From an optimization exercise on the open Yosys and OpenROAD flow, aimed at small area, a short achievable clock period and few clock cycles per item; shortcuts taken in it are not production practice. At most, simulation tests tie the RTL to the original design; equivalence was not proved. The series may have gaps, and a smaller design here may also do less where the tests do not look. Function not checked in runs 2 to 5 and 7 to 11: the RTL went through the layout flow alone.

==> run_1/blocks.png <==
Bar = 100 microns.
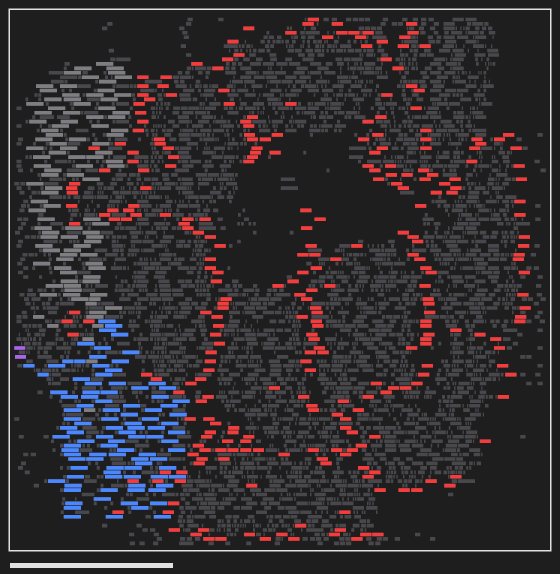
==> run_1/top_view.png <==
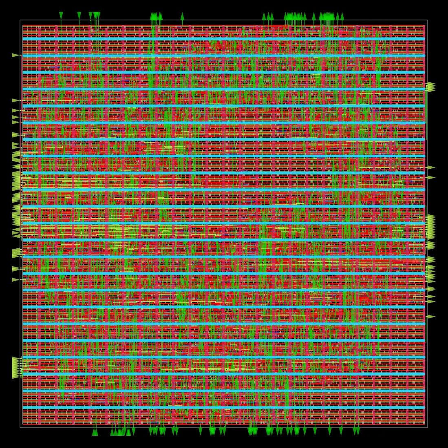
==> run_1/m2.png <==
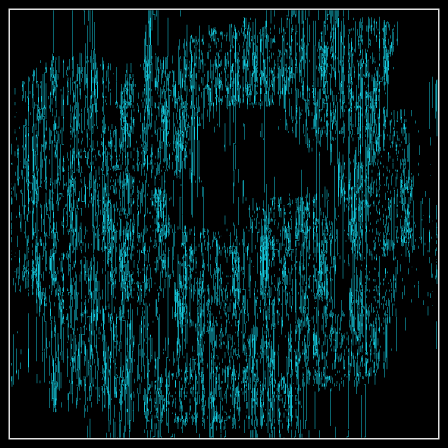
==> run_1/port_trees.png <==
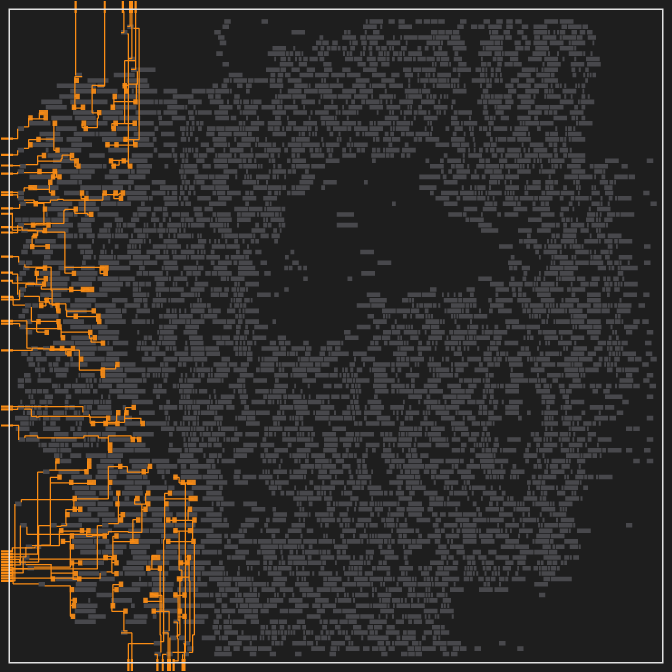
==> flow/design.v <==
module InputBuffer #(DATA_WIDTH=24, ADDR_WIDTH=2)(
    input logic i_clk, i_rst_n,
    input logic i_rd, i_wr,
    input logic [DATA_WIDTH-1:0] i_wr_data,
    output logic [DATA_WIDTH-1:0] o_data,
    output logic o_is_empty,
    output logic o_is_full
);
logic [DATA_WIDTH-1:0] mem[(2**ADDR_WIDTH)-1:0];
logic [ADDR_WIDTH-1:0]rd_pntr, wr_pntr;
logic [ADDR_WIDTH-1:0] next_wr;
integer i;
always_ff @(posedge i_clk) begin
    if (!i_rst_n) begin
        for (i=0; i<(2**ADDR_WIDTH); ++i) begin
            mem[i] <= 0;
        end
        rd_pntr <= 0;
        wr_pntr <= 0;
    end
    else begin 
        if (i_rd && !o_is_empty) begin
            rd_pntr <= rd_pntr + 1;
        end
        if (i_wr && !o_is_full) begin
            mem[wr_pntr] <= i_wr_data;
            wr_pntr <= wr_pntr + 1;
        end
    end
end
assign o_data = mem[rd_pntr];
assign o_is_empty = (rd_pntr == wr_pntr);
assign next_wr = wr_pntr+1;
assign o_is_full = (next_wr == rd_pntr);
endmodule
`timescale 1ns / 1ps
module MAC(
input i_clk,
input i_rst_n,
input logic signed [7:0] i_a,
input logic signed [7:0] i_b,
output logic [7:0] o_x,
output logic [7:0] o_y,
output logic signed [15:0] o_out,
output logic [3:0] o_transaction_cnt
);
logic [7:0] x_d;
logic [7:0] y_d;
logic [15:0] out_d;
always_comb begin
    x_d = i_a;
    y_d = i_b;
end
always_comb begin
    out_d = i_a*i_b + o_out;
end
always @(posedge i_clk) begin
    if (!i_rst_n) begin
        o_transaction_cnt <= 0;
        o_x <= 0;
        o_y <= 0;
        o_out <= 0;
    end else begin
        o_x <= x_d;
        o_y <= y_d;
        o_out <= out_d;
        if (o_transaction_cnt != 7) begin
            o_transaction_cnt <= o_transaction_cnt + 1;
        end
    end
end
endmodule
`timescale 1ns / 1ps
module SystolicArray(
input logic i_clk,
input logic i_rst_n,
input logic [23:0] i_A,
input logic [23:0] i_B,
output logic [143:0] o_C,
output logic o_C_valid
);
logic [3:0] transaction_cnt;
assign o_C_valid = (transaction_cnt == 7) ? 1 : 0;
logic [7:0] A11;
logic [7:0] A21;
logic [7:0] A31;
logic [7:0] B11;
logic [7:0] B12;
logic [7:0] B13;
always_comb begin
    A11 = i_A[7:0];
    A21 = i_A[15:8];
    A31 = i_A[23:16]; 
    B11 = i_B[7:0];
    B12 = i_B[15:8];
    B13 = i_B[23:16]; 
end
logic [7:0] a11_12, a12_13,
            a21_22, a22_23,
            a31_32, a32_33,
            b11_21, b21_31,
            b12_22, b22_32,
            b13_23, b23_33;
logic [7:0] a21_buffer;
logic [7:0] a31_buffer1, a31_buffer2;
logic [7:0] b12_buffer;
logic [7:0] b13_buffer1, b13_buffer2;
always_ff @(posedge i_clk) begin
    if (!i_rst_n) begin
        a21_buffer <= 0;
        a31_buffer1 <= 0;
        a31_buffer2 <= 0;
        b12_buffer <= 0;
        b13_buffer1 <= 0;
        b13_buffer2 <= 0;
    end else begin
        a21_buffer <= A21;
        a31_buffer1 <= A31;
        a31_buffer2 <= a31_buffer1;
        b12_buffer <= B12;
        b13_buffer1 <= B13;
        b13_buffer2 <= b13_buffer1;
    end
end
MAC mac11 (i_clk, i_rst_n, A11, B11, a11_12, b11_21, o_C[15:0], transaction_cnt);
MAC mac12 (i_clk, i_rst_n, a11_12, b12_buffer, a12_13, b12_22, o_C[31:16]);
MAC mac13 (i_clk, i_rst_n, a12_13, b13_buffer2, , b13_23, o_C[47:32]);
MAC mac21 (i_clk, i_rst_n, a21_buffer, b11_21, a21_22, b21_31, o_C[63:48]);
MAC mac22 (i_clk, i_rst_n, a21_22, b12_22, a22_23, b22_32, o_C[79:64]);
MAC mac23 (i_clk, i_rst_n, a22_23, b13_23, , b23_33, o_C[95:80]);
MAC mac31 (i_clk, i_rst_n, a31_buffer2, b21_31, a31_32, , o_C[111:96]);
MAC mac32 (i_clk, i_rst_n, a31_32, b22_32, a32_33, , o_C[127:112]);
MAC mac33 (i_clk, i_rst_n, a32_33, b23_33, , , o_C[143:128]);
endmodule
module ArrayController(
    input logic i_clk,
    input logic i_rst_n,
    input logic s_axis_valid,
    output logic s_axis_ready,
    input logic m_axis_ready,
    output logic m_axis_valid,
    input logic buff_is_empty, buff_is_full,
    output logic buff_rst_n,
    output logic buff_rd, buff_wr,
    input logic arr_C_valid,
    output logic arr_rst_n
);
typedef enum {WAIT, FILL, PROCESS, OUT} states;
states PS, NS;
always_ff @(posedge i_clk) begin
    if (!i_rst_n) begin
        PS <= WAIT;
    end
    else begin
        PS <= NS;
    end
end
always_comb begin
    m_axis_valid = 0;
    buff_rst_n = 1;
    buff_rd = 0;
    buff_wr = 0;
    arr_rst_n = 1;
    case (PS)
        WAIT: begin
            buff_rst_n = 0;
            arr_rst_n = 0;
            if (s_axis_valid && !buff_is_full) begin
                buff_wr = 1;
                buff_rst_n = 1;
                NS = FILL;
            end
            else NS = WAIT;
        end
        FILL: begin
            if (!buff_is_full && s_axis_valid) begin
                buff_wr = 1;
                NS = FILL;
            end
            else if (buff_is_full) begin
                arr_rst_n = 0;
                buff_wr = 0;
                NS = PROCESS;
            end
            else begin
                buff_wr = 0;
                NS = FILL;
            end
        end
        PROCESS: begin
            if (!arr_C_valid && !buff_is_empty) begin
                buff_rd = 1;
                NS = PROCESS;
            end
            else if (!arr_C_valid) begin
            	buff_rd = 0;
				NS = PROCESS;
            end
            else begin
            	buff_rd = 0;
                NS = OUT;
            end        
        end
        OUT: begin
            m_axis_valid = 1;
            buff_rd = 0;
            if (!m_axis_ready) begin
                NS = OUT;
            end
            else begin
				buff_rst_n = 0;
                NS = WAIT;
            end
        end
        default: NS = WAIT;
    endcase
end
assign s_axis_ready = !buff_is_full && (PS == WAIT || PS == FILL);
endmodule
module SystolicArrayAxiWrapper(
    input axi_clk,
    input axi_rst_n,
    input s_axis_valid,
    input [47:0] s_axis_data,
    output s_axis_ready,
    output m_axis_valid,
    output [143:0] m_axis_data,
    input m_axis_ready
);
parameter DATA_WIDTH=24, ADDR_WIDTH=2;
logic buff_rst_n;
logic buff_rd, buff_wr;  
logic buff_rst_n_all;    
assign buff_rst_n_all = buff_rst_n && axi_rst_n;
logic [DATA_WIDTH-1:0] buff_wr_data_a, o_data_a;
logic o_is_empty_a, o_is_full_a;
assign buff_wr_data_a = s_axis_data[23:0];
InputBuffer #(DATA_WIDTH, ADDR_WIDTH) A_Buffer (
    axi_clk, 
    buff_rst_n_all,
    buff_rd, 
    buff_wr, 
    buff_wr_data_a, 
    o_data_a, 
    o_is_empty_a, 
    o_is_full_a
);
logic [DATA_WIDTH-1:0] buff_wr_data_b, o_data_b;
logic o_is_empty_b, o_is_full_b;
assign buff_wr_data_b = s_axis_data[47:24];
InputBuffer #(DATA_WIDTH, ADDR_WIDTH) B_Buffer (
    axi_clk, 
    buff_rst_n_all,
    buff_rd, 
    buff_wr, 
    buff_wr_data_b, 
    o_data_b, 
    o_is_empty_b, 
    o_is_full_b
);
logic arr_rst_n;
logic arr_C_valid;
SystolicArray Array(
    .i_clk (axi_clk),
    .i_rst_n (arr_rst_n),
    .i_A (o_data_a),
    .i_B (o_data_b),
    .o_C (m_axis_data),
    .o_C_valid (arr_C_valid)
);
logic buff_is_empty, buff_is_full;
assign buff_is_empty = o_is_empty_a || o_is_empty_b;
assign buff_is_full = o_is_full_a || o_is_full_b;
ArrayController Controller(
    .i_clk (axi_clk),
    .i_rst_n (axi_rst_n),
    .s_axis_valid (s_axis_valid),
    .s_axis_ready (s_axis_ready),
    .m_axis_ready (m_axis_ready),
    .m_axis_valid (m_axis_valid),
    .buff_is_empty (buff_is_empty), 
    .buff_is_full (buff_is_full),
    .buff_rst_n (buff_rst_n),
    .buff_rd (buff_rd), 
    .buff_wr (buff_wr),
    .arr_C_valid (arr_C_valid),
    .arr_rst_n (arr_rst_n)
);
endmodule
==> flow/run.sh <==
#!/bin/bash
# synth_recipe.tcl (not shown) runs the flow's synth.tcl, then flattens the netlist and writes it again
# the make line also repeats each setting of config.mk as NAME=value (left out here)
make -C /OpenROAD-flow-scripts/flow DESIGN_CONFIG=/design/flow/config.mk WORK_HOME=/design/flow/orfs CLKGATE_MAP_FILE= SYNTH_SCRIPT=/design/flow/synth_recipe.tcl finish
==> flow/config.mk <==
export PLATFORM = sky130hd
export DESIGN_NAME = SystolicArrayAxiWrapper
export DESIGN_NICKNAME = SystolicArrayAxiWrapper
export VERILOG_FILES = /design/flow/design.v
export SDC_FILE = /design/flow/constraint.sdc
export NUM_CORES = 4
export LEC_CHECK = 0
export CAP_MARGIN = 20
export CORE_MARGIN = 2
export CORE_UTILIZATION = 40
export SLEW_MARGIN = 20
==> flow/constraint.sdc <==
create_clock -name core_clock -period 6.5 [get_ports {axi_clk}]
set_input_delay 1.3000 -clock core_clock [delete_from_list [all_inputs] [get_ports {axi_clk}]]
set_output_delay 1.3000 -clock core_clock [all_outputs]
set_load 0.01 [all_outputs]
==> summary.txt, run 1 <==
STA
  – Setup violators final: 0
  – Clock Skews: around 42 ps
  – Slew margin rel.: 0.288

Detailed routing
  – Wire length on met2: 46,400 microns
  – ANT nets after route: 0
  – DR iter-0 viols: between 1,000 and 1,500
  – Drt pass-1 iters: 5
  – Met3 WL: 4990 microns

Place
  – Gpl congestion: 0.820
  – Post-DP HPWL: 77,000 microns
  – Placed instance count: 5,475

Clock network
  – Setup Fix Bufs, Post-CTS: 0
  – CTS max path bufs: 3

Critical path
  – Setup slack, reg-to-reg: 690 ps
  – Crit-path max FO: 9
  – Worst setup endpoint: Array.mac11.o_out[13]$_SDFF_PN0_
  – Reg2Reg Depth: 15
  – Crit path depth: 15

Global route
  – Global-route wire length before repair: ~160,000 microns
  – GRT met2 Usage: 0.310

Yosys
  – Compound-Gate Fraction of Synth Area: 0.0378
  – Synth Area in Simple Gates: 0.152
  – Post-Syn Area: ~43,000 sq um
  – Synthesized Nets: roughly 5,000

Finish
  – Top Registers: A_Buffer.mem x96, B_Buffer.mem x96
  – # clk buffers: 72
  – Synth-to-layout area growth: 13.3%
  – Clk tree area frac: 0.0424
  – Most frequent cells in the layout: inv_1, and2_1, fa_1
  – Non-clock buffer share of cell area: 0.0430

Min path
  – Min-Delay Path Class: reg -> reg

Outcome
  – Status: no timing/DRC/antenna violations
Testbench counts for the RTL of run 1, summed over its fixed seeds: cycles 4,160, items 320.
## Picture notes: blocks.png
Key: purple = Controller [placed flops 2]; blue = B_Buffer [placed flops 100, where bottom left]; red = Array [placed flops 292]
Another 104 sequential cells are not colored.
Finished Layout Cells: 5,589
Die ar.: 109,000 sq um

## Picture notes: top_view.png
row cnt: 119
final core occ: 0.459
Die Y-Extent: 331 microns

## Picture notes: m2.png
The longest straight run is 110 microns. The wires run mostly vertical. The layer holds 47% of the routed length.

## Picture notes: port_trees.png
Key: orange = s_axis_data [direction input, edge 33 left, 9 bottom, 6 top, end cells 192, wire 3,230 microns]
Ports: 198
PortBufs: 197

## Run 2: what changed since run 1
==> flow/design.v (replaced) <==
module SystolicArrayAxiWrapper(
    input axi_clk,
    input axi_rst_n,
    input s_axis_valid,
    input [47:0] s_axis_data,
    output s_axis_ready,
    output m_axis_valid,
    output [143:0] m_axis_data,
    input m_axis_ready
);
logic [1:0] beat;      
logic       ovalid;    
logic [15:0] acc [0:8];
wire fire = s_axis_valid && s_axis_ready;
wire first = (beat == 2'd0);
assign s_axis_ready = !ovalid || m_axis_ready;
assign m_axis_valid = ovalid;
always_ff @(posedge axi_clk) begin
    if (!axi_rst_n) begin
        beat <= 2'd0;
        ovalid <= 1'b0;
    end else begin
        if (fire) beat <= (beat == 2'd2) ? 2'd0 : beat + 2'd1;
        if (fire && beat == 2'd2) ovalid <= 1'b1;
        else if (m_axis_ready) ovalid <= 1'b0;
    end
end
genvar i, j;
generate
    for (i = 0; i < 3; i++) begin : g_row
        for (j = 0; j < 3; j++) begin : g_col
            wire signed [7:0] a = s_axis_data[8*i +: 8];
            wire signed [7:0] b = s_axis_data[24 + 8*j +: 8];
            always_ff @(posedge axi_clk) begin
                if (fire) acc[3*i+j] <= (first ? 16'd0 : acc[3*i+j]) + 16'(a * b);
            end
            assign m_axis_data[16*(3*i+j) +: 16] = acc[3*i+j];
        end
    end
endgenerate
endmodule
==> run_2/top_view.png <==
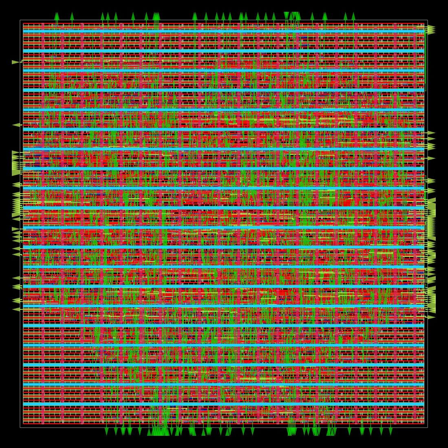
Die Y-Extent: 283 microns
row cnt: 102
final core occ: 0.463

==> run_2/ff_map.png <==
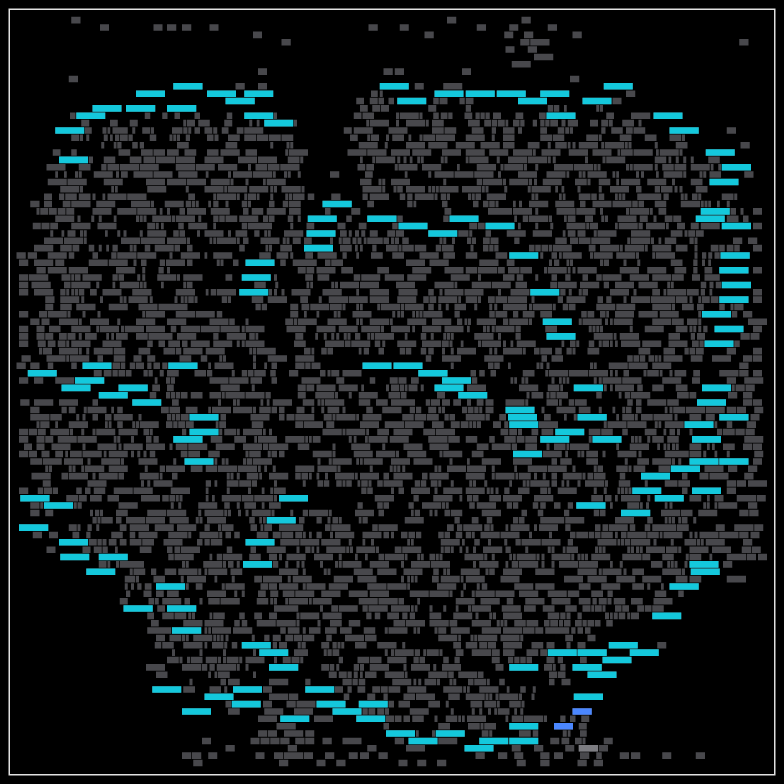
Key: blue = beat [placed flops 2]; cyan = acc [placed flops 144, where widely spread]
Another 1 sequential cells are not colored.
sequential share of cell area: 0.123
sequential cell area: 4380 sq um

==> run_2/gates.png <==
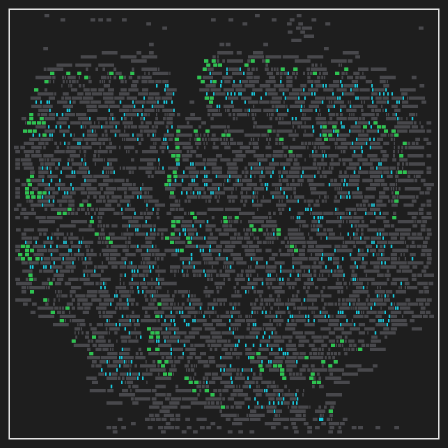
Key: cyan = inv cells [cells 595]; green = xor and xnor cells [cells 183, where widely spread]
Finished Layout Cells: 4,275
most common cell after layout, fill and taps aside: fa_1
fraction of area in multi-input gates: 0.672

==> run 2 against run 1 <==
Still clean on timing, DRC and antenna. Non-clock buffer count up 74. Critical endpoint is now acc[7][15]$_DFFE_PP_.
==> summary.txt, run 2 <==
Finish
  – Synth-to-layout area growth: 15.0%
  – Non-clock buffer share of cell area: 0.0897
  – Most frequent cells in the layout: fa_1, inv_1, and2_1
  – Top Registers: acc x144, beat x2, ovalid x1
  – # clk buffers: 19
  – Clk tree area frac: 0.0159

Critical path
  – Crit path depth: 15
  – Setup slack, reg-to-reg: 790 ps
  – Crit-path max FO: 6
  – WS Path Type: in -> reg
  – Worst setup endpoint: acc[7][15]$_DFFE_PP_
  – Reg2Reg Depth: 18
  – Crit path cell chain: clkdlybuf4s50_1 > inv_1 > fa_1 > fa_1 > fa_1 > fa_1 > fa_1 > inv_1 > ha_1 > o21ai_0 > o21ai_1 > a21oi_1 > o21ai_1 > a31oi_1 > xnor2_1

STA
  – Clock Skews: 16.6 ps
  – Setup violators final: 0
  – Setup TNS: 0 ps
  – Slew margin rel.: 0.529
  – Unrepaired setup endpoints after global routing: false

Detailed routing
  – DR iter-0 viols: about 880
  – ANT nets after route: 0
  – Drt drc: 0
  – Wire length on met2: 34,700 microns
  – Drt pass-1 iters: 6
  – Vias: 20,682

Place
  – Worst slack at placement: between 100 and 150 ps
  – Gpl congestion: between 0.8 and 0.9
  – Post-DP HPWL: 57,700 microns
  – Placed instance count: ~4,200

Clock network
  – Hold-fix buffers at CTS: 0
  – Setup Fix Bufs, Post-CTS: 0
  – CTS max path bufs: 2

Yosys
  – Synth Area in Simple Gates: 0.133
  – Post-Synth Adder-Cell Area: 0.546
  – Compound-Gate Fraction of Synth Area: 0.0418
  – Post-Syn Area: 31,000 sq um
  – Main combinational cell family by area after synthesis: adder cells
  – Mean Syn Cell Area: about 10 sq um
  – Synthesized Nets: 4,052
  – Top-count cell post-synth: fa_1
  – Post-synth cell types: 46

Die
  – Ports: 198
  – Die ar.: 79,800 sq um

Min path
  – Min-Delay Path Class: reg -> reg

Global route
  – GRT met2 Usage: 0.326
  – Initial antenna violation count: 1
  – Global-route wire length before repair: 120,000 microns

Outcome
  – Status: no timing/DRC/antenna violations
==> run_2/port_trees.png <==
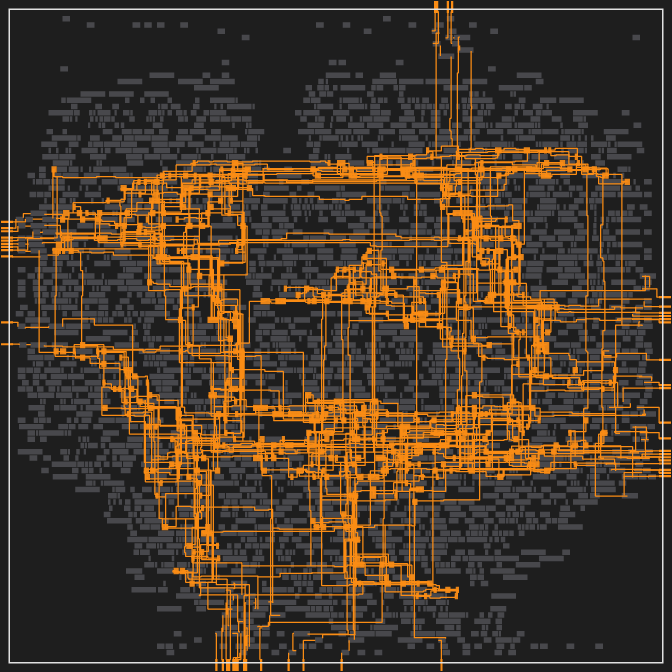

## Run 3: what changed since run 2
==> flow/design.v (replaced) <==
module SystolicArrayAxiWrapper(
    input axi_clk,
    input axi_rst_n,
    input s_axis_valid,
    input [47:0] s_axis_data,
    output s_axis_ready,
    output m_axis_valid,
    output [143:0] m_axis_data,
    input m_axis_ready
);
logic [1:0]  beat_in;   
logic        v1;        
logic        f1, l1;    
logic [47:0] d1;
logic        ovalid;    
logic [15:0] acc [0:8];
wire stall2 = f1 && ovalid && !m_axis_ready;
wire go2 = v1 && !stall2;
assign s_axis_ready = !(v1 && stall2);
assign m_axis_valid = ovalid;
wire fire = s_axis_valid && s_axis_ready;
always_ff @(posedge axi_clk) begin
    if (!axi_rst_n) begin
        beat_in <= 2'd0;
        v1 <= 1'b0;
        ovalid <= 1'b0;
    end else begin
        if (fire) beat_in <= (beat_in == 2'd2) ? 2'd0 : beat_in + 2'd1;
        if (s_axis_ready) v1 <= s_axis_valid;
        if (go2 && l1) ovalid <= 1'b1;
        else if (m_axis_ready) ovalid <= 1'b0;
    end
end
always_ff @(posedge axi_clk) begin
    if (s_axis_ready) begin
        d1 <= s_axis_data;
        f1 <= (beat_in == 2'd0);
        l1 <= (beat_in == 2'd2);
    end
end
genvar i, j;
generate
    for (i = 0; i < 3; i++) begin : g_row
        for (j = 0; j < 3; j++) begin : g_col
            wire signed [7:0] a = d1[8*i +: 8];
            wire signed [7:0] b = d1[24 + 8*j +: 8];
            always_ff @(posedge axi_clk) begin
                if (go2) acc[3*i+j] <= (f1 ? 16'd0 : acc[3*i+j]) + 16'(a * b);
            end
            assign m_axis_data[16*(3*i+j) +: 16] = acc[3*i+j];
        end
    end
endgenerate
endmodule
==> run_3/port_trees.png <==
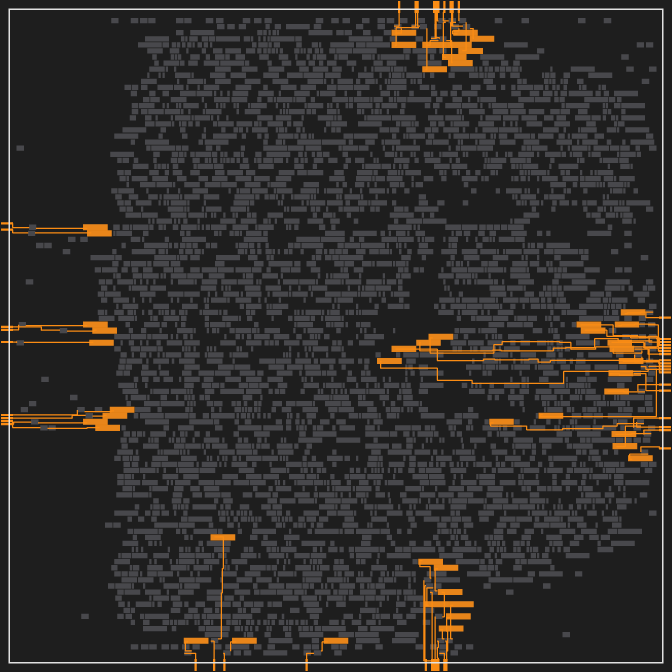
Key: orange = s_axis_data [direction input, edge 18 right, 11 bottom, 10 top, 9 left, end cells 48, wire 1,980 microns]

==> run_3/ff_map.png <==
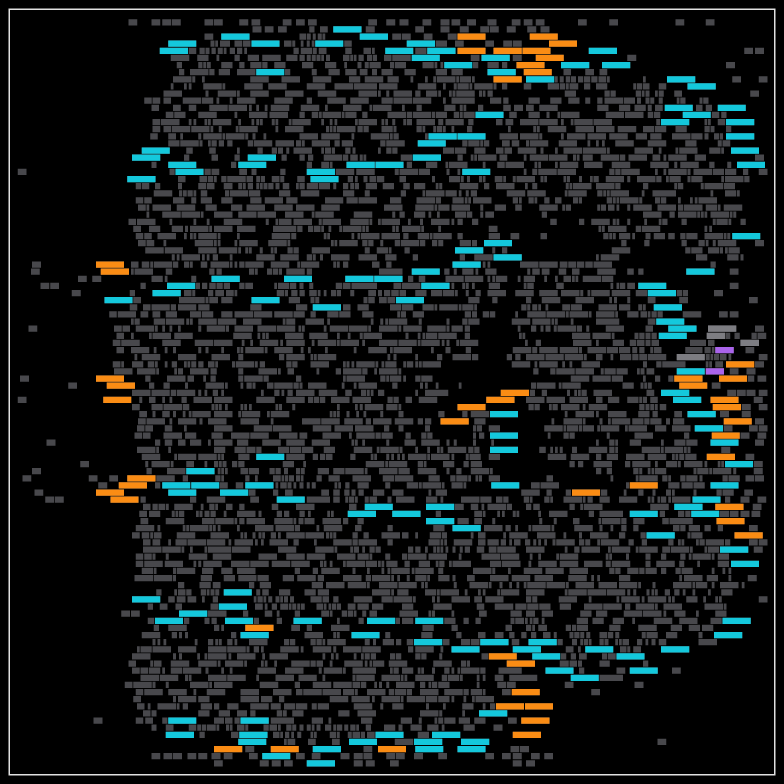
sequential share of cell area: 0.159
sequential cell area: 5910 sq um
final core occ: 0.453

==> run 3 against run 2 <==
Still clean. Cell count up 3.2%. Worst hold slack worse by 33 ps. First-iteration DRC count increased by 23%. Clock-buffer cell count grew 1. Die area is 6.6% higher. Synthesized cell count increased by 4.3%. Wire length grew 8.7%. Sequential share of layout area up 3.6 points. Via count is 4.2% higher. Critical path type is now reg -> reg. Highest routed layer unchanged.
==> summary.txt, run 3 <==
Outcome
  – Status: no timing/DRC/antenna violations

Critical path
  – Crit-path max FO: 19
  – WS Path Type: reg -> reg
  – Setup slack, reg-to-reg: 810 ps

Detailed routing
  – DR iter-0 viols: 1,073
  – Drt drc: 0
  – Drt pass-1 iters: 5
  – ANT nets after route: 0

Die
  – Die ar.: ~85,000 sq um
  – Die Y-Extent: 292 microns
  – Ports: 198
  – Row cnt: roughly 110

STA
  – Slew margin rel.: 0.263
  – Setup TNS: 0 ps

Yosys
  – Main combinational cell family by area after synthesis: adder cells
  – Compound-Gate Fraction of Synth Area: 0.0362
  – Top-count cell post-synth: fa_1

Clock network
  – Hold-fix buffers at CTS: 0

Place
  – Post-DP HPWL: 61,500 microns
  – Gpl congestion: 0.819

Finish
  – # clk buffers: 20
  – Synth-to-layout area growth: 12.1%
  – Finished Layout Cells: 4,411
  – Clk tree area frac: 0.0160

Min path
  – Min-Delay Path Class: reg -> reg
==> run_3/m2.png <==
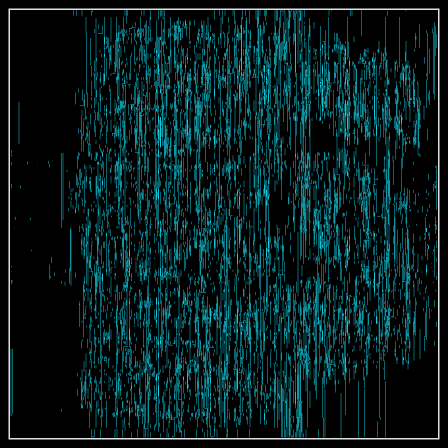
Vias: 21,552
Total Wirelength: 78,300 microns

==> run_3/top_view.png <==
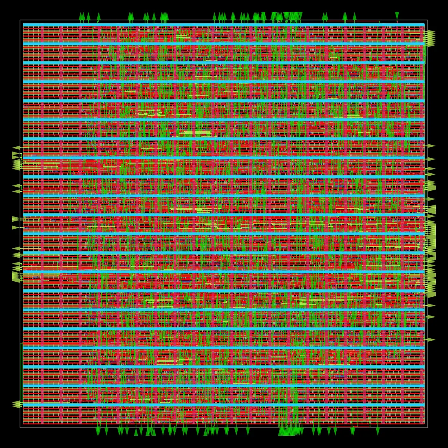

--- run 4 (changed files replaced; the others as in run 3) ---
==> flow/design.v <==
module SystolicArrayAxiWrapper(
    input axi_clk,
    input axi_rst_n,
    input s_axis_valid,
    input [47:0] s_axis_data,
    output s_axis_ready,
    output m_axis_valid,
    output [143:0] m_axis_data,
    input m_axis_ready
);
logic ovalid;    
logic [15:0] acc [0:8];
logic [1:0]  beat_in;   
logic        v1;        
logic        first, last;    
logic [47:0] d;
wire stall = first && ovalid && !m_axis_ready;
wire go = v1 && !stall;
assign s_axis_ready = !(v1 && stall);
assign m_axis_valid = ovalid;
wire fire = s_axis_valid && s_axis_ready;
always_ff @(posedge axi_clk) begin
    if (!axi_rst_n) begin
        beat_in <= 2'd0;
        v1 <= 1'b0;
        ovalid <= 1'b0;
    end else begin
        if (fire) beat_in <= (beat_in == 2'd2) ? 2'd0 : beat_in + 2'd1;
        if (s_axis_ready) v1 <= s_axis_valid;
        if (go && last) ovalid <= 1'b1;
        else if (m_axis_ready) ovalid <= 1'b0;
    end
end
always_ff @(posedge axi_clk) begin
    if (s_axis_ready) begin
        d <= s_axis_data;
        first <= (beat_in == 2'd0);
        last <= (beat_in == 2'd2);
    end
end
logic [3:0] one [0:2], two [0:2], neg [0:2];
genvar j, r;
generate
    for (j = 0; j < 3; j++) begin : g_enc
        wire [8:0] b = {d[24 + 8*j +: 8], 1'b0};
        for (r = 0; r < 4; r++) begin : g_dig
            assign one[j][r] = go & (b[2*r+1] ^ b[2*r]);
            assign two[j][r] = go & ((b[2*r+2] & ~b[2*r+1] & ~b[2*r]) | (~b[2*r+2] & b[2*r+1] & b[2*r]));
            assign neg[j][r] = go & b[2*r+2];
        end
    end
endgenerate
wire clr = go && first;
genvar i, jj;
generate
    for (i = 0; i < 3; i++) begin : g_row
        for (jj = 0; jj < 3; jj++) begin : g_col
            wire [15:0] sum;
            wire [15:0] start = clr ? 16'h0100 : acc[3*i+jj];
            Mac u_mac (.a(d[8*i +: 8]), .one(one[jj]), .two(two[jj]), .neg(neg[jj]), .act(go), .acc(start), .sum(sum));
            always_ff @(posedge axi_clk) acc[3*i+jj] <= sum;
            assign m_axis_data[16*(3*i+jj) +: 16] = acc[3*i+jj];
        end
    end
endgenerate
endmodule
module Mac(
    input [7:0] a,
    input [3:0] one, two, neg,
    input act,
    input [15:0] acc,
    output [15:0] sum
);
    wire p0 = (one[0] & a[0]) ^ neg[0];
    wire p1 = ((one[0] & a[1]) | (two[0] & a[0])) ^ neg[0];
    wire p2 = ((one[0] & a[2]) | (two[0] & a[1])) ^ neg[0];
    wire p3 = ((one[0] & a[3]) | (two[0] & a[2])) ^ neg[0];
    wire p4 = ((one[0] & a[4]) | (two[0] & a[3])) ^ neg[0];
    wire p5 = ((one[0] & a[5]) | (two[0] & a[4])) ^ neg[0];
    wire p6 = ((one[0] & a[6]) | (two[0] & a[5])) ^ neg[0];
    wire p7 = ((one[0] & a[7]) | (two[0] & a[6])) ^ neg[0];
    wire p8 = ((one[0] & a[7]) | (two[0] & a[7])) ^ neg[0];
    wire p9 = ~p8 & act;
    wire p10 = (one[1] & a[0]) ^ neg[1];
    wire p11 = ((one[1] & a[1]) | (two[1] & a[0])) ^ neg[1];
    wire p12 = ((one[1] & a[2]) | (two[1] & a[1])) ^ neg[1];
    wire p13 = ((one[1] & a[3]) | (two[1] & a[2])) ^ neg[1];
    wire p14 = ((one[1] & a[4]) | (two[1] & a[3])) ^ neg[1];
    wire p15 = ((one[1] & a[5]) | (two[1] & a[4])) ^ neg[1];
    wire p16 = ((one[1] & a[6]) | (two[1] & a[5])) ^ neg[1];
    wire p17 = ((one[1] & a[7]) | (two[1] & a[6])) ^ neg[1];
    wire p18 = ((one[1] & a[7]) | (two[1] & a[7])) ^ neg[1];
    wire p19 = ~p18 & act;
    wire p20 = (one[2] & a[0]) ^ neg[2];
    wire p21 = ((one[2] & a[1]) | (two[2] & a[0])) ^ neg[2];
    wire p22 = ((one[2] & a[2]) | (two[2] & a[1])) ^ neg[2];
    wire p23 = ((one[2] & a[3]) | (two[2] & a[2])) ^ neg[2];
    wire p24 = ((one[2] & a[4]) | (two[2] & a[3])) ^ neg[2];
    wire p25 = ((one[2] & a[5]) | (two[2] & a[4])) ^ neg[2];
    wire p26 = ((one[2] & a[6]) | (two[2] & a[5])) ^ neg[2];
    wire p27 = ((one[2] & a[7]) | (two[2] & a[6])) ^ neg[2];
    wire p28 = ((one[2] & a[7]) | (two[2] & a[7])) ^ neg[2];
    wire p29 = ~p28 & act;
    wire p30 = (one[3] & a[0]) ^ neg[3];
    wire p31 = ((one[3] & a[1]) | (two[3] & a[0])) ^ neg[3];
    wire p32 = ((one[3] & a[2]) | (two[3] & a[1])) ^ neg[3];
    wire p33 = ((one[3] & a[3]) | (two[3] & a[2])) ^ neg[3];
    wire p34 = ((one[3] & a[4]) | (two[3] & a[3])) ^ neg[3];
    wire p35 = ((one[3] & a[5]) | (two[3] & a[4])) ^ neg[3];
    wire p36 = ((one[3] & a[6]) | (two[3] & a[5])) ^ neg[3];
    wire p37 = ((one[3] & a[7]) | (two[3] & a[6])) ^ neg[3];
    wire p38 = ((one[3] & a[7]) | (two[3] & a[7])) ^ neg[3];
    wire p39 = ~p38 & act;
    wire s40 = neg[0] ^ acc[0] ^ p0;
    wire c41 = (neg[0] & acc[0]) | (neg[0] & p0) | (acc[0] & p0);
    wire s42 = acc[1] ^ p1 ^ c41;
    wire c43 = (acc[1] & p1) | (acc[1] & c41) | (p1 & c41);
    wire s44 = neg[1] ^ acc[2] ^ p10;
    wire c45 = (neg[1] & acc[2]) | (neg[1] & p10) | (acc[2] & p10);
    wire s46 = p2 ^ s44 ^ c43;
    wire c47 = (p2 & s44) | (p2 & c43) | (s44 & c43);
    wire s48 = acc[3] ^ p11 ^ p3;
    wire c49 = (acc[3] & p11) | (acc[3] & p3) | (p11 & p3);
    wire s50 = c45 ^ s48 ^ c47;
    wire c51 = (c45 & s48) | (c45 & c47) | (s48 & c47);
    wire s52 = neg[2] ^ acc[4] ^ p12;
    wire c53 = (neg[2] & acc[4]) | (neg[2] & p12) | (acc[4] & p12);
    wire s54 = p20 ^ p4 ^ c49;
    wire c55 = (p20 & p4) | (p20 & c49) | (p4 & c49);
    wire s56 = s52 ^ s54 ^ c51;
    wire c57 = (s52 & s54) | (s52 & c51) | (s54 & c51);
    wire s58 = acc[5] ^ p13 ^ p21;
    wire c59 = (acc[5] & p13) | (acc[5] & p21) | (p13 & p21);
    wire s60 = p5 ^ c53 ^ s58;
    wire c61 = (p5 & c53) | (p5 & s58) | (c53 & s58);
    wire s62 = c55 ^ s60 ^ c57;
    wire c63 = (c55 & s60) | (c55 & c57) | (s60 & c57);
    wire s64 = neg[3] ^ acc[6] ^ p14;
    wire c65 = (neg[3] & acc[6]) | (neg[3] & p14) | (acc[6] & p14);
    wire s66 = p22 ^ p30 ^ p6;
    wire c67 = (p22 & p30) | (p22 & p6) | (p30 & p6);
    wire s68 = c59 ^ s64 ^ s66;
    wire c69 = (c59 & s64) | (c59 & s66) | (s64 & s66);
    wire s70 = c61 ^ s68 ^ c63;
    wire c71 = (c61 & s68) | (c61 & c63) | (s68 & c63);
    wire s72 = acc[7] ^ p15 ^ p23;
    wire c73 = (acc[7] & p15) | (acc[7] & p23) | (p15 & p23);
    wire s74 = p31 ^ p7 ^ c65;
    wire c75 = (p31 & p7) | (p31 & c65) | (p7 & c65);
    wire s76 = c67 ^ s72 ^ c69;
    wire c77 = (c67 & s72) | (c67 & c69) | (s72 & c69);
    wire s78 = s74 ^ s76 ^ c71;
    wire c79 = (s74 & s76) | (s74 & c71) | (s76 & c71);
    wire s80 = acc[8] ^ p16 ^ p24;
    wire c81 = (acc[8] & p16) | (acc[8] & p24) | (p16 & p24);
    wire s82 = p32 ^ p9 ^ c73;
    wire c83 = (p32 & p9) | (p32 & c73) | (p9 & c73);
    wire s84 = s80 ^ c75 ^ s82;
    wire c85 = (s80 & c75) | (s80 & s82) | (c75 & s82);
    wire s86 = c77 ^ s84 ^ c79;
    wire c87 = (c77 & s84) | (c77 & c79) | (s84 & c79);
    wire s88 = acc[9] ^ p17 ^ p25;
    wire c89 = (acc[9] & p17) | (acc[9] & p25) | (p17 & p25);
    wire s90 = p33 ^ c81 ^ s88;
    wire c91 = (p33 & c81) | (p33 & s88) | (c81 & s88);
    wire s92 = c83 ^ s90 ^ c85;
    wire c93 = (c83 & s90) | (c83 & c85) | (s90 & c85);
    wire s94 = acc[10] ^ p19 ^ p26;
    wire c95 = (acc[10] & p19) | (acc[10] & p26) | (p19 & p26);
    wire s96 = p34 ^ c89 ^ s94;
    wire c97 = (p34 & c89) | (p34 & s94) | (c89 & s94);
    wire s98 = c91 ^ s96 ^ c93;
    wire c99 = (c91 & s96) | (c91 & c93) | (s96 & c93);
    wire s100 = acc[11] ^ p27 ^ p35;
    wire c101 = (acc[11] & p27) | (acc[11] & p35) | (p27 & p35);
    wire s102 = c95 ^ s100 ^ c97;
    wire c103 = (c95 & s100) | (c95 & c97) | (s100 & c97);
    wire s104 = acc[12] ^ p29 ^ p36;
    wire c105 = (acc[12] & p29) | (acc[12] & p36) | (p29 & p36);
    wire s106 = c101 ^ s104 ^ c103;
    wire c107 = (c101 & s104) | (c101 & c103) | (s104 & c103);
    wire s108 = acc[13] ^ p37 ^ c105;
    wire c109 = (acc[13] & p37) | (acc[13] & c105) | (p37 & c105);
    wire s110 = acc[14] ^ p39 ^ c109;
    wire c111 = (acc[14] & p39) | (acc[14] & c109) | (p39 & c109);
    wire [15:0] rx = {acc[15], s110, s108, s106, s102, s98, s92, s86, s78, s70, s62, s56, s50, s46, s42, s40};
    wire [15:0] ry = {c111, 1'b0, c107, 1'b0, c99, 1'b0, c87, 1'b0, 1'b0, 1'b0, 1'b0, 1'b0, 1'b0, 1'b0, 1'b0, 1'b0};
    assign sum = rx + ry;
endmodule
==> run_4/top_view.png <==
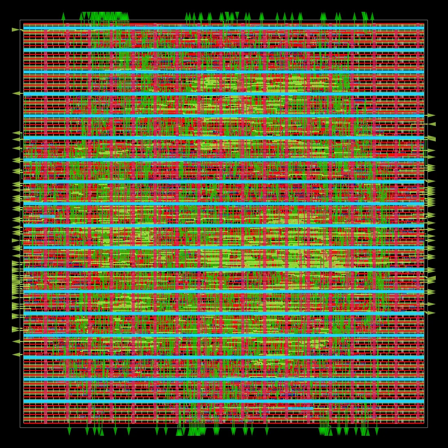
Finished Layout Cells: 3,953
Post-Layout Inst Area: 28,500 sq um

==> run_4/m2.png <==
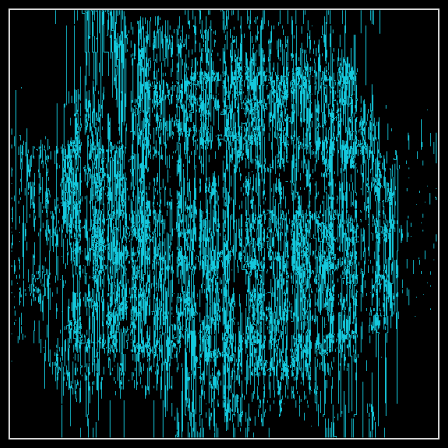
The layer holds 46% of the routed length. 2,885 nets have wire on it. The longest straight run is 91.5 microns.

==> run 4 against run 3 <==
Critical path depth rose by 7. Cell area decreased by 23%. Maximum frequency is 10% lower. Highest routed layer is now met5. Clock skew grew 0.51 ps. Synthesized cell count is 2.8% lower. Critical path type is now in -> reg. Clock-buffer cell count grew 2. First-iteration DRC count grew 150%. Sequential cell count did not move.
==> summary.txt, run 4 <==
Outcome
  – Status: no timing/DRC/antenna violations

Critical path
  – Setup slack, reg-to-reg: 680 ps
  – Reg2Reg Depth: 19
  – Crit path depth: 24
  – Worst setup endpoint: acc[8][15]$_DFF_P_
  – Crit-path max FO: 15
  – WS Path Type: in -> reg
  – Crit path cell chain: clkdlybuf4s50_1 > nor2b_1 > buf_6 > or2_4 > buf_4 > and2_1 > fa_1 > fa_1 > inv_1 > fa_1 > inv_1 > fa_1 > fa_1 > fa_1 > fa_1 > inv_1 > fa_1 > inv_1 > ha_1 > ha_1 > a21oi_1 > nor2_1 > o21ai_0 > xnor2_1

Die
  – Core Region: roughly 61,000 sq um
  – Row cnt: 91
  – Ports: 198
  – Die ar.: between 60,000 and 70,000 sq um
  – Die Y-Extent: 253 microns

Yosys
  – Post-Synth Adder-Cell Area: 0.285
  – Main combinational cell family by area after synthesis: adder cells
  – Synth Area in Simple Gates: 0.134
  – Post-Syn Area: 24,700 sq um
  – Synthesized Nets: approximately 3,500
  – Post-synth cell types: 64
  – Compound-Gate Fraction of Synth Area: 0.236

Place
  – Placed instance count: 3,917
  – Post-DP HPWL: around 63,000 microns
  – Worst slack at placement: -662 ps
  – Gpl congestion: 0.939

Finish
  – Fraction of area in multi-input gates: 0.623
  – # clk buffers: 22
  – Top Registers: acc x144, d x48, beat_in x2
  – Most common cell after layout, fill and taps aside: o21ai_0
  – Clk tree area frac: 0.0190
  – Synth-to-layout area growth: 15.4%
  – Most frequent cells in the layout: o21ai_0, nand2_1, inv_1

STA
  – Clock Skews: 17.2 ps
  – Setup violators final: 0
  – Slew margin rel.: 0.264
  – Setup TNS: 0 ps

Detailed routing
  – Vias: 22,958
  – Met3 WL: 8290 microns
  – ANT nets after route: 0
  – Routed wire per std cell: between 20 and 25 microns
  – Drt drc: 0
  – Wire length on met2: 40,000 microns
  – Total Wirelength: roughly 86,000 microns
  – DR iter-0 viols: 2,653

Global route
  – GRT met2 Usage: 0.429
  – Largest net degree at the start of global routing: 65
  – Initial antenna violation count: 3
  – Global-route wire length before repair: around 130,000 microns

Clock network
  – CTS max path bufs: 2
  – Setup Fix Bufs, Post-CTS: 0
  – Hold-fix buffers at CTS: 0

Min path
  – Min-Delay Path Class: reg -> reg
==> run_4/ff_map.png <==
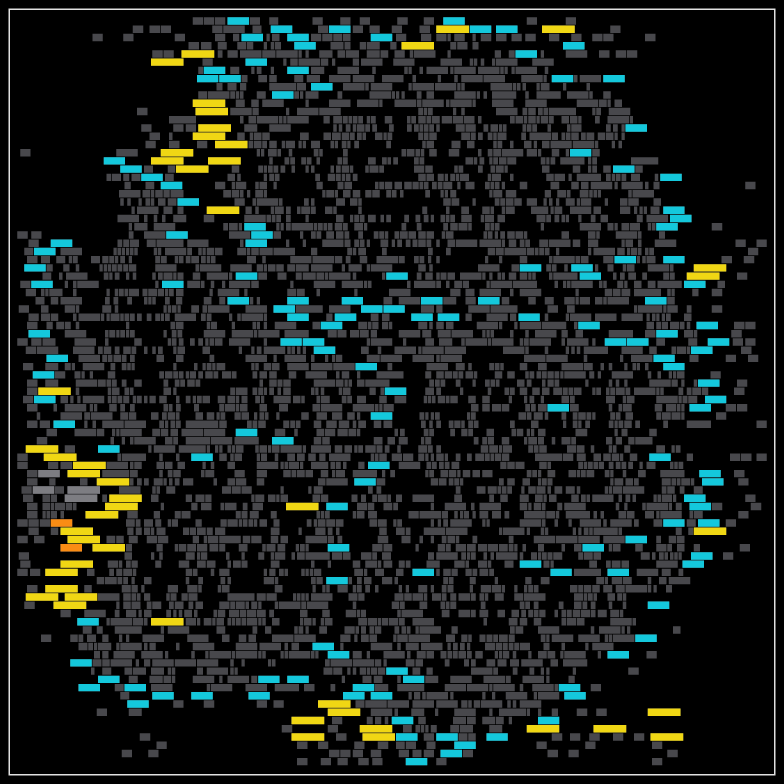
Key: yellow = d [placed flops 48, where widely spread]; orange = beat_in [placed flops 2]; cyan = acc [placed flops 144, where widely spread]
sequential share of cell area: 0.157
sequential cell area: 4460 sq um
final core occ: 0.464

==> run_4/gates.png <==
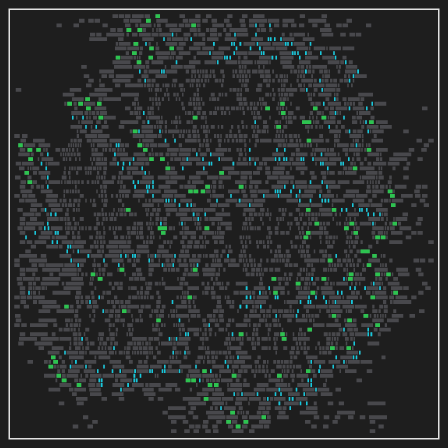

## Run 5: what changed since run 4
--- a/flow/design.v
+++ b/flow/design.v
@@ -11,30 +11,19 @@
 logic ovalid;    
 logic [15:0] acc [0:8];
-logic [1:0]  beat_in;   
-logic        v1;        
-logic        first, last;    
-logic [47:0] d;
-wire stall = first && ovalid && !m_axis_ready;
-wire go = v1 && !stall;
-assign s_axis_ready = !(v1 && stall);
+logic [1:0] beat;    
+assign s_axis_ready = !ovalid || m_axis_ready;
 assign m_axis_valid = ovalid;
-wire fire = s_axis_valid && s_axis_ready;
+wire go = s_axis_valid && s_axis_ready;
+wire first = (beat == 2'd0);
+wire last = (beat == 2'd2);
+wire [47:0] d = s_axis_data;
 always_ff @(posedge axi_clk) begin
     if (!axi_rst_n) begin
-        beat_in <= 2'd0;
-        v1 <= 1'b0;
+        beat <= 2'd0;
         ovalid <= 1'b0;
     end else begin
-        if (fire) beat_in <= (beat_in == 2'd2) ? 2'd0 : beat_in + 2'd1;
-        if (s_axis_ready) v1 <= s_axis_valid;
+        if (go) beat <= last ? 2'd0 : beat + 2'd1;
         if (go && last) ovalid <= 1'b1;
         else if (m_axis_ready) ovalid <= 1'b0;
-    end
-end
-always_ff @(posedge axi_clk) begin
-    if (s_axis_ready) begin
-        d <= s_axis_data;
-        first <= (beat_in == 2'd0);
-        last <= (beat_in == 2'd2);
     end
 end
==> run_5/gates.png <==
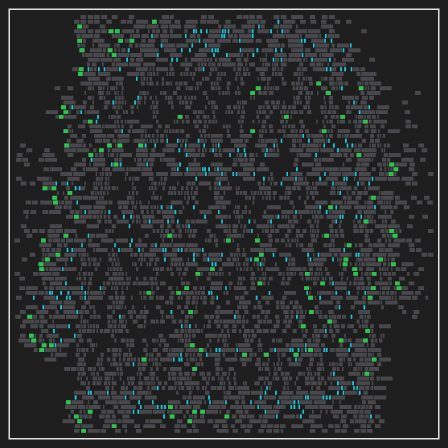
Key: green = xor and xnor cells [cells 119, where widely spread]; cyan = inv cells [cells 321, where widely spread]
fraction of area in multi-input gates: 0.635
Finished Layout Cells: 3,987
most common cell after layout, fill and taps aside: nand2_1

==> run_5/port_trees.png <==
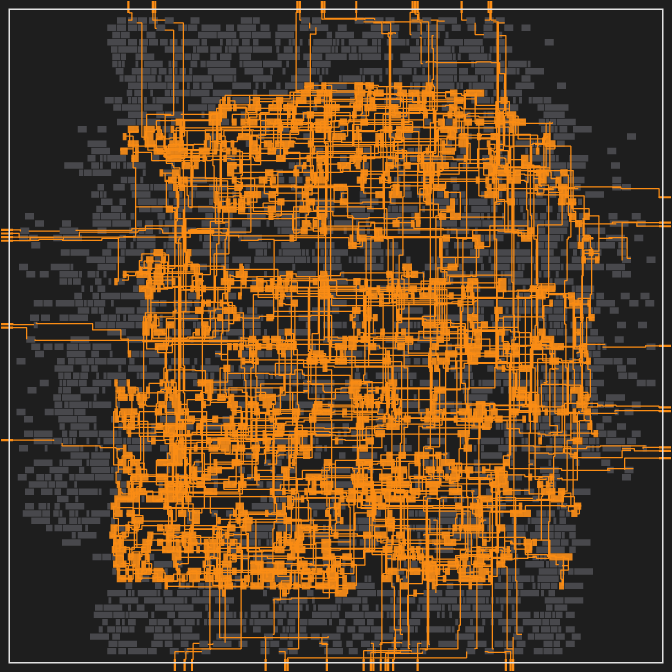
Key: orange = s_axis_data [direction input, edge 18 bottom, 14 top, 9 right, 7 left, end cells 1,281, wire 28.1 mm]

==> run_5/m2.png <==
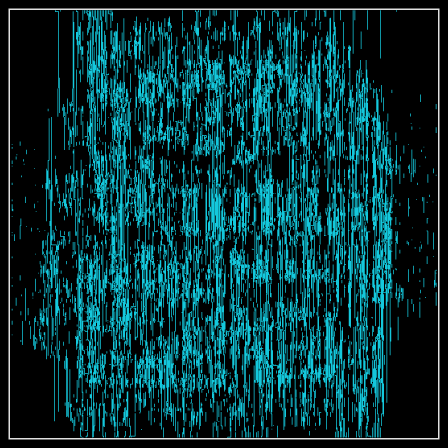
2,928 nets have wire on it. The wires run mostly vertical.

==> run 5 against run 4 <==
Clock skew decreased by 1.6 ps. Critical path depth fell by 1. Critical path type unchanged. Still clean. Die area is 6.1% lower.
==> summary.txt, run 5 <==
Outcome
  – Status: no timing/DRC/antenna violations

Finish
  – Non-clock buffer share of cell area: 0.161
  – Post-Layout Inst Area: 28,000 sq um
  – # clk buffers: 19
  – Sequential share of cell area: 0.105

Die
  – Die ar.: 59,900 sq um
  – Core Region: 57,500 sq um

Place
  – Post-DP HPWL: 62,900 microns
  – Gpl congestion: 0.911

Global route
  – Initial antenna violation count: 2
  – GRT met2 Usage: 0.424

STA
  – Clock Skews: 15.6 ps
  – Slew margin rel.: 0.414

Detailed routing
  – Total Wirelength: approximately 85,000 microns
  – Drt pass-1 iters: 6
  – Met3 WL: 7310 microns
  – Drt drc: 0

Min path
  – Min-Delay Path Class: reg -> reg

Yosys
  – Top-count cell post-synth: nand2_1
  – Synthesized Nets: 3,406

Critical path
  – Worst setup endpoint: acc[4][15]$_DFF_P_
  – Crit-path max FO: 6
  – Crit path cell chain: clkdlybuf4s50_1 > or3b_4 > nand2b_4 > buf_4 > and2_4 > fa_1 > fa_1 > inv_1 > fa_1 > inv_1 > fa_1 > fa_2 > fa_2 > fa_1 > inv_1 > fa_1 > inv_1 > ha_1 > ha_2 > a21oi_4 > nor2_1 > o21ai_1 > xnor2_1

Clock network
  – CTS max path bufs: 2
==> run_5/top_view.png <==
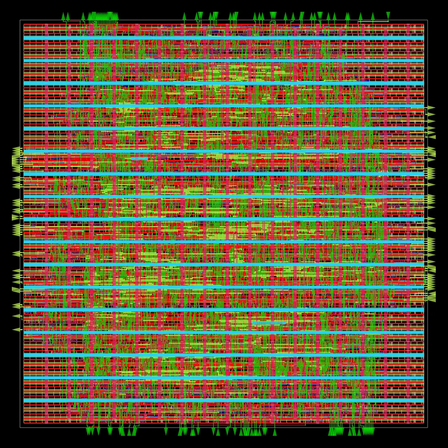

## Run 6: what changed since run 5
--- a/flow/design.v
+++ b/flow/design.v
@@ -11,19 +11,30 @@
 logic ovalid;    
 logic [15:0] acc [0:8];
-logic [1:0] beat;    
-assign s_axis_ready = !ovalid || m_axis_ready;
+logic [1:0]  beat_in;   
+logic        v1;        
+logic        first, last;    
+logic [47:0] d;
+wire stall = first && ovalid && !m_axis_ready;
+wire go = v1 && !stall;
+assign s_axis_ready = !(v1 && stall);
 assign m_axis_valid = ovalid;
-wire go = s_axis_valid && s_axis_ready;
-wire first = (beat == 2'd0);
-wire last = (beat == 2'd2);
-wire [47:0] d = s_axis_data;
+wire fire = s_axis_valid && s_axis_ready;
 always_ff @(posedge axi_clk) begin
     if (!axi_rst_n) begin
-        beat <= 2'd0;
+        beat_in <= 2'd0;
+        v1 <= 1'b0;
         ovalid <= 1'b0;
     end else begin
-        if (go) beat <= last ? 2'd0 : beat + 2'd1;
+        if (fire) beat_in <= (beat_in == 2'd2) ? 2'd0 : beat_in + 2'd1;
+        if (s_axis_ready) v1 <= s_axis_valid;
         if (go && last) ovalid <= 1'b1;
         else if (m_axis_ready) ovalid <= 1'b0;
+    end
+end
+always_ff @(posedge axi_clk) begin
+    if (s_axis_ready) begin
+        d <= s_axis_data;
+        first <= (beat_in == 2'd0);
+        last <= (beat_in == 2'd2);
     end
 end
@@ -34,11 +45,12 @@
         wire [8:0] b = {d[24 + 8*j +: 8], 1'b0};
         for (r = 0; r < 4; r++) begin : g_dig
-            assign one[j][r] = go & (b[2*r+1] ^ b[2*r]);
-            assign two[j][r] = go & ((b[2*r+2] & ~b[2*r+1] & ~b[2*r]) | (~b[2*r+2] & b[2*r+1] & b[2*r]));
-            assign neg[j][r] = go & b[2*r+2];
+            assign one[j][r] = gate & (b[2*r+1] ^ b[2*r]);
+            assign two[j][r] = gate & ((b[2*r+2] & ~b[2*r+1] & ~b[2*r]) | (~b[2*r+2] & b[2*r+1] & b[2*r]));
+            assign neg[j][r] = gate & b[2*r+2];
         end
     end
 endgenerate
-wire clr = go && first;
+wire gate = 1'b1;
+wire clr = first;
 genvar i, jj;
 generate
@@ -47,6 +59,6 @@
             wire [15:0] sum;
             wire [15:0] start = clr ? 16'h0100 : acc[3*i+jj];
-            Mac u_mac (.a(d[8*i +: 8]), .one(one[jj]), .two(two[jj]), .neg(neg[jj]), .act(go), .acc(start), .sum(sum));
-            always_ff @(posedge axi_clk) acc[3*i+jj] <= sum;
+            Mac u_mac (.a(d[8*i +: 8]), .one(one[jj]), .two(two[jj]), .neg(neg[jj]), .act(gate), .acc(start), .sum(sum));
+            always_ff @(posedge axi_clk) if (go) acc[3*i+jj] <= sum;
             assign m_axis_data[16*(3*i+jj) +: 16] = acc[3*i+jj];
         end
--- a/flow/config.mk
+++ b/flow/config.mk
@@ -9,3 +9,4 @@
 export CORE_MARGIN = 2
 export CORE_UTILIZATION = 40
+export SETUP_SLACK_MARGIN = 2.5
 export SLEW_MARGIN = 20
==> run_6/top_view.png <==
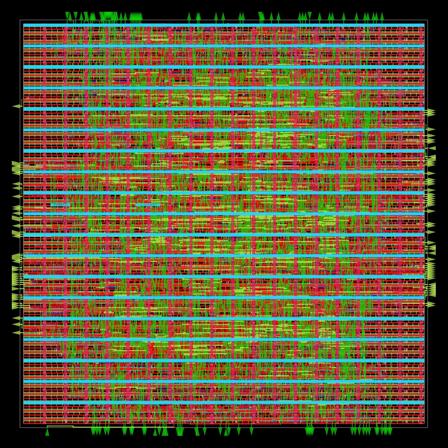
Post-Layout Inst Area: 33,300 sq um
die width: 264 microns
row cnt: 95
Die ar.: 69,900 sq um
Total Wirelength: 92,300 microns

==> run_6/ff_map.png <==
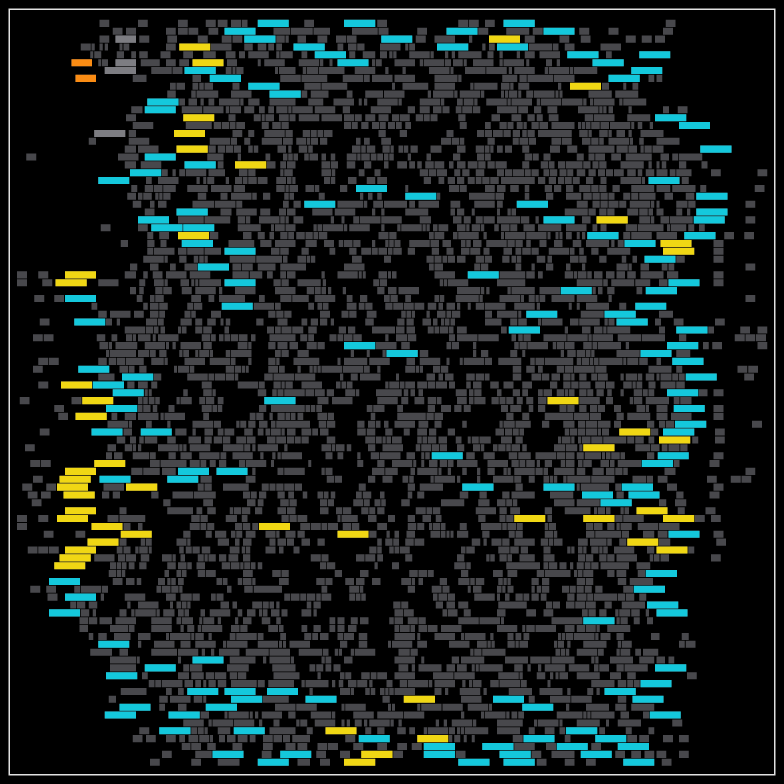
Key: yellow = d [placed flops 48, where widely spread]; orange = beat_in [placed flops 2]; cyan = acc [placed flops 144, where widely spread]
Another 4 sequential cells are not colored.
sequential share of cell area: 0.177
sequential cell area: 5910 sq um
final core occ: 0.496

==> run 6 against run 5 <==
Register-to-register slack improved by 330 ps. Critical endpoint is now acc[8][15]$_DFFE_PP_. Non-clock buffer count fell by 25. Synthesized cell count fell by 4.9%. Critical path depth is 4 lower. Wire length grew 9.2%. Via count increased by 2.1%. Cell area up 19%.
==> summary.txt, run 6 <==
Critical path
  – Reg2Reg Depth: 19
  – Crit path depth: 19
  – WS Path Type: reg -> reg

Yosys
  – Synth Area in Simple Gates: 0.129
  – Synthesized Nets: ~3,300
  – Top-count cell post-synth: fa_1
  – Compound-Gate Fraction of Synth Area: 0.213
  – Post-Synth Adder-Cell Area: 0.272
  – Post-synth cell types: between 60 and 70

Finish
  – Non-clock buffer share of cell area: 0.152
  – Top Registers: acc x144, d x48, beat_in x2
  – Clk tree area frac: 0.0174
  – Synth-to-layout area growth: 22.9%
  – # clk buffers: 18

Detailed routing
  – Met3 WL: 7160 microns
  – Vias: around 23,000
  – Drt pass-1 iters: 7
  – Routed wire per std cell: 23.7 microns
  – DR iter-0 viols: 2,698

Die
  – Core Region: 67,200 sq um

Clock network
  – Hold-fix buffers at CTS: 0
  – Setup Fix Bufs, Post-CTS: around 130

STA
  – Clock Skews: 15.2 ps
  – Setup violators final: 0
  – Slew margin rel.: 0.213
  – Setup TNS: 0 ps

Global route
  – GRT met2 Usage: 0.395

Outcome
  – Status: no timing/DRC/antenna violations

Place
  – Placed instance count: 3,684
  – Gpl congestion: 0.878

Min path
  – Min-Delay Path Class: reg -> reg
Testbench counts for the RTL of run 6, summed over its fixed seeds: cycles 976, items 320.
==> run_6/gates.png <==
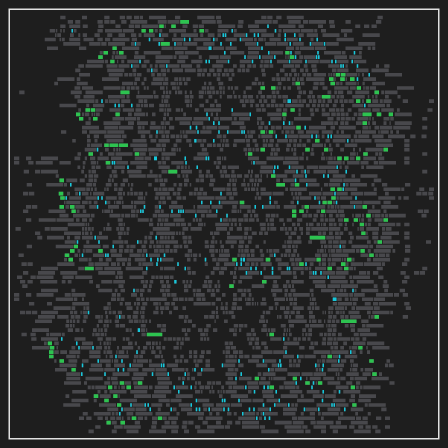
fraction of area in multi-input gates: 0.588
most common cell after layout, fill and taps aside: inv_1
Finished Layout Cells: 3,891

==> run_6/port_trees.png <==
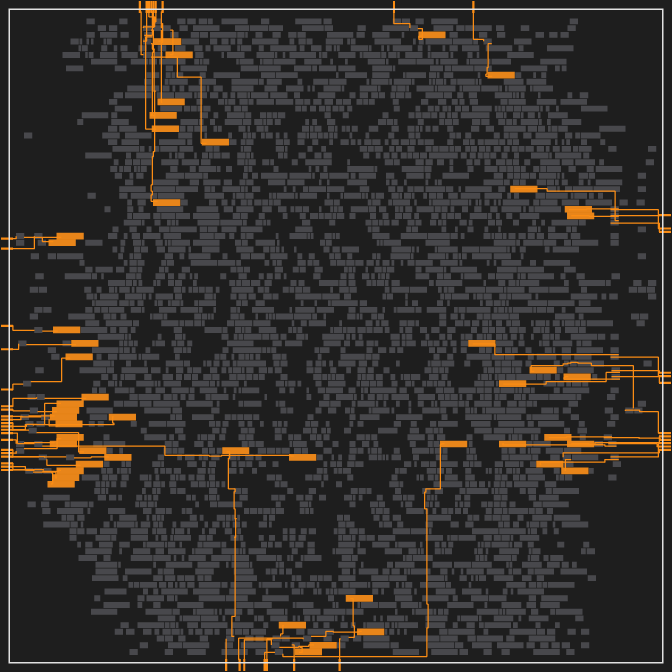

--- run 7 (changed files replaced; the others as in run 6) ---
==> flow/design.v <==
module SystolicArrayAxiWrapper(
    input axi_clk,
    input axi_rst_n,
    input s_axis_valid,
    input [47:0] s_axis_data,
    output s_axis_ready,
    output m_axis_valid,
    output [143:0] m_axis_data,
    input m_axis_ready
);
logic ovalid;    
logic [15:0] acc [0:8];
logic [1:0] cy [0:8];
logic [1:0]  beat_in;   
logic        v1;        
logic        first, last;    
logic [47:0] d;
wire stall = first && ovalid && !m_axis_ready;
wire go = v1 && !stall;
assign s_axis_ready = !(v1 && stall);
assign m_axis_valid = ovalid;
wire fire = s_axis_valid && s_axis_ready;
always_ff @(posedge axi_clk) begin
    if (!axi_rst_n) begin
        beat_in <= 2'd0;
        v1 <= 1'b0;
        ovalid <= 1'b0;
    end else begin
        if (fire) beat_in <= (beat_in == 2'd2) ? 2'd0 : beat_in + 2'd1;
        if (s_axis_ready) v1 <= s_axis_valid;
        if (go && last) ovalid <= 1'b1;
        else if (m_axis_ready) ovalid <= 1'b0;
    end
end
always_ff @(posedge axi_clk) begin
    if (s_axis_ready) begin
        d <= s_axis_data;
        first <= (beat_in == 2'd0);
        last <= (beat_in == 2'd2);
    end
end
wire gate = 1'b1;
wire clr = first;
logic [3:0] one [0:2], two [0:2], neg [0:2];
genvar j, r;
generate
    for (j = 0; j < 3; j++) begin : g_enc
        wire [8:0] b = {s_axis_data[24 + 8*j +: 8], 1'b0};
        for (r = 0; r < 4; r++) begin : g_dig
            wire one_d = b[2*r+1] ^ b[2*r];
            wire two_d = (b[2*r+2] & ~b[2*r+1] & ~b[2*r]) | (~b[2*r+2] & b[2*r+1] & b[2*r]);
            wire neg_d = b[2*r+2];
            always_ff @(posedge axi_clk) begin
                if (s_axis_ready) begin
                    one[j][r] <= one_d;
                    two[j][r] <= two_d;
                    neg[j][r] <= neg_d;
                end
            end
        end
    end
endgenerate
genvar i, jj;
generate
    for (i = 0; i < 3; i++) begin : g_row
        for (jj = 0; jj < 3; jj++) begin : g_col
            wire [15:0] sum;
            wire [1:0] cout;
            wire [15:0] start = clr ? 16'h0100 : acc[3*i+jj];
            Mac u_mac (.a(d[8*i +: 8]), .one(one[jj]), .two(two[jj]), .neg(neg[jj]), .act(gate), .acc(start), .cin(clr ? 2'd0 : cy[3*i+jj]), .cout(cout), .sum(sum));
            always_ff @(posedge axi_clk) if (go) cy[3*i+jj] <= cout;
            always_ff @(posedge axi_clk) if (go) acc[3*i+jj] <= sum;
            assign m_axis_data[16*(3*i+jj) +: 16] = acc[3*i+jj] + {1'b0, 1'b0, 1'b0, cy[3*i+jj][1], 1'b0, 1'b0, 1'b0, 1'b0, 1'b0, cy[3*i+jj][0], 1'b0, 1'b0, 1'b0, 1'b0, 1'b0, 1'b0};
        end
    end
endgenerate
endmodule
module Mac(
    input [7:0] a,
    input [3:0] one, two, neg,
    input act,
    input [15:0] acc,
    input [1:0] cin,
    output [1:0] cout,
    output [15:0] sum
);
    wire p0 = (one[0] & a[0]) ^ neg[0];
    wire p1 = ((one[0] & a[1]) | (two[0] & a[0])) ^ neg[0];
    wire p2 = ((one[0] & a[2]) | (two[0] & a[1])) ^ neg[0];
    wire p3 = ((one[0] & a[3]) | (two[0] & a[2])) ^ neg[0];
    wire p4 = ((one[0] & a[4]) | (two[0] & a[3])) ^ neg[0];
    wire p5 = ((one[0] & a[5]) | (two[0] & a[4])) ^ neg[0];
    wire p6 = ((one[0] & a[6]) | (two[0] & a[5])) ^ neg[0];
    wire p7 = ((one[0] & a[7]) | (two[0] & a[6])) ^ neg[0];
    wire p8 = ((one[0] & a[7]) | (two[0] & a[7])) ^ neg[0];
    wire p9 = ~p8 & act;
    wire p10 = (one[1] & a[0]) ^ neg[1];
    wire p11 = ((one[1] & a[1]) | (two[1] & a[0])) ^ neg[1];
    wire p12 = ((one[1] & a[2]) | (two[1] & a[1])) ^ neg[1];
    wire p13 = ((one[1] & a[3]) | (two[1] & a[2])) ^ neg[1];
    wire p14 = ((one[1] & a[4]) | (two[1] & a[3])) ^ neg[1];
    wire p15 = ((one[1] & a[5]) | (two[1] & a[4])) ^ neg[1];
    wire p16 = ((one[1] & a[6]) | (two[1] & a[5])) ^ neg[1];
    wire p17 = ((one[1] & a[7]) | (two[1] & a[6])) ^ neg[1];
    wire p18 = ((one[1] & a[7]) | (two[1] & a[7])) ^ neg[1];
    wire p19 = ~p18 & act;
    wire p20 = (one[2] & a[0]) ^ neg[2];
    wire p21 = ((one[2] & a[1]) | (two[2] & a[0])) ^ neg[2];
    wire p22 = ((one[2] & a[2]) | (two[2] & a[1])) ^ neg[2];
    wire p23 = ((one[2] & a[3]) | (two[2] & a[2])) ^ neg[2];
    wire p24 = ((one[2] & a[4]) | (two[2] & a[3])) ^ neg[2];
    wire p25 = ((one[2] & a[5]) | (two[2] & a[4])) ^ neg[2];
    wire p26 = ((one[2] & a[6]) | (two[2] & a[5])) ^ neg[2];
    wire p27 = ((one[2] & a[7]) | (two[2] & a[6])) ^ neg[2];
    wire p28 = ((one[2] & a[7]) | (two[2] & a[7])) ^ neg[2];
    wire p29 = ~p28 & act;
    wire p30 = (one[3] & a[0]) ^ neg[3];
    wire p31 = ((one[3] & a[1]) | (two[3] & a[0])) ^ neg[3];
    wire p32 = ((one[3] & a[2]) | (two[3] & a[1])) ^ neg[3];
    wire p33 = ((one[3] & a[3]) | (two[3] & a[2])) ^ neg[3];
    wire p34 = ((one[3] & a[4]) | (two[3] & a[3])) ^ neg[3];
    wire p35 = ((one[3] & a[5]) | (two[3] & a[4])) ^ neg[3];
    wire p36 = ((one[3] & a[6]) | (two[3] & a[5])) ^ neg[3];
    wire p37 = ((one[3] & a[7]) | (two[3] & a[6])) ^ neg[3];
    wire p38 = ((one[3] & a[7]) | (two[3] & a[7])) ^ neg[3];
    wire p39 = ~p38 & act;
    wire s40 = neg[0] ^ acc[0] ^ p0;
    wire c41 = (neg[0] & acc[0]) | (neg[0] & p0) | (acc[0] & p0);
    wire s42 = acc[1] ^ p1;
    wire c43 = acc[1] & p1;
    wire s44 = neg[1] ^ acc[2] ^ p10;
    wire c45 = (neg[1] & acc[2]) | (neg[1] & p10) | (acc[2] & p10);
    wire s46 = p2 ^ c43 ^ s44;
    wire c47 = (p2 & c43) | (p2 & s44) | (c43 & s44);
    wire s48 = acc[3] ^ p11 ^ p3;
    wire c49 = (acc[3] & p11) | (acc[3] & p3) | (p11 & p3);
    wire s50 = c45 ^ s48;
    wire c51 = c45 & s48;
    wire s52 = neg[2] ^ acc[4] ^ p12;
    wire c53 = (neg[2] & acc[4]) | (neg[2] & p12) | (acc[4] & p12);
    wire s54 = p20 ^ p4 ^ c49;
    wire c55 = (p20 & p4) | (p20 & c49) | (p4 & c49);
    wire s56 = s52 ^ c51 ^ s54;
    wire c57 = (s52 & c51) | (s52 & s54) | (c51 & s54);
    wire s58 = acc[5] ^ p13 ^ p21;
    wire c59 = (acc[5] & p13) | (acc[5] & p21) | (p13 & p21);
    wire s60 = p5 ^ c53 ^ s58;
    wire c61 = (p5 & c53) | (p5 & s58) | (c53 & s58);
    wire s62 = c55 ^ s60;
    wire c63 = c55 & s60;
    wire s64 = neg[3] ^ acc[6] ^ cin[0];
    wire c65 = (neg[3] & acc[6]) | (neg[3] & cin[0]) | (acc[6] & cin[0]);
    wire s66 = p14 ^ p22 ^ p30;
    wire c67 = (p14 & p22) | (p14 & p30) | (p22 & p30);
    wire s68 = p6 ^ c59 ^ s64;
    wire c69 = (p6 & c59) | (p6 & s64) | (c59 & s64);
    wire s70 = s66 ^ c61 ^ s68;
    wire c71 = (s66 & c61) | (s66 & s68) | (c61 & s68);
    wire s72 = acc[7] ^ p15 ^ p23;
    wire c73 = (acc[7] & p15) | (acc[7] & p23) | (p15 & p23);
    wire s74 = p31 ^ p7 ^ c65;
    wire c75 = (p31 & p7) | (p31 & c65) | (p7 & c65);
    wire s76 = c67 ^ s72 ^ c69;
    wire c77 = (c67 & s72) | (c67 & c69) | (s72 & c69);
    wire s78 = s74 ^ c71 ^ s76;
    wire c79 = (s74 & c71) | (s74 & s76) | (c71 & s76);
    wire s80 = acc[8] ^ p16 ^ p24;
    wire c81 = (acc[8] & p16) | (acc[8] & p24) | (p16 & p24);
    wire s82 = p32 ^ p9 ^ c73;
    wire c83 = (p32 & p9) | (p32 & c73) | (p9 & c73);
    wire s84 = s80 ^ c75 ^ s82;
    wire c85 = (s80 & c75) | (s80 & s82) | (c75 & s82);
    wire s86 = c77 ^ s84;
    wire c87 = c77 & s84;
    wire s88 = acc[9] ^ p17 ^ p25;
    wire c89 = (acc[9] & p17) | (acc[9] & p25) | (p17 & p25);
    wire s90 = p33 ^ c81 ^ s88;
    wire c91 = (p33 & c81) | (p33 & s88) | (c81 & s88);
    wire s92 = c83 ^ s90 ^ c85;
    wire c93 = (c83 & s90) | (c83 & c85) | (s90 & c85);
    wire s94 = acc[10] ^ p19 ^ p26;
    wire c95 = (acc[10] & p19) | (acc[10] & p26) | (p19 & p26);
    wire s96 = p34 ^ c89 ^ s94;
    wire c97 = (p34 & c89) | (p34 & s94) | (c89 & s94);
    wire s98 = c91 ^ s96;
    wire c99 = c91 & s96;
    wire s100 = acc[11] ^ p27 ^ p35;
    wire c101 = (acc[11] & p27) | (acc[11] & p35) | (p27 & p35);
    wire s102 = c95 ^ s100 ^ c97;
    wire c103 = (c95 & s100) | (c95 & c97) | (s100 & c97);
    wire s104 = acc[12] ^ cin[1] ^ p29;
    wire c105 = (acc[12] & cin[1]) | (acc[12] & p29) | (cin[1] & p29);
    wire s106 = p36 ^ c101 ^ s104;
    wire c107 = (p36 & c101) | (p36 & s104) | (c101 & s104);
    wire s108 = acc[13] ^ p37 ^ c105;
    wire c109 = (acc[13] & p37) | (acc[13] & c105) | (p37 & c105);
    wire s110 = acc[14] ^ p39;
    wire c111 = acc[14] & p39;
    wire [15:0] rx = {acc[15], s110, c107, s106, c99, s98, c87, s86, s78, c63, s62, s56, s50, s46, s42, s40};
    wire [15:0] ry = {c111, c109, s108, c103, s102, c93, s92, c79, 1'b0, s70, c57, 1'b0, c47, 1'b0, c41, 1'b0};
    assign {cout[0], sum[5:0]} = rx[5:0] + ry[5:0];
    assign {cout[1], sum[11:6]} = rx[11:6] + ry[11:6];
    assign sum[15:12] = rx[15:12] + ry[15:12];
endmodule
==> flow/config.mk <==
export PLATFORM = sky130hd
export DESIGN_NAME = SystolicArrayAxiWrapper
export DESIGN_NICKNAME = SystolicArrayAxiWrapper
export VERILOG_FILES = /design/flow/design.v
export SDC_FILE = /design/flow/constraint.sdc
export NUM_CORES = 4
export LEC_CHECK = 0
export CAP_MARGIN = 20
export CORE_MARGIN = 2
export CORE_UTILIZATION = 40
export SETUP_SLACK_MARGIN = 2.6
export SLEW_MARGIN = 20
==> run_7/port_trees.png <==
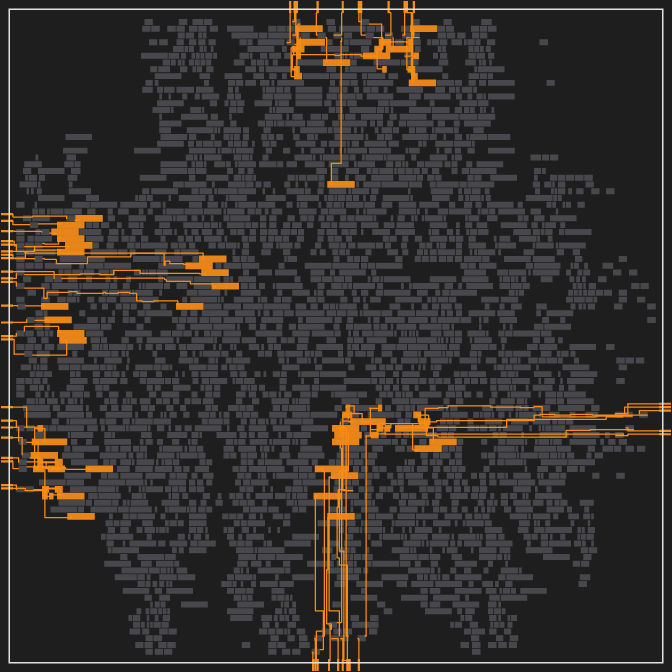
Key: orange = s_axis_data [direction input, edge 23 left, 11 top, 9 bottom, 5 right, end cells 79, wire 2,770 microns]

==> run_7/ff_map.png <==
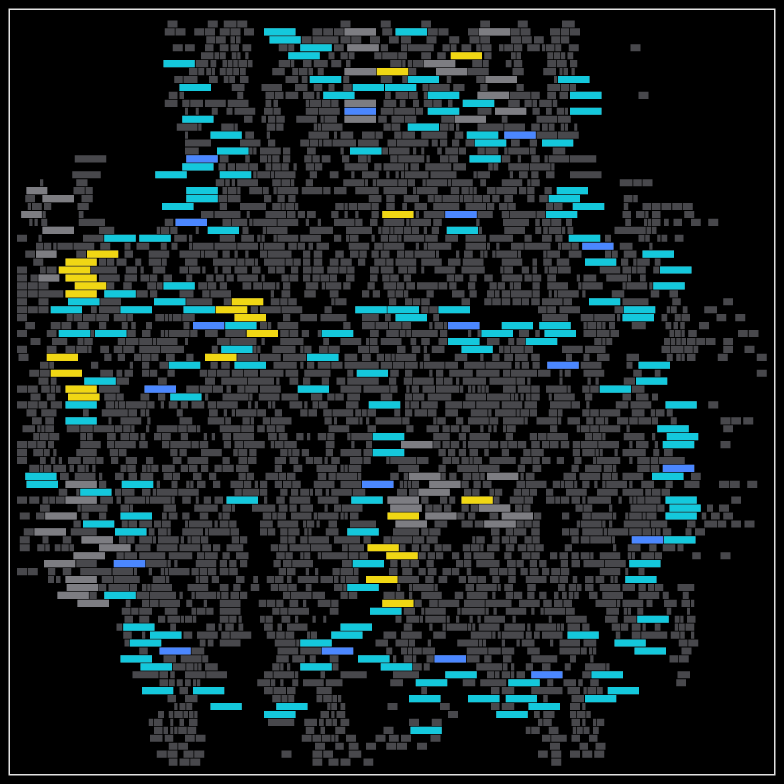
Key: cyan = acc [placed flops 144, where widely spread]; blue = cy [placed flops 18]; yellow = d [placed flops 24]
final core occ: 0.496
sequential share of cell area: 0.209
sequential cell area: 6810 sq um

==> run_7/m2.png <==
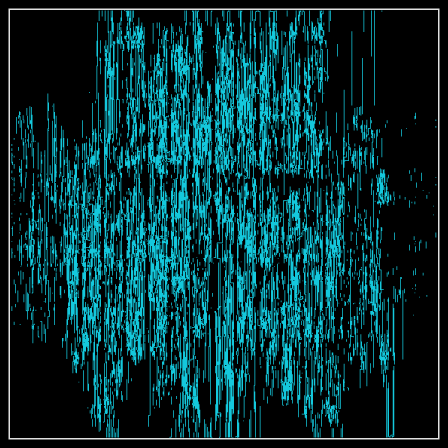
The longest straight run is 83.6 microns. 2,885 nets have wire on it.
Vias: 20,263
GRT met2 Usage: 0.375

==> run 7 against run 6 <==
Still clean on timing, DRC and antenna. Via count is 13% lower. Clock-buffer cell count is 16 higher. Maximum frequency is 30% higher. Largest cell class unchanged.
==> summary.txt, run 7 <==
Outcome
  – Status: no timing/DRC/antenna violations

Detailed routing
  – Drt drc: 0
  – Total Wirelength: 80,300 microns
  – Routed wire per std cell: 22.0 microns
  – Drt pass-1 iters: 7
  – ANT nets after route: 0
  – Met3 WL: around 6500 microns
  – Wire length on met2: 37,800 microns

Finish
  – Finished Layout Cells: 3,660
  – Most common cell after layout, fill and taps aside: xnor2_1
  – Non-clock buffer share of cell area: 0.126
  – Top Registers: acc x144, d x24, cy x18
  – Clk tree area frac: 0.0321
  – Fraction of area in multi-input gates: 0.565
  – Synth-to-layout area growth: 22.7%
  – Post-Layout Inst Area: 32,600 sq um
  – # clk buffers: 34
  – Most frequent cells in the layout: xnor2_1, inv_1, fa_1

Place
  – Worst slack at placement: roughly 1600 ps
  – Placed instance count: 3,451
  – PortBufs: about 200
  – Gpl congestion: between 0.8 and 0.9
  – Post-DP HPWL: 51,500 microns

Yosys
  – Top-count cell post-synth: xnor2_1
  – Synth Area in Simple Gates: 0.0816
  – Post-Syn Area: between 20,000 and 30,000 sq um
  – Synthesized Nets: 3,058
  – Mean Syn Cell Area: 10.4 sq um
  – Compound-Gate Fraction of Synth Area: 0.119
  – Post-synth cell types: 44
  – Main combinational cell family by area after synthesis: adder cells
  – Post-Synth Adder-Cell Area: 0.290

Die
  – Die ar.: 68,600 sq um
  – Core Region: roughly 66,000 sq um
  – Ports: 198
  – Die Y-Extent: 262 microns
  – Row cnt: 94
  – Die width: between 200 and 300 microns

STA
  – Unrepaired setup endpoints after global routing: true
  – Setup violators final: 0
  – Hold Slack: 489 ps
  – Setup TNS: 0 ps
  – Slew margin rel.: 0.296

Critical path
  – Setup slack, reg-to-reg: 2580 ps
  – Crit-path max FO: 7
  – Reg2Reg Depth: 13
  – Crit path cell chain: bufinv_16 > nand2_2 > fa_1 > inv_1 > fa_2 > inv_2 > fa_1 > fa_1 > inv_2 > ha_4 > a211oi_2 > o21bai_1 > a21o_1
  – Worst setup endpoint: cy[1][1]$_DFFE_PP_
  – Crit path depth: 13
  – WS Path Type: reg -> reg

Clock network
  – Hold-fix buffers at CTS: 0
  – CTS max path bufs: 3

Global route
  – Global-route wire length before repair: 120,000 microns
  – Initial antenna violation count: 1

Min path
  – Min-Delay Path Class: reg -> reg
  – Hold EP: beat_in[1]$_SDFFE_PN0P_
==> run_7/top_view.png <==
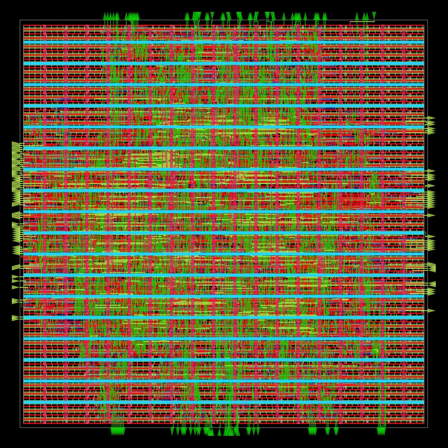

==> run 8: a larger rewrite; changed files in full <==
==> flow/design.v <==
module SystolicArrayAxiWrapper(
    input axi_clk,
    input axi_rst_n,
    input s_axis_valid,
    input [47:0] s_axis_data,
    output s_axis_ready,
    output m_axis_valid,
    output [143:0] m_axis_data,
    input m_axis_ready
);
logic ovalid;    
logic [15:0] acc [0:8];
logic [1:0]  beat_in;   
logic        v1;        
logic        first, last;    
logic [47:0] d;
wire stall = first && ovalid && !m_axis_ready;
wire go = v1 && !stall;
assign s_axis_ready = !(v1 && stall);
assign m_axis_valid = ovalid;
wire fire = s_axis_valid && s_axis_ready;
always_ff @(posedge axi_clk) begin
    if (!axi_rst_n) begin
        beat_in <= 2'd0;
        v1 <= 1'b0;
        ovalid <= 1'b0;
    end else begin
        if (fire) beat_in <= (beat_in == 2'd2) ? 2'd0 : beat_in + 2'd1;
        if (s_axis_ready) v1 <= s_axis_valid;
        if (go && last) ovalid <= 1'b1;
        else if (m_axis_ready) ovalid <= 1'b0;
    end
end
always_ff @(posedge axi_clk) begin
    if (s_axis_ready) begin
        d <= s_axis_data;
        first <= (beat_in == 2'd0);
        last <= (beat_in == 2'd2);
    end
end
logic [3:0] one [0:2], two [0:2], neg [0:2];
genvar j, r;
generate
    for (j = 0; j < 3; j++) begin : g_enc
        wire [8:0] b = {d[24 + 8*j +: 8], 1'b0};
        for (r = 0; r < 4; r++) begin : g_dig
            assign one[j][r] = gate & (b[2*r+1] ^ b[2*r]);
            assign two[j][r] = gate & ((b[2*r+2] & ~b[2*r+1] & ~b[2*r]) | (~b[2*r+2] & b[2*r+1] & b[2*r]));
            assign neg[j][r] = gate & b[2*r+2];
        end
    end
endgenerate
wire gate = 1'b1;
wire clr = first;
genvar i, jj;
generate
    for (i = 0; i < 3; i++) begin : g_row
        for (jj = 0; jj < 3; jj++) begin : g_col
            wire [15:0] sum;
            wire [15:0] start = clr ? 16'h0100 : acc[3*i+jj];
            Mac u_mac (.a(d[8*i +: 8]), .one(one[jj]), .two(two[jj]), .neg(neg[jj]), .act(gate), .acc(start), .sum(sum));
            always_ff @(posedge axi_clk) if (go) acc[3*i+jj] <= sum;
            assign m_axis_data[16*(3*i+jj) +: 16] = acc[3*i+jj];
        end
    end
endgenerate
endmodule
module Mac(
    input [7:0] a,
    input [3:0] one, two, neg,
    input act,
    input [15:0] acc,
    output [15:0] sum
);
    wire p0 = (one[0] & a[0]) ^ neg[0];
    wire p1 = ((one[0] & a[1]) | (two[0] & a[0])) ^ neg[0];
    wire p2 = ((one[0] & a[2]) | (two[0] & a[1])) ^ neg[0];
    wire p3 = ((one[0] & a[3]) | (two[0] & a[2])) ^ neg[0];
    wire p4 = ((one[0] & a[4]) | (two[0] & a[3])) ^ neg[0];
    wire p5 = ((one[0] & a[5]) | (two[0] & a[4])) ^ neg[0];
    wire p6 = ((one[0] & a[6]) | (two[0] & a[5])) ^ neg[0];
    wire p7 = ((one[0] & a[7]) | (two[0] & a[6])) ^ neg[0];
    wire p8 = ((one[0] & a[7]) | (two[0] & a[7])) ^ neg[0];
    wire p9 = ~p8 & act;
    wire p10 = (one[1] & a[0]) ^ neg[1];
    wire p11 = ((one[1] & a[1]) | (two[1] & a[0])) ^ neg[1];
    wire p12 = ((one[1] & a[2]) | (two[1] & a[1])) ^ neg[1];
    wire p13 = ((one[1] & a[3]) | (two[1] & a[2])) ^ neg[1];
    wire p14 = ((one[1] & a[4]) | (two[1] & a[3])) ^ neg[1];
    wire p15 = ((one[1] & a[5]) | (two[1] & a[4])) ^ neg[1];
    wire p16 = ((one[1] & a[6]) | (two[1] & a[5])) ^ neg[1];
    wire p17 = ((one[1] & a[7]) | (two[1] & a[6])) ^ neg[1];
    wire p18 = ((one[1] & a[7]) | (two[1] & a[7])) ^ neg[1];
    wire p19 = ~p18 & act;
    wire p20 = (one[2] & a[0]) ^ neg[2];
    wire p21 = ((one[2] & a[1]) | (two[2] & a[0])) ^ neg[2];
    wire p22 = ((one[2] & a[2]) | (two[2] & a[1])) ^ neg[2];
    wire p23 = ((one[2] & a[3]) | (two[2] & a[2])) ^ neg[2];
    wire p24 = ((one[2] & a[4]) | (two[2] & a[3])) ^ neg[2];
    wire p25 = ((one[2] & a[5]) | (two[2] & a[4])) ^ neg[2];
    wire p26 = ((one[2] & a[6]) | (two[2] & a[5])) ^ neg[2];
    wire p27 = ((one[2] & a[7]) | (two[2] & a[6])) ^ neg[2];
    wire p28 = ((one[2] & a[7]) | (two[2] & a[7])) ^ neg[2];
    wire p29 = ~p28 & act;
    wire p30 = (one[3] & a[0]) ^ neg[3];
    wire p31 = ((one[3] & a[1]) | (two[3] & a[0])) ^ neg[3];
    wire p32 = ((one[3] & a[2]) | (two[3] & a[1])) ^ neg[3];
    wire p33 = ((one[3] & a[3]) | (two[3] & a[2])) ^ neg[3];
    wire p34 = ((one[3] & a[4]) | (two[3] & a[3])) ^ neg[3];
    wire p35 = ((one[3] & a[5]) | (two[3] & a[4])) ^ neg[3];
    wire p36 = ((one[3] & a[6]) | (two[3] & a[5])) ^ neg[3];
    wire p37 = ((one[3] & a[7]) | (two[3] & a[6])) ^ neg[3];
    wire p38 = ((one[3] & a[7]) | (two[3] & a[7])) ^ neg[3];
    wire p39 = ~p38 & act;
    wire s40 = neg[2] ^ acc[4];
    wire c41 = neg[2] & acc[4];
    wire s42 = acc[5] ^ p13;
    wire c43 = acc[5] & p13;
    wire s44 = neg[3] ^ acc[6] ^ p14;
    wire c45 = (neg[3] & acc[6]) | (neg[3] & p14) | (acc[6] & p14);
    wire s46 = p22 ^ p30;
    wire c47 = p22 & p30;
    wire s48 = acc[7] ^ p15 ^ p23;
    wire c49 = (acc[7] & p15) | (acc[7] & p23) | (p15 & p23);
    wire s50 = p31 ^ p7;
    wire c51 = p31 & p7;
    wire s52 = acc[8] ^ p16 ^ p24;
    wire c53 = (acc[8] & p16) | (acc[8] & p24) | (p16 & p24);
    wire s54 = p32 ^ p9;
    wire c55 = p32 & p9;
    wire s56 = acc[9] ^ p17 ^ p25;
    wire c57 = (acc[9] & p17) | (acc[9] & p25) | (p17 & p25);
    wire s58 = acc[10] ^ p19;
    wire c59 = acc[10] & p19;
    wire s60 = neg[1] ^ acc[2];
    wire c61 = neg[1] & acc[2];
    wire s62 = acc[3] ^ p11;
    wire c63 = acc[3] & p11;
    wire s64 = p12 ^ p20 ^ p4;
    wire c65 = (p12 & p20) | (p12 & p4) | (p20 & p4);
    wire s66 = p21 ^ p5 ^ c41;
    wire c67 = (p21 & p5) | (p21 & c41) | (p5 & c41);
    wire s68 = p6 ^ c43 ^ s46;
    wire c69 = (p6 & c43) | (p6 & s46) | (c43 & s46);
    wire s70 = c47 ^ s50 ^ c45;
    wire c71 = (c47 & s50) | (c47 & c45) | (s50 & c45);
    wire s72 = c51 ^ s54 ^ c49;
    wire c73 = (c51 & s54) | (c51 & c49) | (s54 & c49);
    wire s74 = p33 ^ c55 ^ c53;
    wire c75 = (p33 & c55) | (p33 & c53) | (c55 & c53);
    wire s76 = p26 ^ p34 ^ s58;
    wire c77 = (p26 & p34) | (p26 & s58) | (p34 & s58);
    wire s78 = acc[11] ^ p27 ^ p35;
    wire c79 = (acc[11] & p27) | (acc[11] & p35) | (p27 & p35);
    wire s80 = acc[12] ^ p29;
    wire c81 = acc[12] & p29;
    wire s82 = neg[0] ^ acc[0];
    wire c83 = neg[0] & acc[0];
    wire s84 = acc[1] ^ p1;
    wire c85 = acc[1] & p1;
    wire s86 = p10 ^ p2 ^ s60;
    wire c87 = (p10 & p2) | (p10 & s60) | (p2 & s60);
    wire s88 = p3 ^ c61 ^ s62;
    wire c89 = (p3 & c61) | (p3 & s62) | (c61 & s62);
    wire s90 = c63 ^ s40 ^ s64;
    wire c91 = (c63 & s40) | (c63 & s64) | (s40 & s64);
    wire s92 = s42 ^ c65 ^ s66;
    wire c93 = (s42 & c65) | (s42 & s66) | (c65 & s66);
    wire s94 = s44 ^ c67 ^ s68;
    wire c95 = (s44 & c67) | (s44 & s68) | (c67 & s68);
    wire s96 = s48 ^ c69 ^ s70;
    wire c97 = (s48 & c69) | (s48 & s70) | (c69 & s70);
    wire s98 = s52 ^ c71 ^ s72;
    wire c99 = (s52 & c71) | (s52 & s72) | (c71 & s72);
    wire s100 = s56 ^ c73 ^ s74;
    wire c101 = (s56 & c73) | (s56 & s74) | (c73 & s74);
    wire s102 = c57 ^ s76 ^ c75;
    wire c103 = (c57 & s76) | (c57 & c75) | (s76 & c75);
    wire s104 = c59 ^ s78 ^ c77;
    wire c105 = (c59 & s78) | (c59 & c77) | (s78 & c77);
    wire s106 = p36 ^ s80 ^ c79;
    wire c107 = (p36 & s80) | (p36 & c79) | (s80 & c79);
    wire s108 = acc[13] ^ p37 ^ c81;
    wire c109 = (acc[13] & p37) | (acc[13] & c81) | (p37 & c81);
    wire s110 = acc[14] ^ p39;
    wire c111 = acc[14] & p39;
    wire [15:0] rx = {acc[15], s110, s108, s106, s104, c101, c99, c97, c95, c93, c91, c89, c87, c85, c83, p0};
    wire [15:0] ry = {c111, c109, c107, c105, c103, s102, s100, s98, s96, s94, s92, s90, s88, s86, s84, s82};
    assign sum = rx + ry;
endmodule
==> flow/config.mk <==
export PLATFORM = sky130hd
export DESIGN_NAME = SystolicArrayAxiWrapper
export DESIGN_NICKNAME = SystolicArrayAxiWrapper
export VERILOG_FILES = /design/flow/design.v
export SDC_FILE = /design/flow/constraint.sdc
export NUM_CORES = 4
export LEC_CHECK = 0
export CAP_MARGIN = 20
export CORE_MARGIN = 2
export CORE_UTILIZATION = 40
export SLEW_MARGIN = 20
==> run_8/top_view.png <==
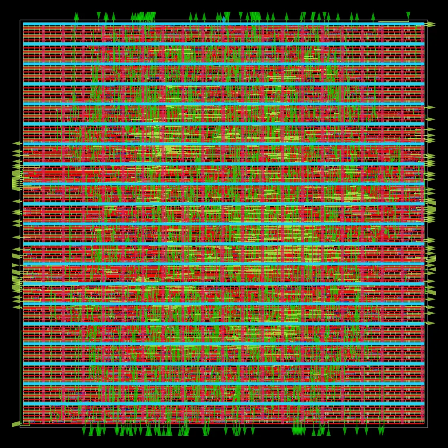
row cnt: 100
Finished Layout Cells: 4,600
Total Wirelength: 89,700 microns
Die Y-Extent: 277 microns

==> run_8/gates.png <==
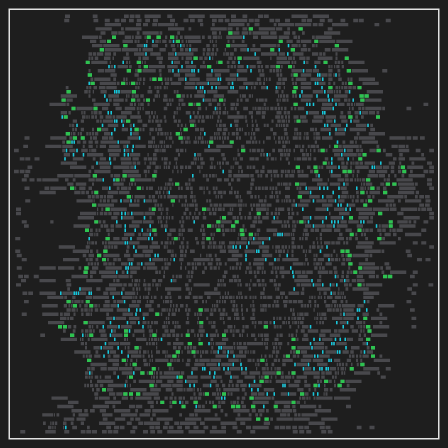
Key: cyan = inv cells [cells 377]; green = xor and xnor cells [cells 227, where widely spread]

==> run 8 against run 7 <==
Cell count rose by 26%. Cell area rose by 1.7%. Critical path depth rose by 4. Maximum frequency fell by 30%. Clock-buffer cell count fell by 17. First-iteration DRC count rose by 67%. Critical endpoint is now acc[2][13]$_DFFE_PP_.
==> summary.txt, run 8 <==
Outcome
  – Status: no timing/DRC/antenna violations

Yosys
  – Post-synth cell types: 74
  – Compound-Gate Fraction of Synth Area: 0.246
  – Main combinational cell family by area after synthesis: adder cells
  – Synth Area in Simple Gates: 0.126
  – Post-Syn Area: 29,900 sq um
  – Top-count cell post-synth: a21oi_1
  – Synthesized Nets: 4,158

Clock network
  – Hold-fix buffers at CTS: 0
  – CTS max path bufs: 2

Min path
  – Min-Delay Path Class: reg -> reg
  – Hold EP: beat_in[1]$_SDFFE_PN0P_

Finish
  – Top Registers: acc x144, d x48, beat_in x2
  – Clk tree area frac: 0.0171
  – Sequential share of cell area: 0.178
  – Most common cell after layout, fill and taps aside: a21oi_1
  – Sequential cell area: 5910 sq um
  – # clk buffers: 17
  – Post-Layout Inst Area: around 33,000 sq um
  – Final core occ: 0.447
  – Synth-to-layout area growth: 10.9%
  – Fraction of area in multi-input gates: 0.643
  – Non-clock buffer share of cell area: 0.0824

Die
  – Core Region: 74,200 sq um
  – Die width: ~280 microns

Place
  – Gpl congestion: 0.885
  – Post-DP HPWL: 66,600 microns
  – PortBufs: 197
  – Placed instance count: around 4,600

Global route
  – Initial antenna violation count: 0
  – Largest net degree at the start of global routing: 127
  – Global-route wire length before repair: approximately 140,000 microns

Detailed routing
  – ANT nets after route: 0
  – Met3 WL: 6120 microns
  – Routed wire per std cell: 19.5 microns
  – Drt drc: 0
  – Wire length on met2: 38,100 microns

Critical path
  – WS Path Type: reg -> reg
  – Crit path depth: 17
  – Crit-path max FO: 23
  – Setup slack, reg-to-reg: roughly 900 ps
  – Worst setup endpoint: acc[2][13]$_DFFE_PP_

STA
  – Clock Skews: 18.6 ps
  – Hold Slack: 509 ps
  – Unrepaired setup endpoints after global routing: false
  – Setup violators final: 0
==> run_8/m2.png <==
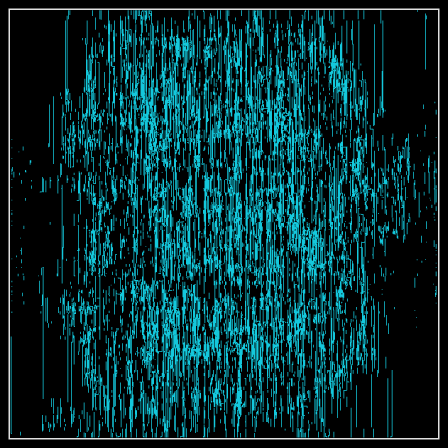
The longest straight run is 85.3 microns. 3,215 nets have wire on it. The wires run mostly vertical. The layer holds 43% of the routed length. The layer carries 38.1 mm of wire.
Vias: 26,224
GRT met2 Usage: 0.338

==> run_8/port_trees.png <==
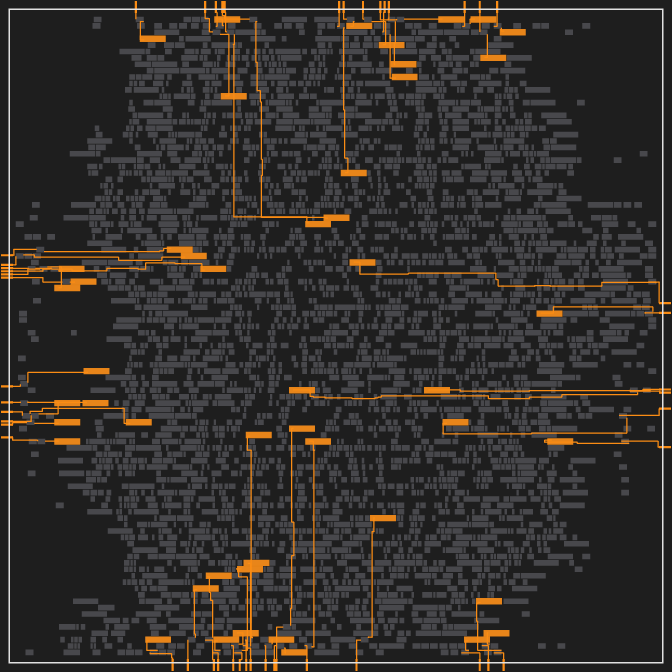

## Run 9: what changed since run 8
--- a/flow/config.mk
+++ b/flow/config.mk
@@ -9,3 +9,4 @@
 export CORE_MARGIN = 2
 export CORE_UTILIZATION = 40
+export SETUP_SLACK_MARGIN = 2.5
 export SLEW_MARGIN = 20
==> run_9/port_trees.png <==
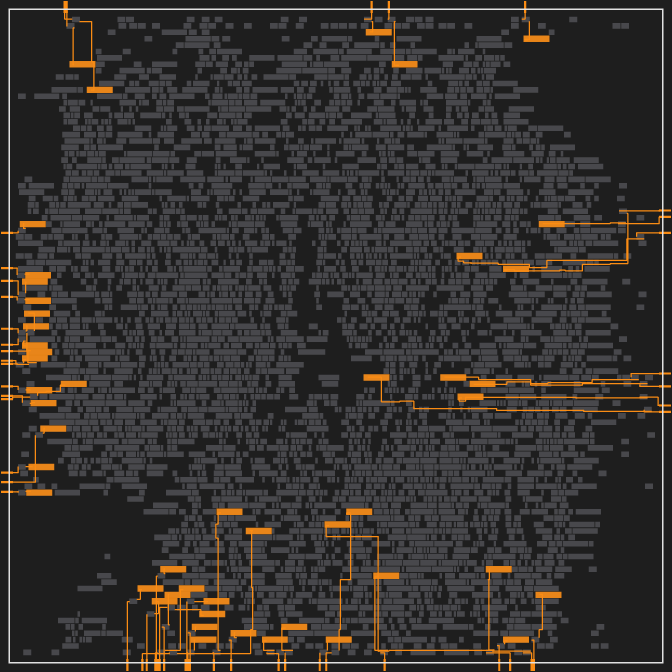
Key: orange = s_axis_data [direction input, edge 21 bottom, 15 left, 7 right, 5 top, end cells 48, wire 1,850 microns]

==> run_9/m2.png <==
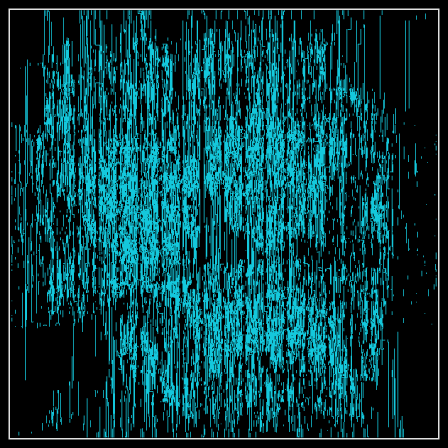
3,772 nets have wire on it. The wires run mostly vertical.

==> run 9 against run 8 <==
Core utilization grew 11 points. Register-to-register slack gained 1200 ps. Sequential share of layout area shrank 3.5 points. Synthesized area is the same. Synthesized cell count is the same. Worst hold slack lost 5.0 ps. Clock-buffer cell count grew 1. Sequential cell count is the same. Cell area grew 24%. Critical endpoint unchanged.
==> summary.txt, run 9 <==
Detailed routing
  – Total Wirelength: 111,000 microns
  – ANT nets after route: 0
  – Vias: slightly below 30,000
  – Drt pass-1 iters: 9
  – Met3 WL: between 9000 and 10,000 microns

Global route
  – Initial antenna violation count: 1
  – Largest net degree at the start of global routing: 79
  – GRT met2 Usage: 0.437

Clock network
  – CTS max path bufs: 2

Min path
  – Hold EP: ovalid$_SDFFE_PN0P_
  – Min-Delay Path Class: reg -> reg

Critical path
  – Crit path depth: 17
  – Crit-path max FO: 6
  – Crit path cell chain: buf_12 > buf_12 > xor2_4 > and2_4 > a221oi_4 > ha_4 > fa_1 > inv_2 > fa_1 > inv_2 > ha_4 > a21oi_2 > o22ai_2 > a211oi_4 > a21boi_2 > or4_1 > and4_1
  – Setup slack, reg-to-reg: roughly 2100 ps

Place
  – PortBufs: slightly below 200
  – Placed instance count: 4,561

Die
  – Row cnt: 100
  – Die width: roughly 280 microns

Yosys
  – Synth Area in Simple Gates: 0.126
  – Post-Syn Area: 29,900 sq um
  – Post-synth cell types: 74
  – Main combinational cell family by area after synthesis: adder cells
  – Post-Synth Adder-Cell Area: 0.269

Finish
  – Non-clock buffer share of cell area: 0.173
  – Post-Layout Inst Area: around 41,000 sq um
  – Finished Layout Cells: 4,995
  – Top Registers: acc x144, d x48, beat_in x2
  – Synth-to-layout area growth: 37.9%
  – # clk buffers: 18
  – Fraction of area in multi-input gates: 0.602

STA
  – Unrepaired setup endpoints after global routing: true

Outcome
  – Status: no timing/DRC/antenna violations
==> run_9/ff_map.png <==
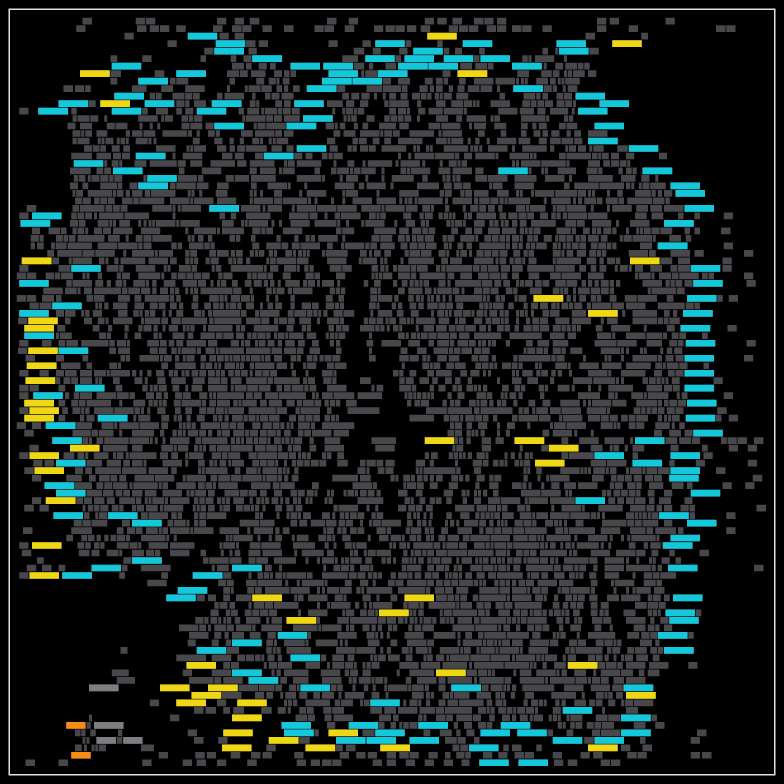
sequential cell area: 5910 sq um
sequential share of cell area: 0.143
final core occ: 0.556

==> run_9/gates.png <==
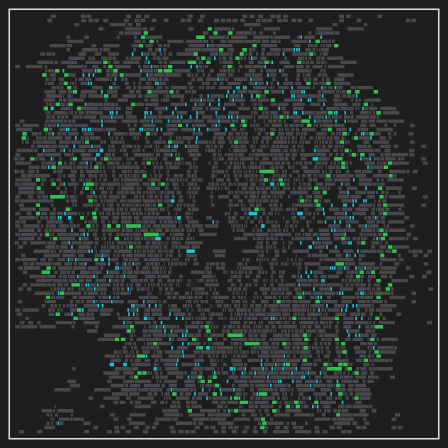

## Run 10: what changed since run 9
--- a/flow/design.v
+++ b/flow/design.v
@@ -34,23 +34,30 @@
 always_ff @(posedge axi_clk) begin
     if (s_axis_ready) begin
-        d <= s_axis_data;
+        d <= s_axis_data;   
         first <= (beat_in == 2'd0);
         last <= (beat_in == 2'd2);
     end
 end
+wire gate = 1'b1;
+wire clr = first;
 logic [3:0] one [0:2], two [0:2], neg [0:2];
 genvar j, r;
 generate
     for (j = 0; j < 3; j++) begin : g_enc
-        wire [8:0] b = {d[24 + 8*j +: 8], 1'b0};
+        wire [8:0] b = {s_axis_data[24 + 8*j +: 8], 1'b0};
         for (r = 0; r < 4; r++) begin : g_dig
-            assign one[j][r] = gate & (b[2*r+1] ^ b[2*r]);
-            assign two[j][r] = gate & ((b[2*r+2] & ~b[2*r+1] & ~b[2*r]) | (~b[2*r+2] & b[2*r+1] & b[2*r]));
-            assign neg[j][r] = gate & b[2*r+2];
+            wire one_d = b[2*r+1] ^ b[2*r];
+            wire two_d = (b[2*r+2] & ~b[2*r+1] & ~b[2*r]) | (~b[2*r+2] & b[2*r+1] & b[2*r]);
+            wire neg_d = b[2*r+2];
+            always_ff @(posedge axi_clk) begin
+                if (s_axis_ready) begin
+                    one[j][r] <= one_d;
+                    two[j][r] <= two_d;
+                    neg[j][r] <= neg_d;
+                end
+            end
         end
     end
 endgenerate
-wire gate = 1'b1;
-wire clr = first;
 genvar i, jj;
 generate
==> run_10/gates.png <==
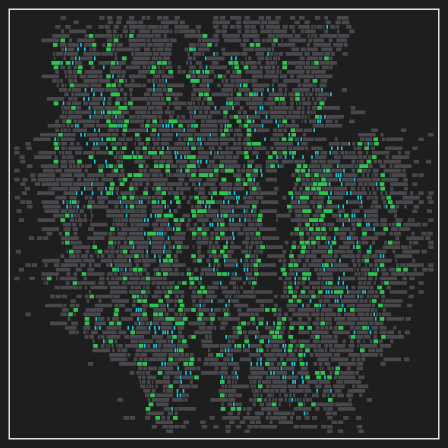
Key: cyan = inv cells [cells 391]; green = xor and xnor cells [cells 455]
Finished Layout Cells: 3,968
fraction of area in multi-input gates: 0.560

==> run_10/ff_map.png <==
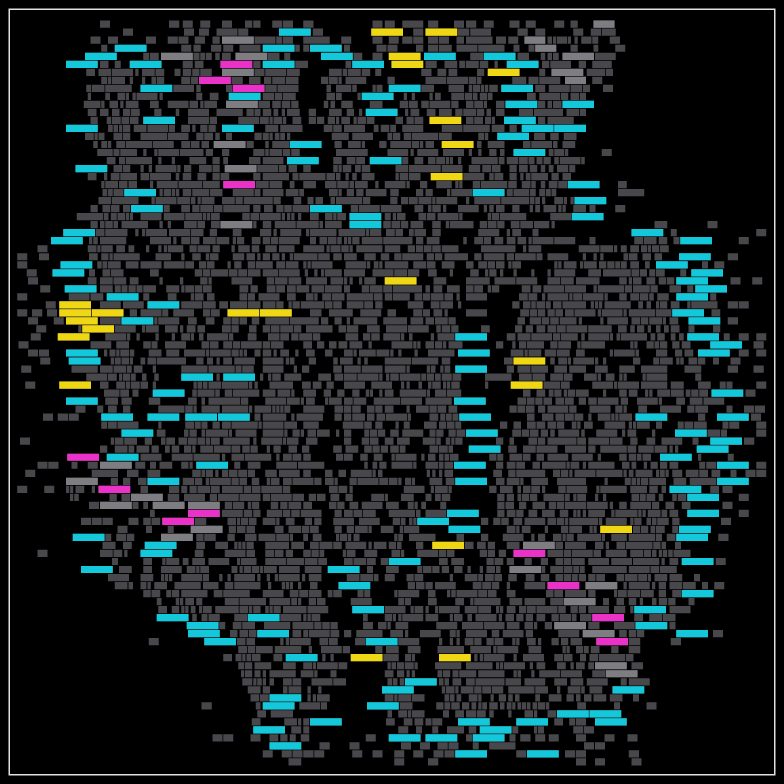
final core occ: 0.550
sequential cell area: 6270 sq um
sequential share of cell area: 0.177

==> run 10 against run 9 <==
Core utilization fell by 0.57 points. Maximum frequency is 5.3% higher. Clock skew increased by 6.2 ps. Largest cell class unchanged. Worst hold slack improved by 2.1 ps. Cell area shrank 14%. Sequential share of layout area grew 3.4 points. Critical endpoint is now acc[7][15]$_DFFE_PP_. Critical path type unchanged.
==> summary.txt, run 10 <==
Outcome
  – Status: no timing/DRC/antenna violations

Min path
  – Min-Delay Path Class: reg -> reg
  – Hold EP: ovalid$_SDFFE_PN0P_

Critical path
  – Reg2Reg Depth: 15
  – Crit path cell chain: buf_6 > bufbuf_16 > buf_4 > a22oi_2 > xor2_1 > fa_1 > inv_1 > fa_1 > ha_4 > and2_4 > a221oi_4 > o211ai_1 > a311oi_1 > o21bai_1 > xnor2_1
  – Worst r2r dst: acc[7][15]$_DFFE_PP_
  – Setup slack, reg-to-reg: 2320 ps
  – Worst setup endpoint: acc[7][15]$_DFFE_PP_
  – WS Path Type: reg -> reg

Finish
  – Clk tree area frac: 0.0243
  – Layout cell share with drive strength beyond 1: 0.249
  – Seq_cells: 210
  – Synth-to-layout area growth: 36.0%
  – # clk buffers: 29
  – Most common cell after layout, fill and taps aside: inv_1

Detailed routing
  – DR iter-0 viols: approximately 1,700
  – ANT nets after route: 0
  – Met3 WL: 6960 microns
  – Wire length on met2: 42,000 microns
  – Drt drc: 0
  – Routed wire per std cell: 22.3 microns
  – Vias: approximately 22,000
  – Drt pass-1 iters: 6

Die
  – Core Region: 64,300 sq um
  – Ports: 198
  – Row cnt: 93

STA
  – Setup TNS: 0 ps
  – Setup violators final: 0
  – Unrepaired setup endpoints after global routing: true
  – Clock Skews: 20.4 ps
  – Slew margin rel.: 0.300

Place
  – Worst slack at placement: 1700 ps
  – Placed instance count: ~3,600
  – Gpl congestion: 0.864
  – Post-DP HPWL: 53,600 microns
  – PortBufs: between 150 and 200

Global route
  – GRT met2 Usage: 0.425
  – Global Route Usage Sum: 0.252
  – Global-route wire length before repair: 132,000 microns
  – Largest net degree at the start of global routing: 145
  – Initial antenna violation count: 0

Clock network
  – Sink Count: 210
  – CTS max path bufs: 3
  – Setup Fix Bufs, Post-CTS: roughly 220
  – Hold-fix buffers at CTS: 0

Yosys
  – Top-count cell post-synth: inv_1
  – Synthesized Nets: 3,192
  – Post-synth cell types: just over 60
  – Main combinational cell family by area after synthesis: adder cells
  – Mean Syn Cell Area: 9.74 sq um
  – Post-Synth Adder-Cell Area: 0.290
  – Compound-Gate Fraction of Synth Area: 0.159
  – Synth Area in Simple Gates: 0.0775
==> run_10/top_view.png <==
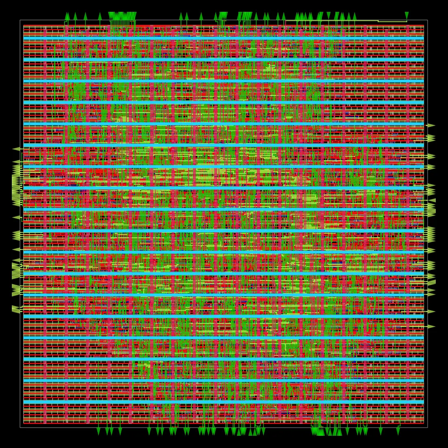
die width: 259 microns
Post-Layout Inst Area: 35,400 sq um
Total Wirelength: 88,500 microns
Die ar.: 67,200 sq um

==> run_10/m2.png <==
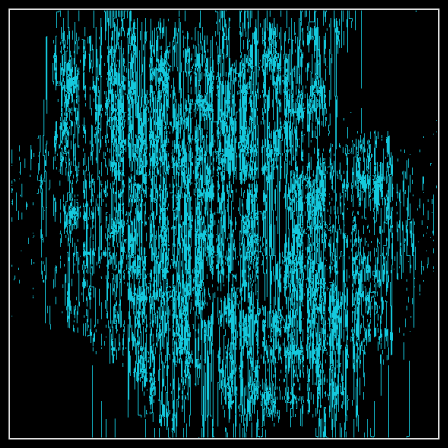

## Run 11: what changed since run 10
--- a/flow/design.v
+++ b/flow/design.v
@@ -11,4 +11,5 @@
 logic ovalid;    
 logic [15:0] acc [0:8];
+logic cy [0:8];
 logic [1:0]  beat_in;   
 logic        v1;        
@@ -34,5 +35,5 @@
 always_ff @(posedge axi_clk) begin
     if (s_axis_ready) begin
-        d <= s_axis_data;   
+        d <= s_axis_data;
         first <= (beat_in == 2'd0);
         last <= (beat_in == 2'd2);
@@ -65,8 +66,10 @@
         for (jj = 0; jj < 3; jj++) begin : g_col
             wire [15:0] sum;
+            wire cout;
             wire [15:0] start = clr ? 16'h0100 : acc[3*i+jj];
-            Mac u_mac (.a(d[8*i +: 8]), .one(one[jj]), .two(two[jj]), .neg(neg[jj]), .act(gate), .acc(start), .sum(sum));
+            Mac u_mac (.a(d[8*i +: 8]), .one(one[jj]), .two(two[jj]), .neg(neg[jj]), .act(gate), .acc(start), .cin(!clr && cy[3*i+jj]), .cout(cout), .sum(sum));
+            always_ff @(posedge axi_clk) if (go) cy[3*i+jj] <= cout;
             always_ff @(posedge axi_clk) if (go) acc[3*i+jj] <= sum;
-            assign m_axis_data[16*(3*i+jj) +: 16] = acc[3*i+jj];
+            assign m_axis_data[16*(3*i+jj) +: 16] = {acc[3*i+jj][15:8] + 8'(cy[3*i+jj]), acc[3*i+jj][7:0]};
         end
     end
@@ -78,4 +81,6 @@
     input act,
     input [15:0] acc,
+    input cin,
+    output cout,
     output [15:0] sum
 );
@@ -132,8 +137,8 @@
     wire s50 = p31 ^ p7;
     wire c51 = p31 & p7;
-    wire s52 = acc[8] ^ p16 ^ p24;
-    wire c53 = (acc[8] & p16) | (acc[8] & p24) | (p16 & p24);
-    wire s54 = p32 ^ p9;
-    wire c55 = p32 & p9;
+    wire s52 = acc[8] ^ cin ^ p16;
+    wire c53 = (acc[8] & cin) | (acc[8] & p16) | (cin & p16);
+    wire s54 = p24 ^ p32 ^ p9;
+    wire c55 = (p24 & p32) | (p24 & p9) | (p32 & p9);
     wire s56 = acc[9] ^ p17 ^ p25;
     wire c57 = (acc[9] & p17) | (acc[9] & p25) | (p17 & p25);
@@ -152,8 +157,8 @@
     wire s70 = c47 ^ s50 ^ c45;
     wire c71 = (c47 & s50) | (c47 & c45) | (s50 & c45);
-    wire s72 = c51 ^ s54 ^ c49;
-    wire c73 = (c51 & s54) | (c51 & c49) | (s54 & c49);
-    wire s74 = p33 ^ c55 ^ c53;
-    wire c75 = (p33 & c55) | (p33 & c53) | (c55 & c53);
+    wire s72 = c51 ^ c49 ^ s52;
+    wire c73 = (c51 & c49) | (c51 & s52) | (c49 & s52);
+    wire s74 = p33 ^ c53 ^ c55;
+    wire c75 = (p33 & c53) | (p33 & c55) | (c53 & c55);
     wire s76 = p26 ^ p34 ^ s58;
     wire c77 = (p26 & p34) | (p26 & s58) | (p34 & s58);
@@ -178,6 +183,6 @@
     wire s96 = s48 ^ c69 ^ s70;
     wire c97 = (s48 & c69) | (s48 & s70) | (c69 & s70);
-    wire s98 = s52 ^ c71 ^ s72;
-    wire c99 = (s52 & c71) | (s52 & s72) | (c71 & s72);
+    wire s98 = s54 ^ c71 ^ s72;
+    wire c99 = (s54 & c71) | (s54 & s72) | (c71 & s72);
     wire s100 = s56 ^ c73 ^ s74;
     wire c101 = (s56 & c73) | (s56 & s74) | (c73 & s74);
@@ -194,4 +199,5 @@
     wire [15:0] rx = {acc[15], s110, s108, s106, s104, c101, c99, c97, c95, c93, c91, c89, c87, c85, c83, p0};
     wire [15:0] ry = {c111, c109, c107, c105, c103, s102, s100, s98, s96, s94, s92, s90, s88, s86, s84, s82};
-    assign sum = rx + ry;
+    assign {cout, sum[7:0]} = rx[7:0] + ry[7:0];
+    assign sum[15:8] = rx[15:8] + ry[15:8];
 endmodule
--- a/flow/config.mk
+++ b/flow/config.mk
@@ -9,4 +9,4 @@
 export CORE_MARGIN = 2
 export CORE_UTILIZATION = 40
-export SETUP_SLACK_MARGIN = 2.5
+export SETUP_SLACK_MARGIN = 3.1
 export SLEW_MARGIN = 20
==> run_11/m2.png <==
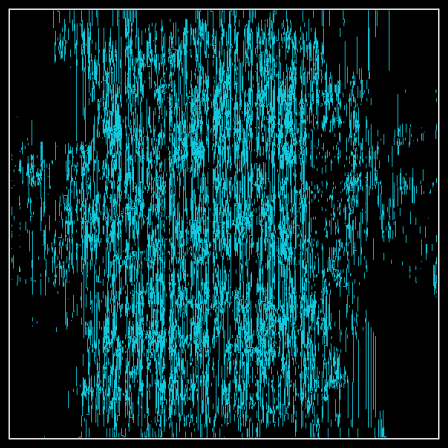
The layer holds 47% of the routed length. The longest straight run is 65.3 microns. The layer carries 39.8 mm of wire. 3,203 nets have wire on it.

==> run_11/gates.png <==
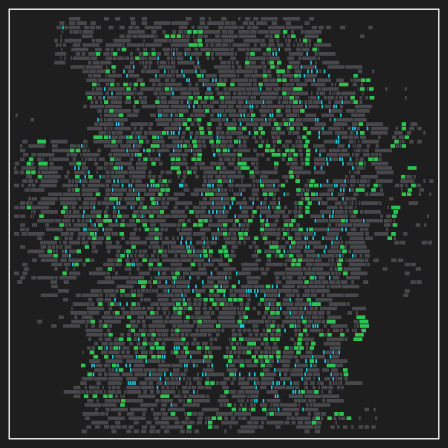
Key: green = xor and xnor cells [cells 488]; cyan = inv cells [cells 378]
Finished Layout Cells: 4,061
fraction of area in multi-input gates: 0.562
most common cell after layout, fill and taps aside: xnor2_1

==> run 11 against run 10 <==
Still clean on timing, DRC and antenna. Synthesized cell count increased by 3.9%. Wire length fell by 3.7%. Worst hold slack better by 4.4 ps. Sequential share of layout area grew 0.45 points. Non-clock buffer count up 40. Largest cell class unchanged.
==> summary.txt, run 11 <==
Global route
  – Global Route Usage Sum: 0.237

Die
  – Ports: 198
  – Core Region: 67,400 sq um

Detailed routing
  – Total Wirelength: roughly 85,000 microns
  – Drt drc: 0
  – Wire length on met2: 39,800 microns
  – Drt pass-1 iters: 5
  – Met3 WL: between 5000 and 6000 microns

Finish
  – Synth-to-layout area growth: 32.0%
  – Final core occ: 0.534
  – Top Registers: acc x144, d x24

Min path
  – Min-Delay Path Class: reg -> reg

Clock network
  – Hold-fix buffers at CTS: 0
  – Setup Fix Bufs, Post-CTS: 263

Place
  – Post-DP HPWL: 54,300 microns
  – Gpl congestion: between 0.8 and 0.9
  – Worst slack at placement: 1720 ps

Critical path
  – Worst setup endpoint: acc[5][14]$_DFFE_PP_
  – Worst r2r dst: acc[5][14]$_DFFE_PP_
  – WS Path Type: reg -> reg

Outcome
  – Status: no timing/DRC/antenna violations

STA
  – Setup violators final: 0
  – Setup TNS: 0 ps

Yosys
  – Synthesized Nets: 3,322
  – Mean Syn Cell Area: 9.83 sq um
==> run_11/top_view.png <==
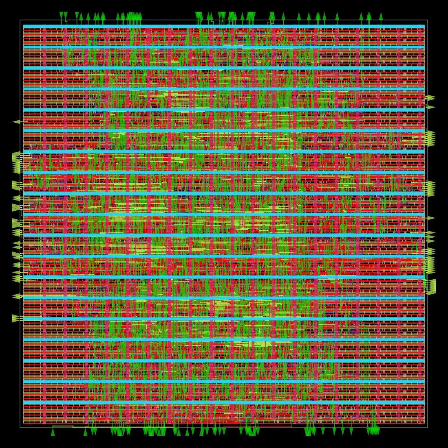
row cnt: 95
Die Y-Extent: 265 microns
Post-Layout Inst Area: 36,000 sq um


==> gallery <==
Sequential cells grouped by signal name.
shot_01.png
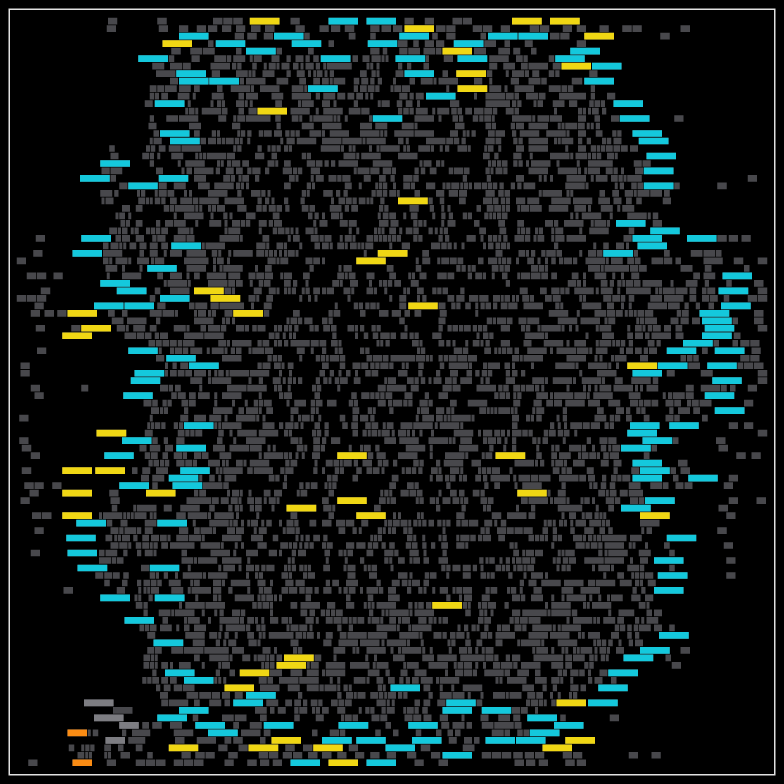
shot_02.png
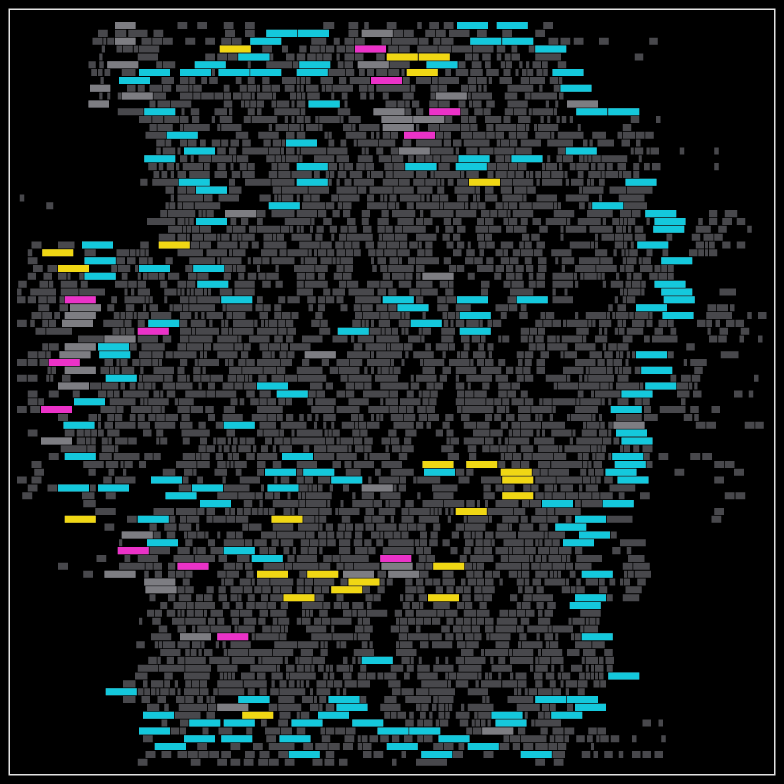
shot_03.png
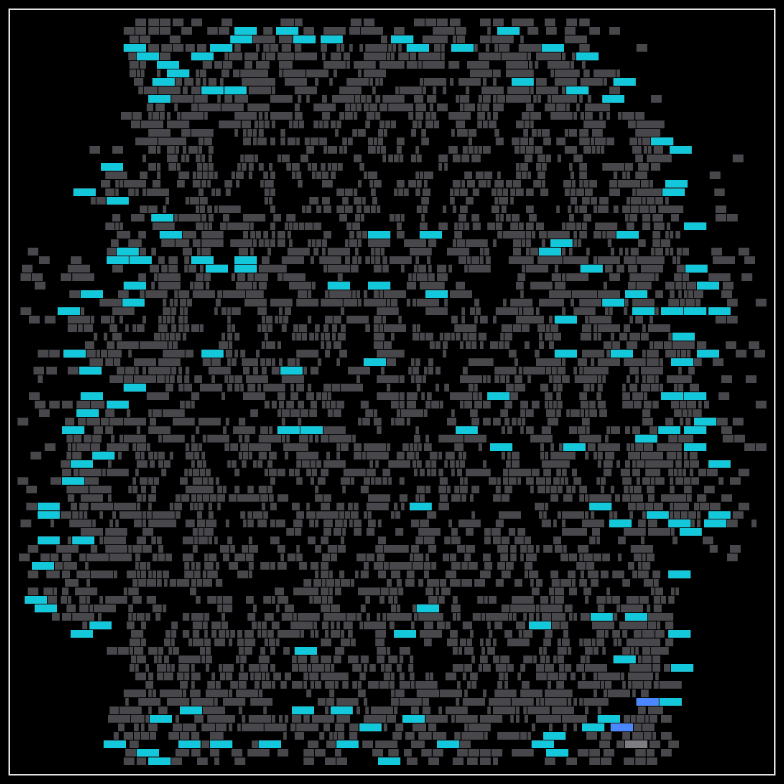
- fewest sequential cells: shot_03.png
- run 5 = shot_03.png
- run 8 = shot_01.png
- run 11 = shot_02.png

Key to shot_03.png:
Key: cyan = acc [placed flops 144, where widely spread]; blue = beat [placed flops 2]
Another 1 sequential cells are not colored.


==> layout pictures side by side <==
Nets reached from selected ports.
panel A
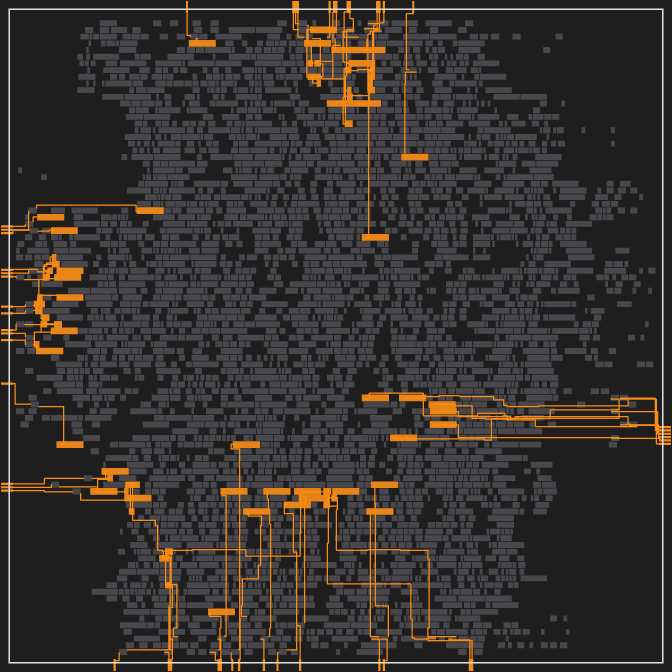
panel B
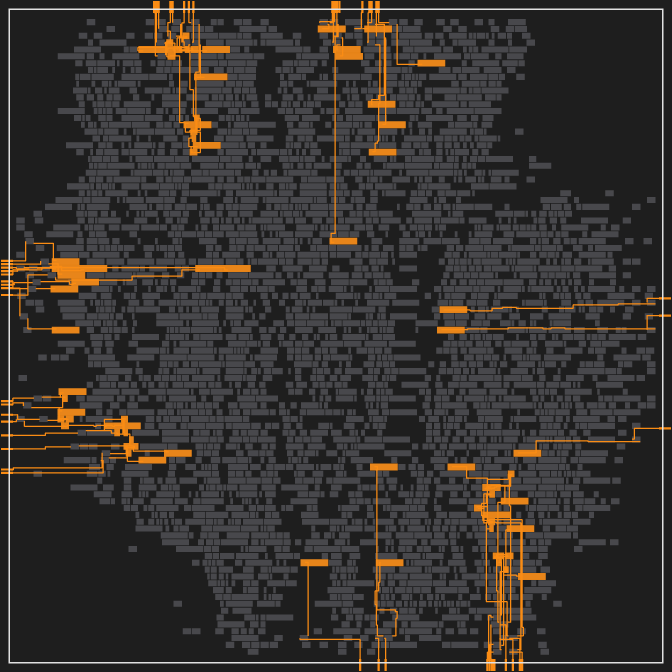
panel C
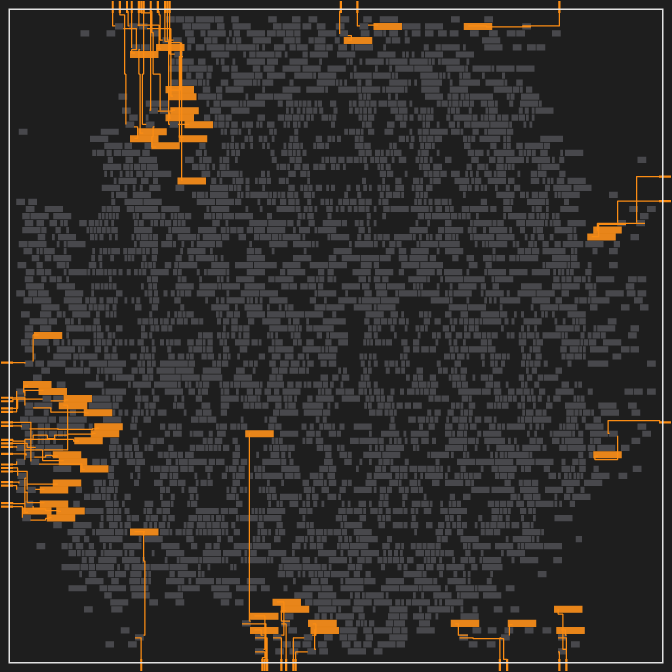
run 11: panel A
run 10: panel B
run 4: panel C

Key to panel C:
Key: orange = s_axis_data [direction input, edge 18 left, 15 top, 12 bottom, 3 right, end cells 48, wire 1,560 microns]

==> separate check: timing with driven ports <==
In the flow no input, the clock included, has a driving cell. The finished layouts below were timed again as built, in two steps.
Step 1 sets driving cells, clkbuf_16 on the clock port and buf_2 on the other inputs (assumed; they add their load-dependent delay and slew).
Step 2 also shifts input and output timing later by t, the mid clock arrival at the registers, as if the neighbouring blocks saw the same clock.
Slacks: ideal / step 1 / step 2; pairs: ideal / step 1.
run | t (ns) | setup slack, ns | hold WS [ns] | worst setup path after step 2 | latest minus earliest clock arrival (ns)
run 1 | 0.726 | 0.690 / 0.690 / 0.690 | 0.430 / 0.430 / 0.430 | register to register | 0.042 / 0.042
run 2 | 0.552 | 0.642 / 0.677 / 0.126 | 0.529 / 0.529 / 0.529 | input to register | 0.019 / 0.019
run 3 | 0.581 | 0.808 / 0.808 / 0.808 | 0.496 / 0.496 / 0.496 | register to register | 0.017 / 0.017
run 4 | 0.579 | 0.172 / 0.211 / -0.368 | 0.501 / 0.501 / 0.501 | input to register | 0.019 / 0.019
run 5 | 0.565 | 0.195 / 0.224 / -0.340 | 0.505 / 0.505 / 0.505 | input to register | 0.019 / 0.019
run 6 | 0.573 | 1.417 / 1.417 / 1.417 | 0.498 / 0.498 / 0.498 | register to register | 0.016 / 0.015
run 7 | 0.641 | 2.577 / 2.577 / 2.577 | 0.489 / 0.489 / 0.489 | register to register | 0.022 / 0.021
run 8 | 0.579 | 0.902 / 0.902 / 0.902 | 0.509 / 0.509 / 0.509 | register to register | 0.019 / 0.019
run 9 | 0.577 | 2.095 / 2.095 / 2.095 | 0.504 / 0.504 / 0.504 | register to register | 0.015 / 0.015
run 10 | 0.639 | 2.318 / 2.318 / 2.318 | 0.506 / 0.506 / 0.506 | register to register | 0.022 / 0.022
run 11 | 0.651 | 2.329 / 2.329 / 2.329 | 0.510 / 0.510 / 0.510 | register to register | 0.029 / 0.029
Met with ideal ports but missed after step 2: setup timing in run 4 and run 5. For run 4, which loses most, drivers alone change the setup slack by +0.039 ns; drivers and shift together by -0.540 ns.
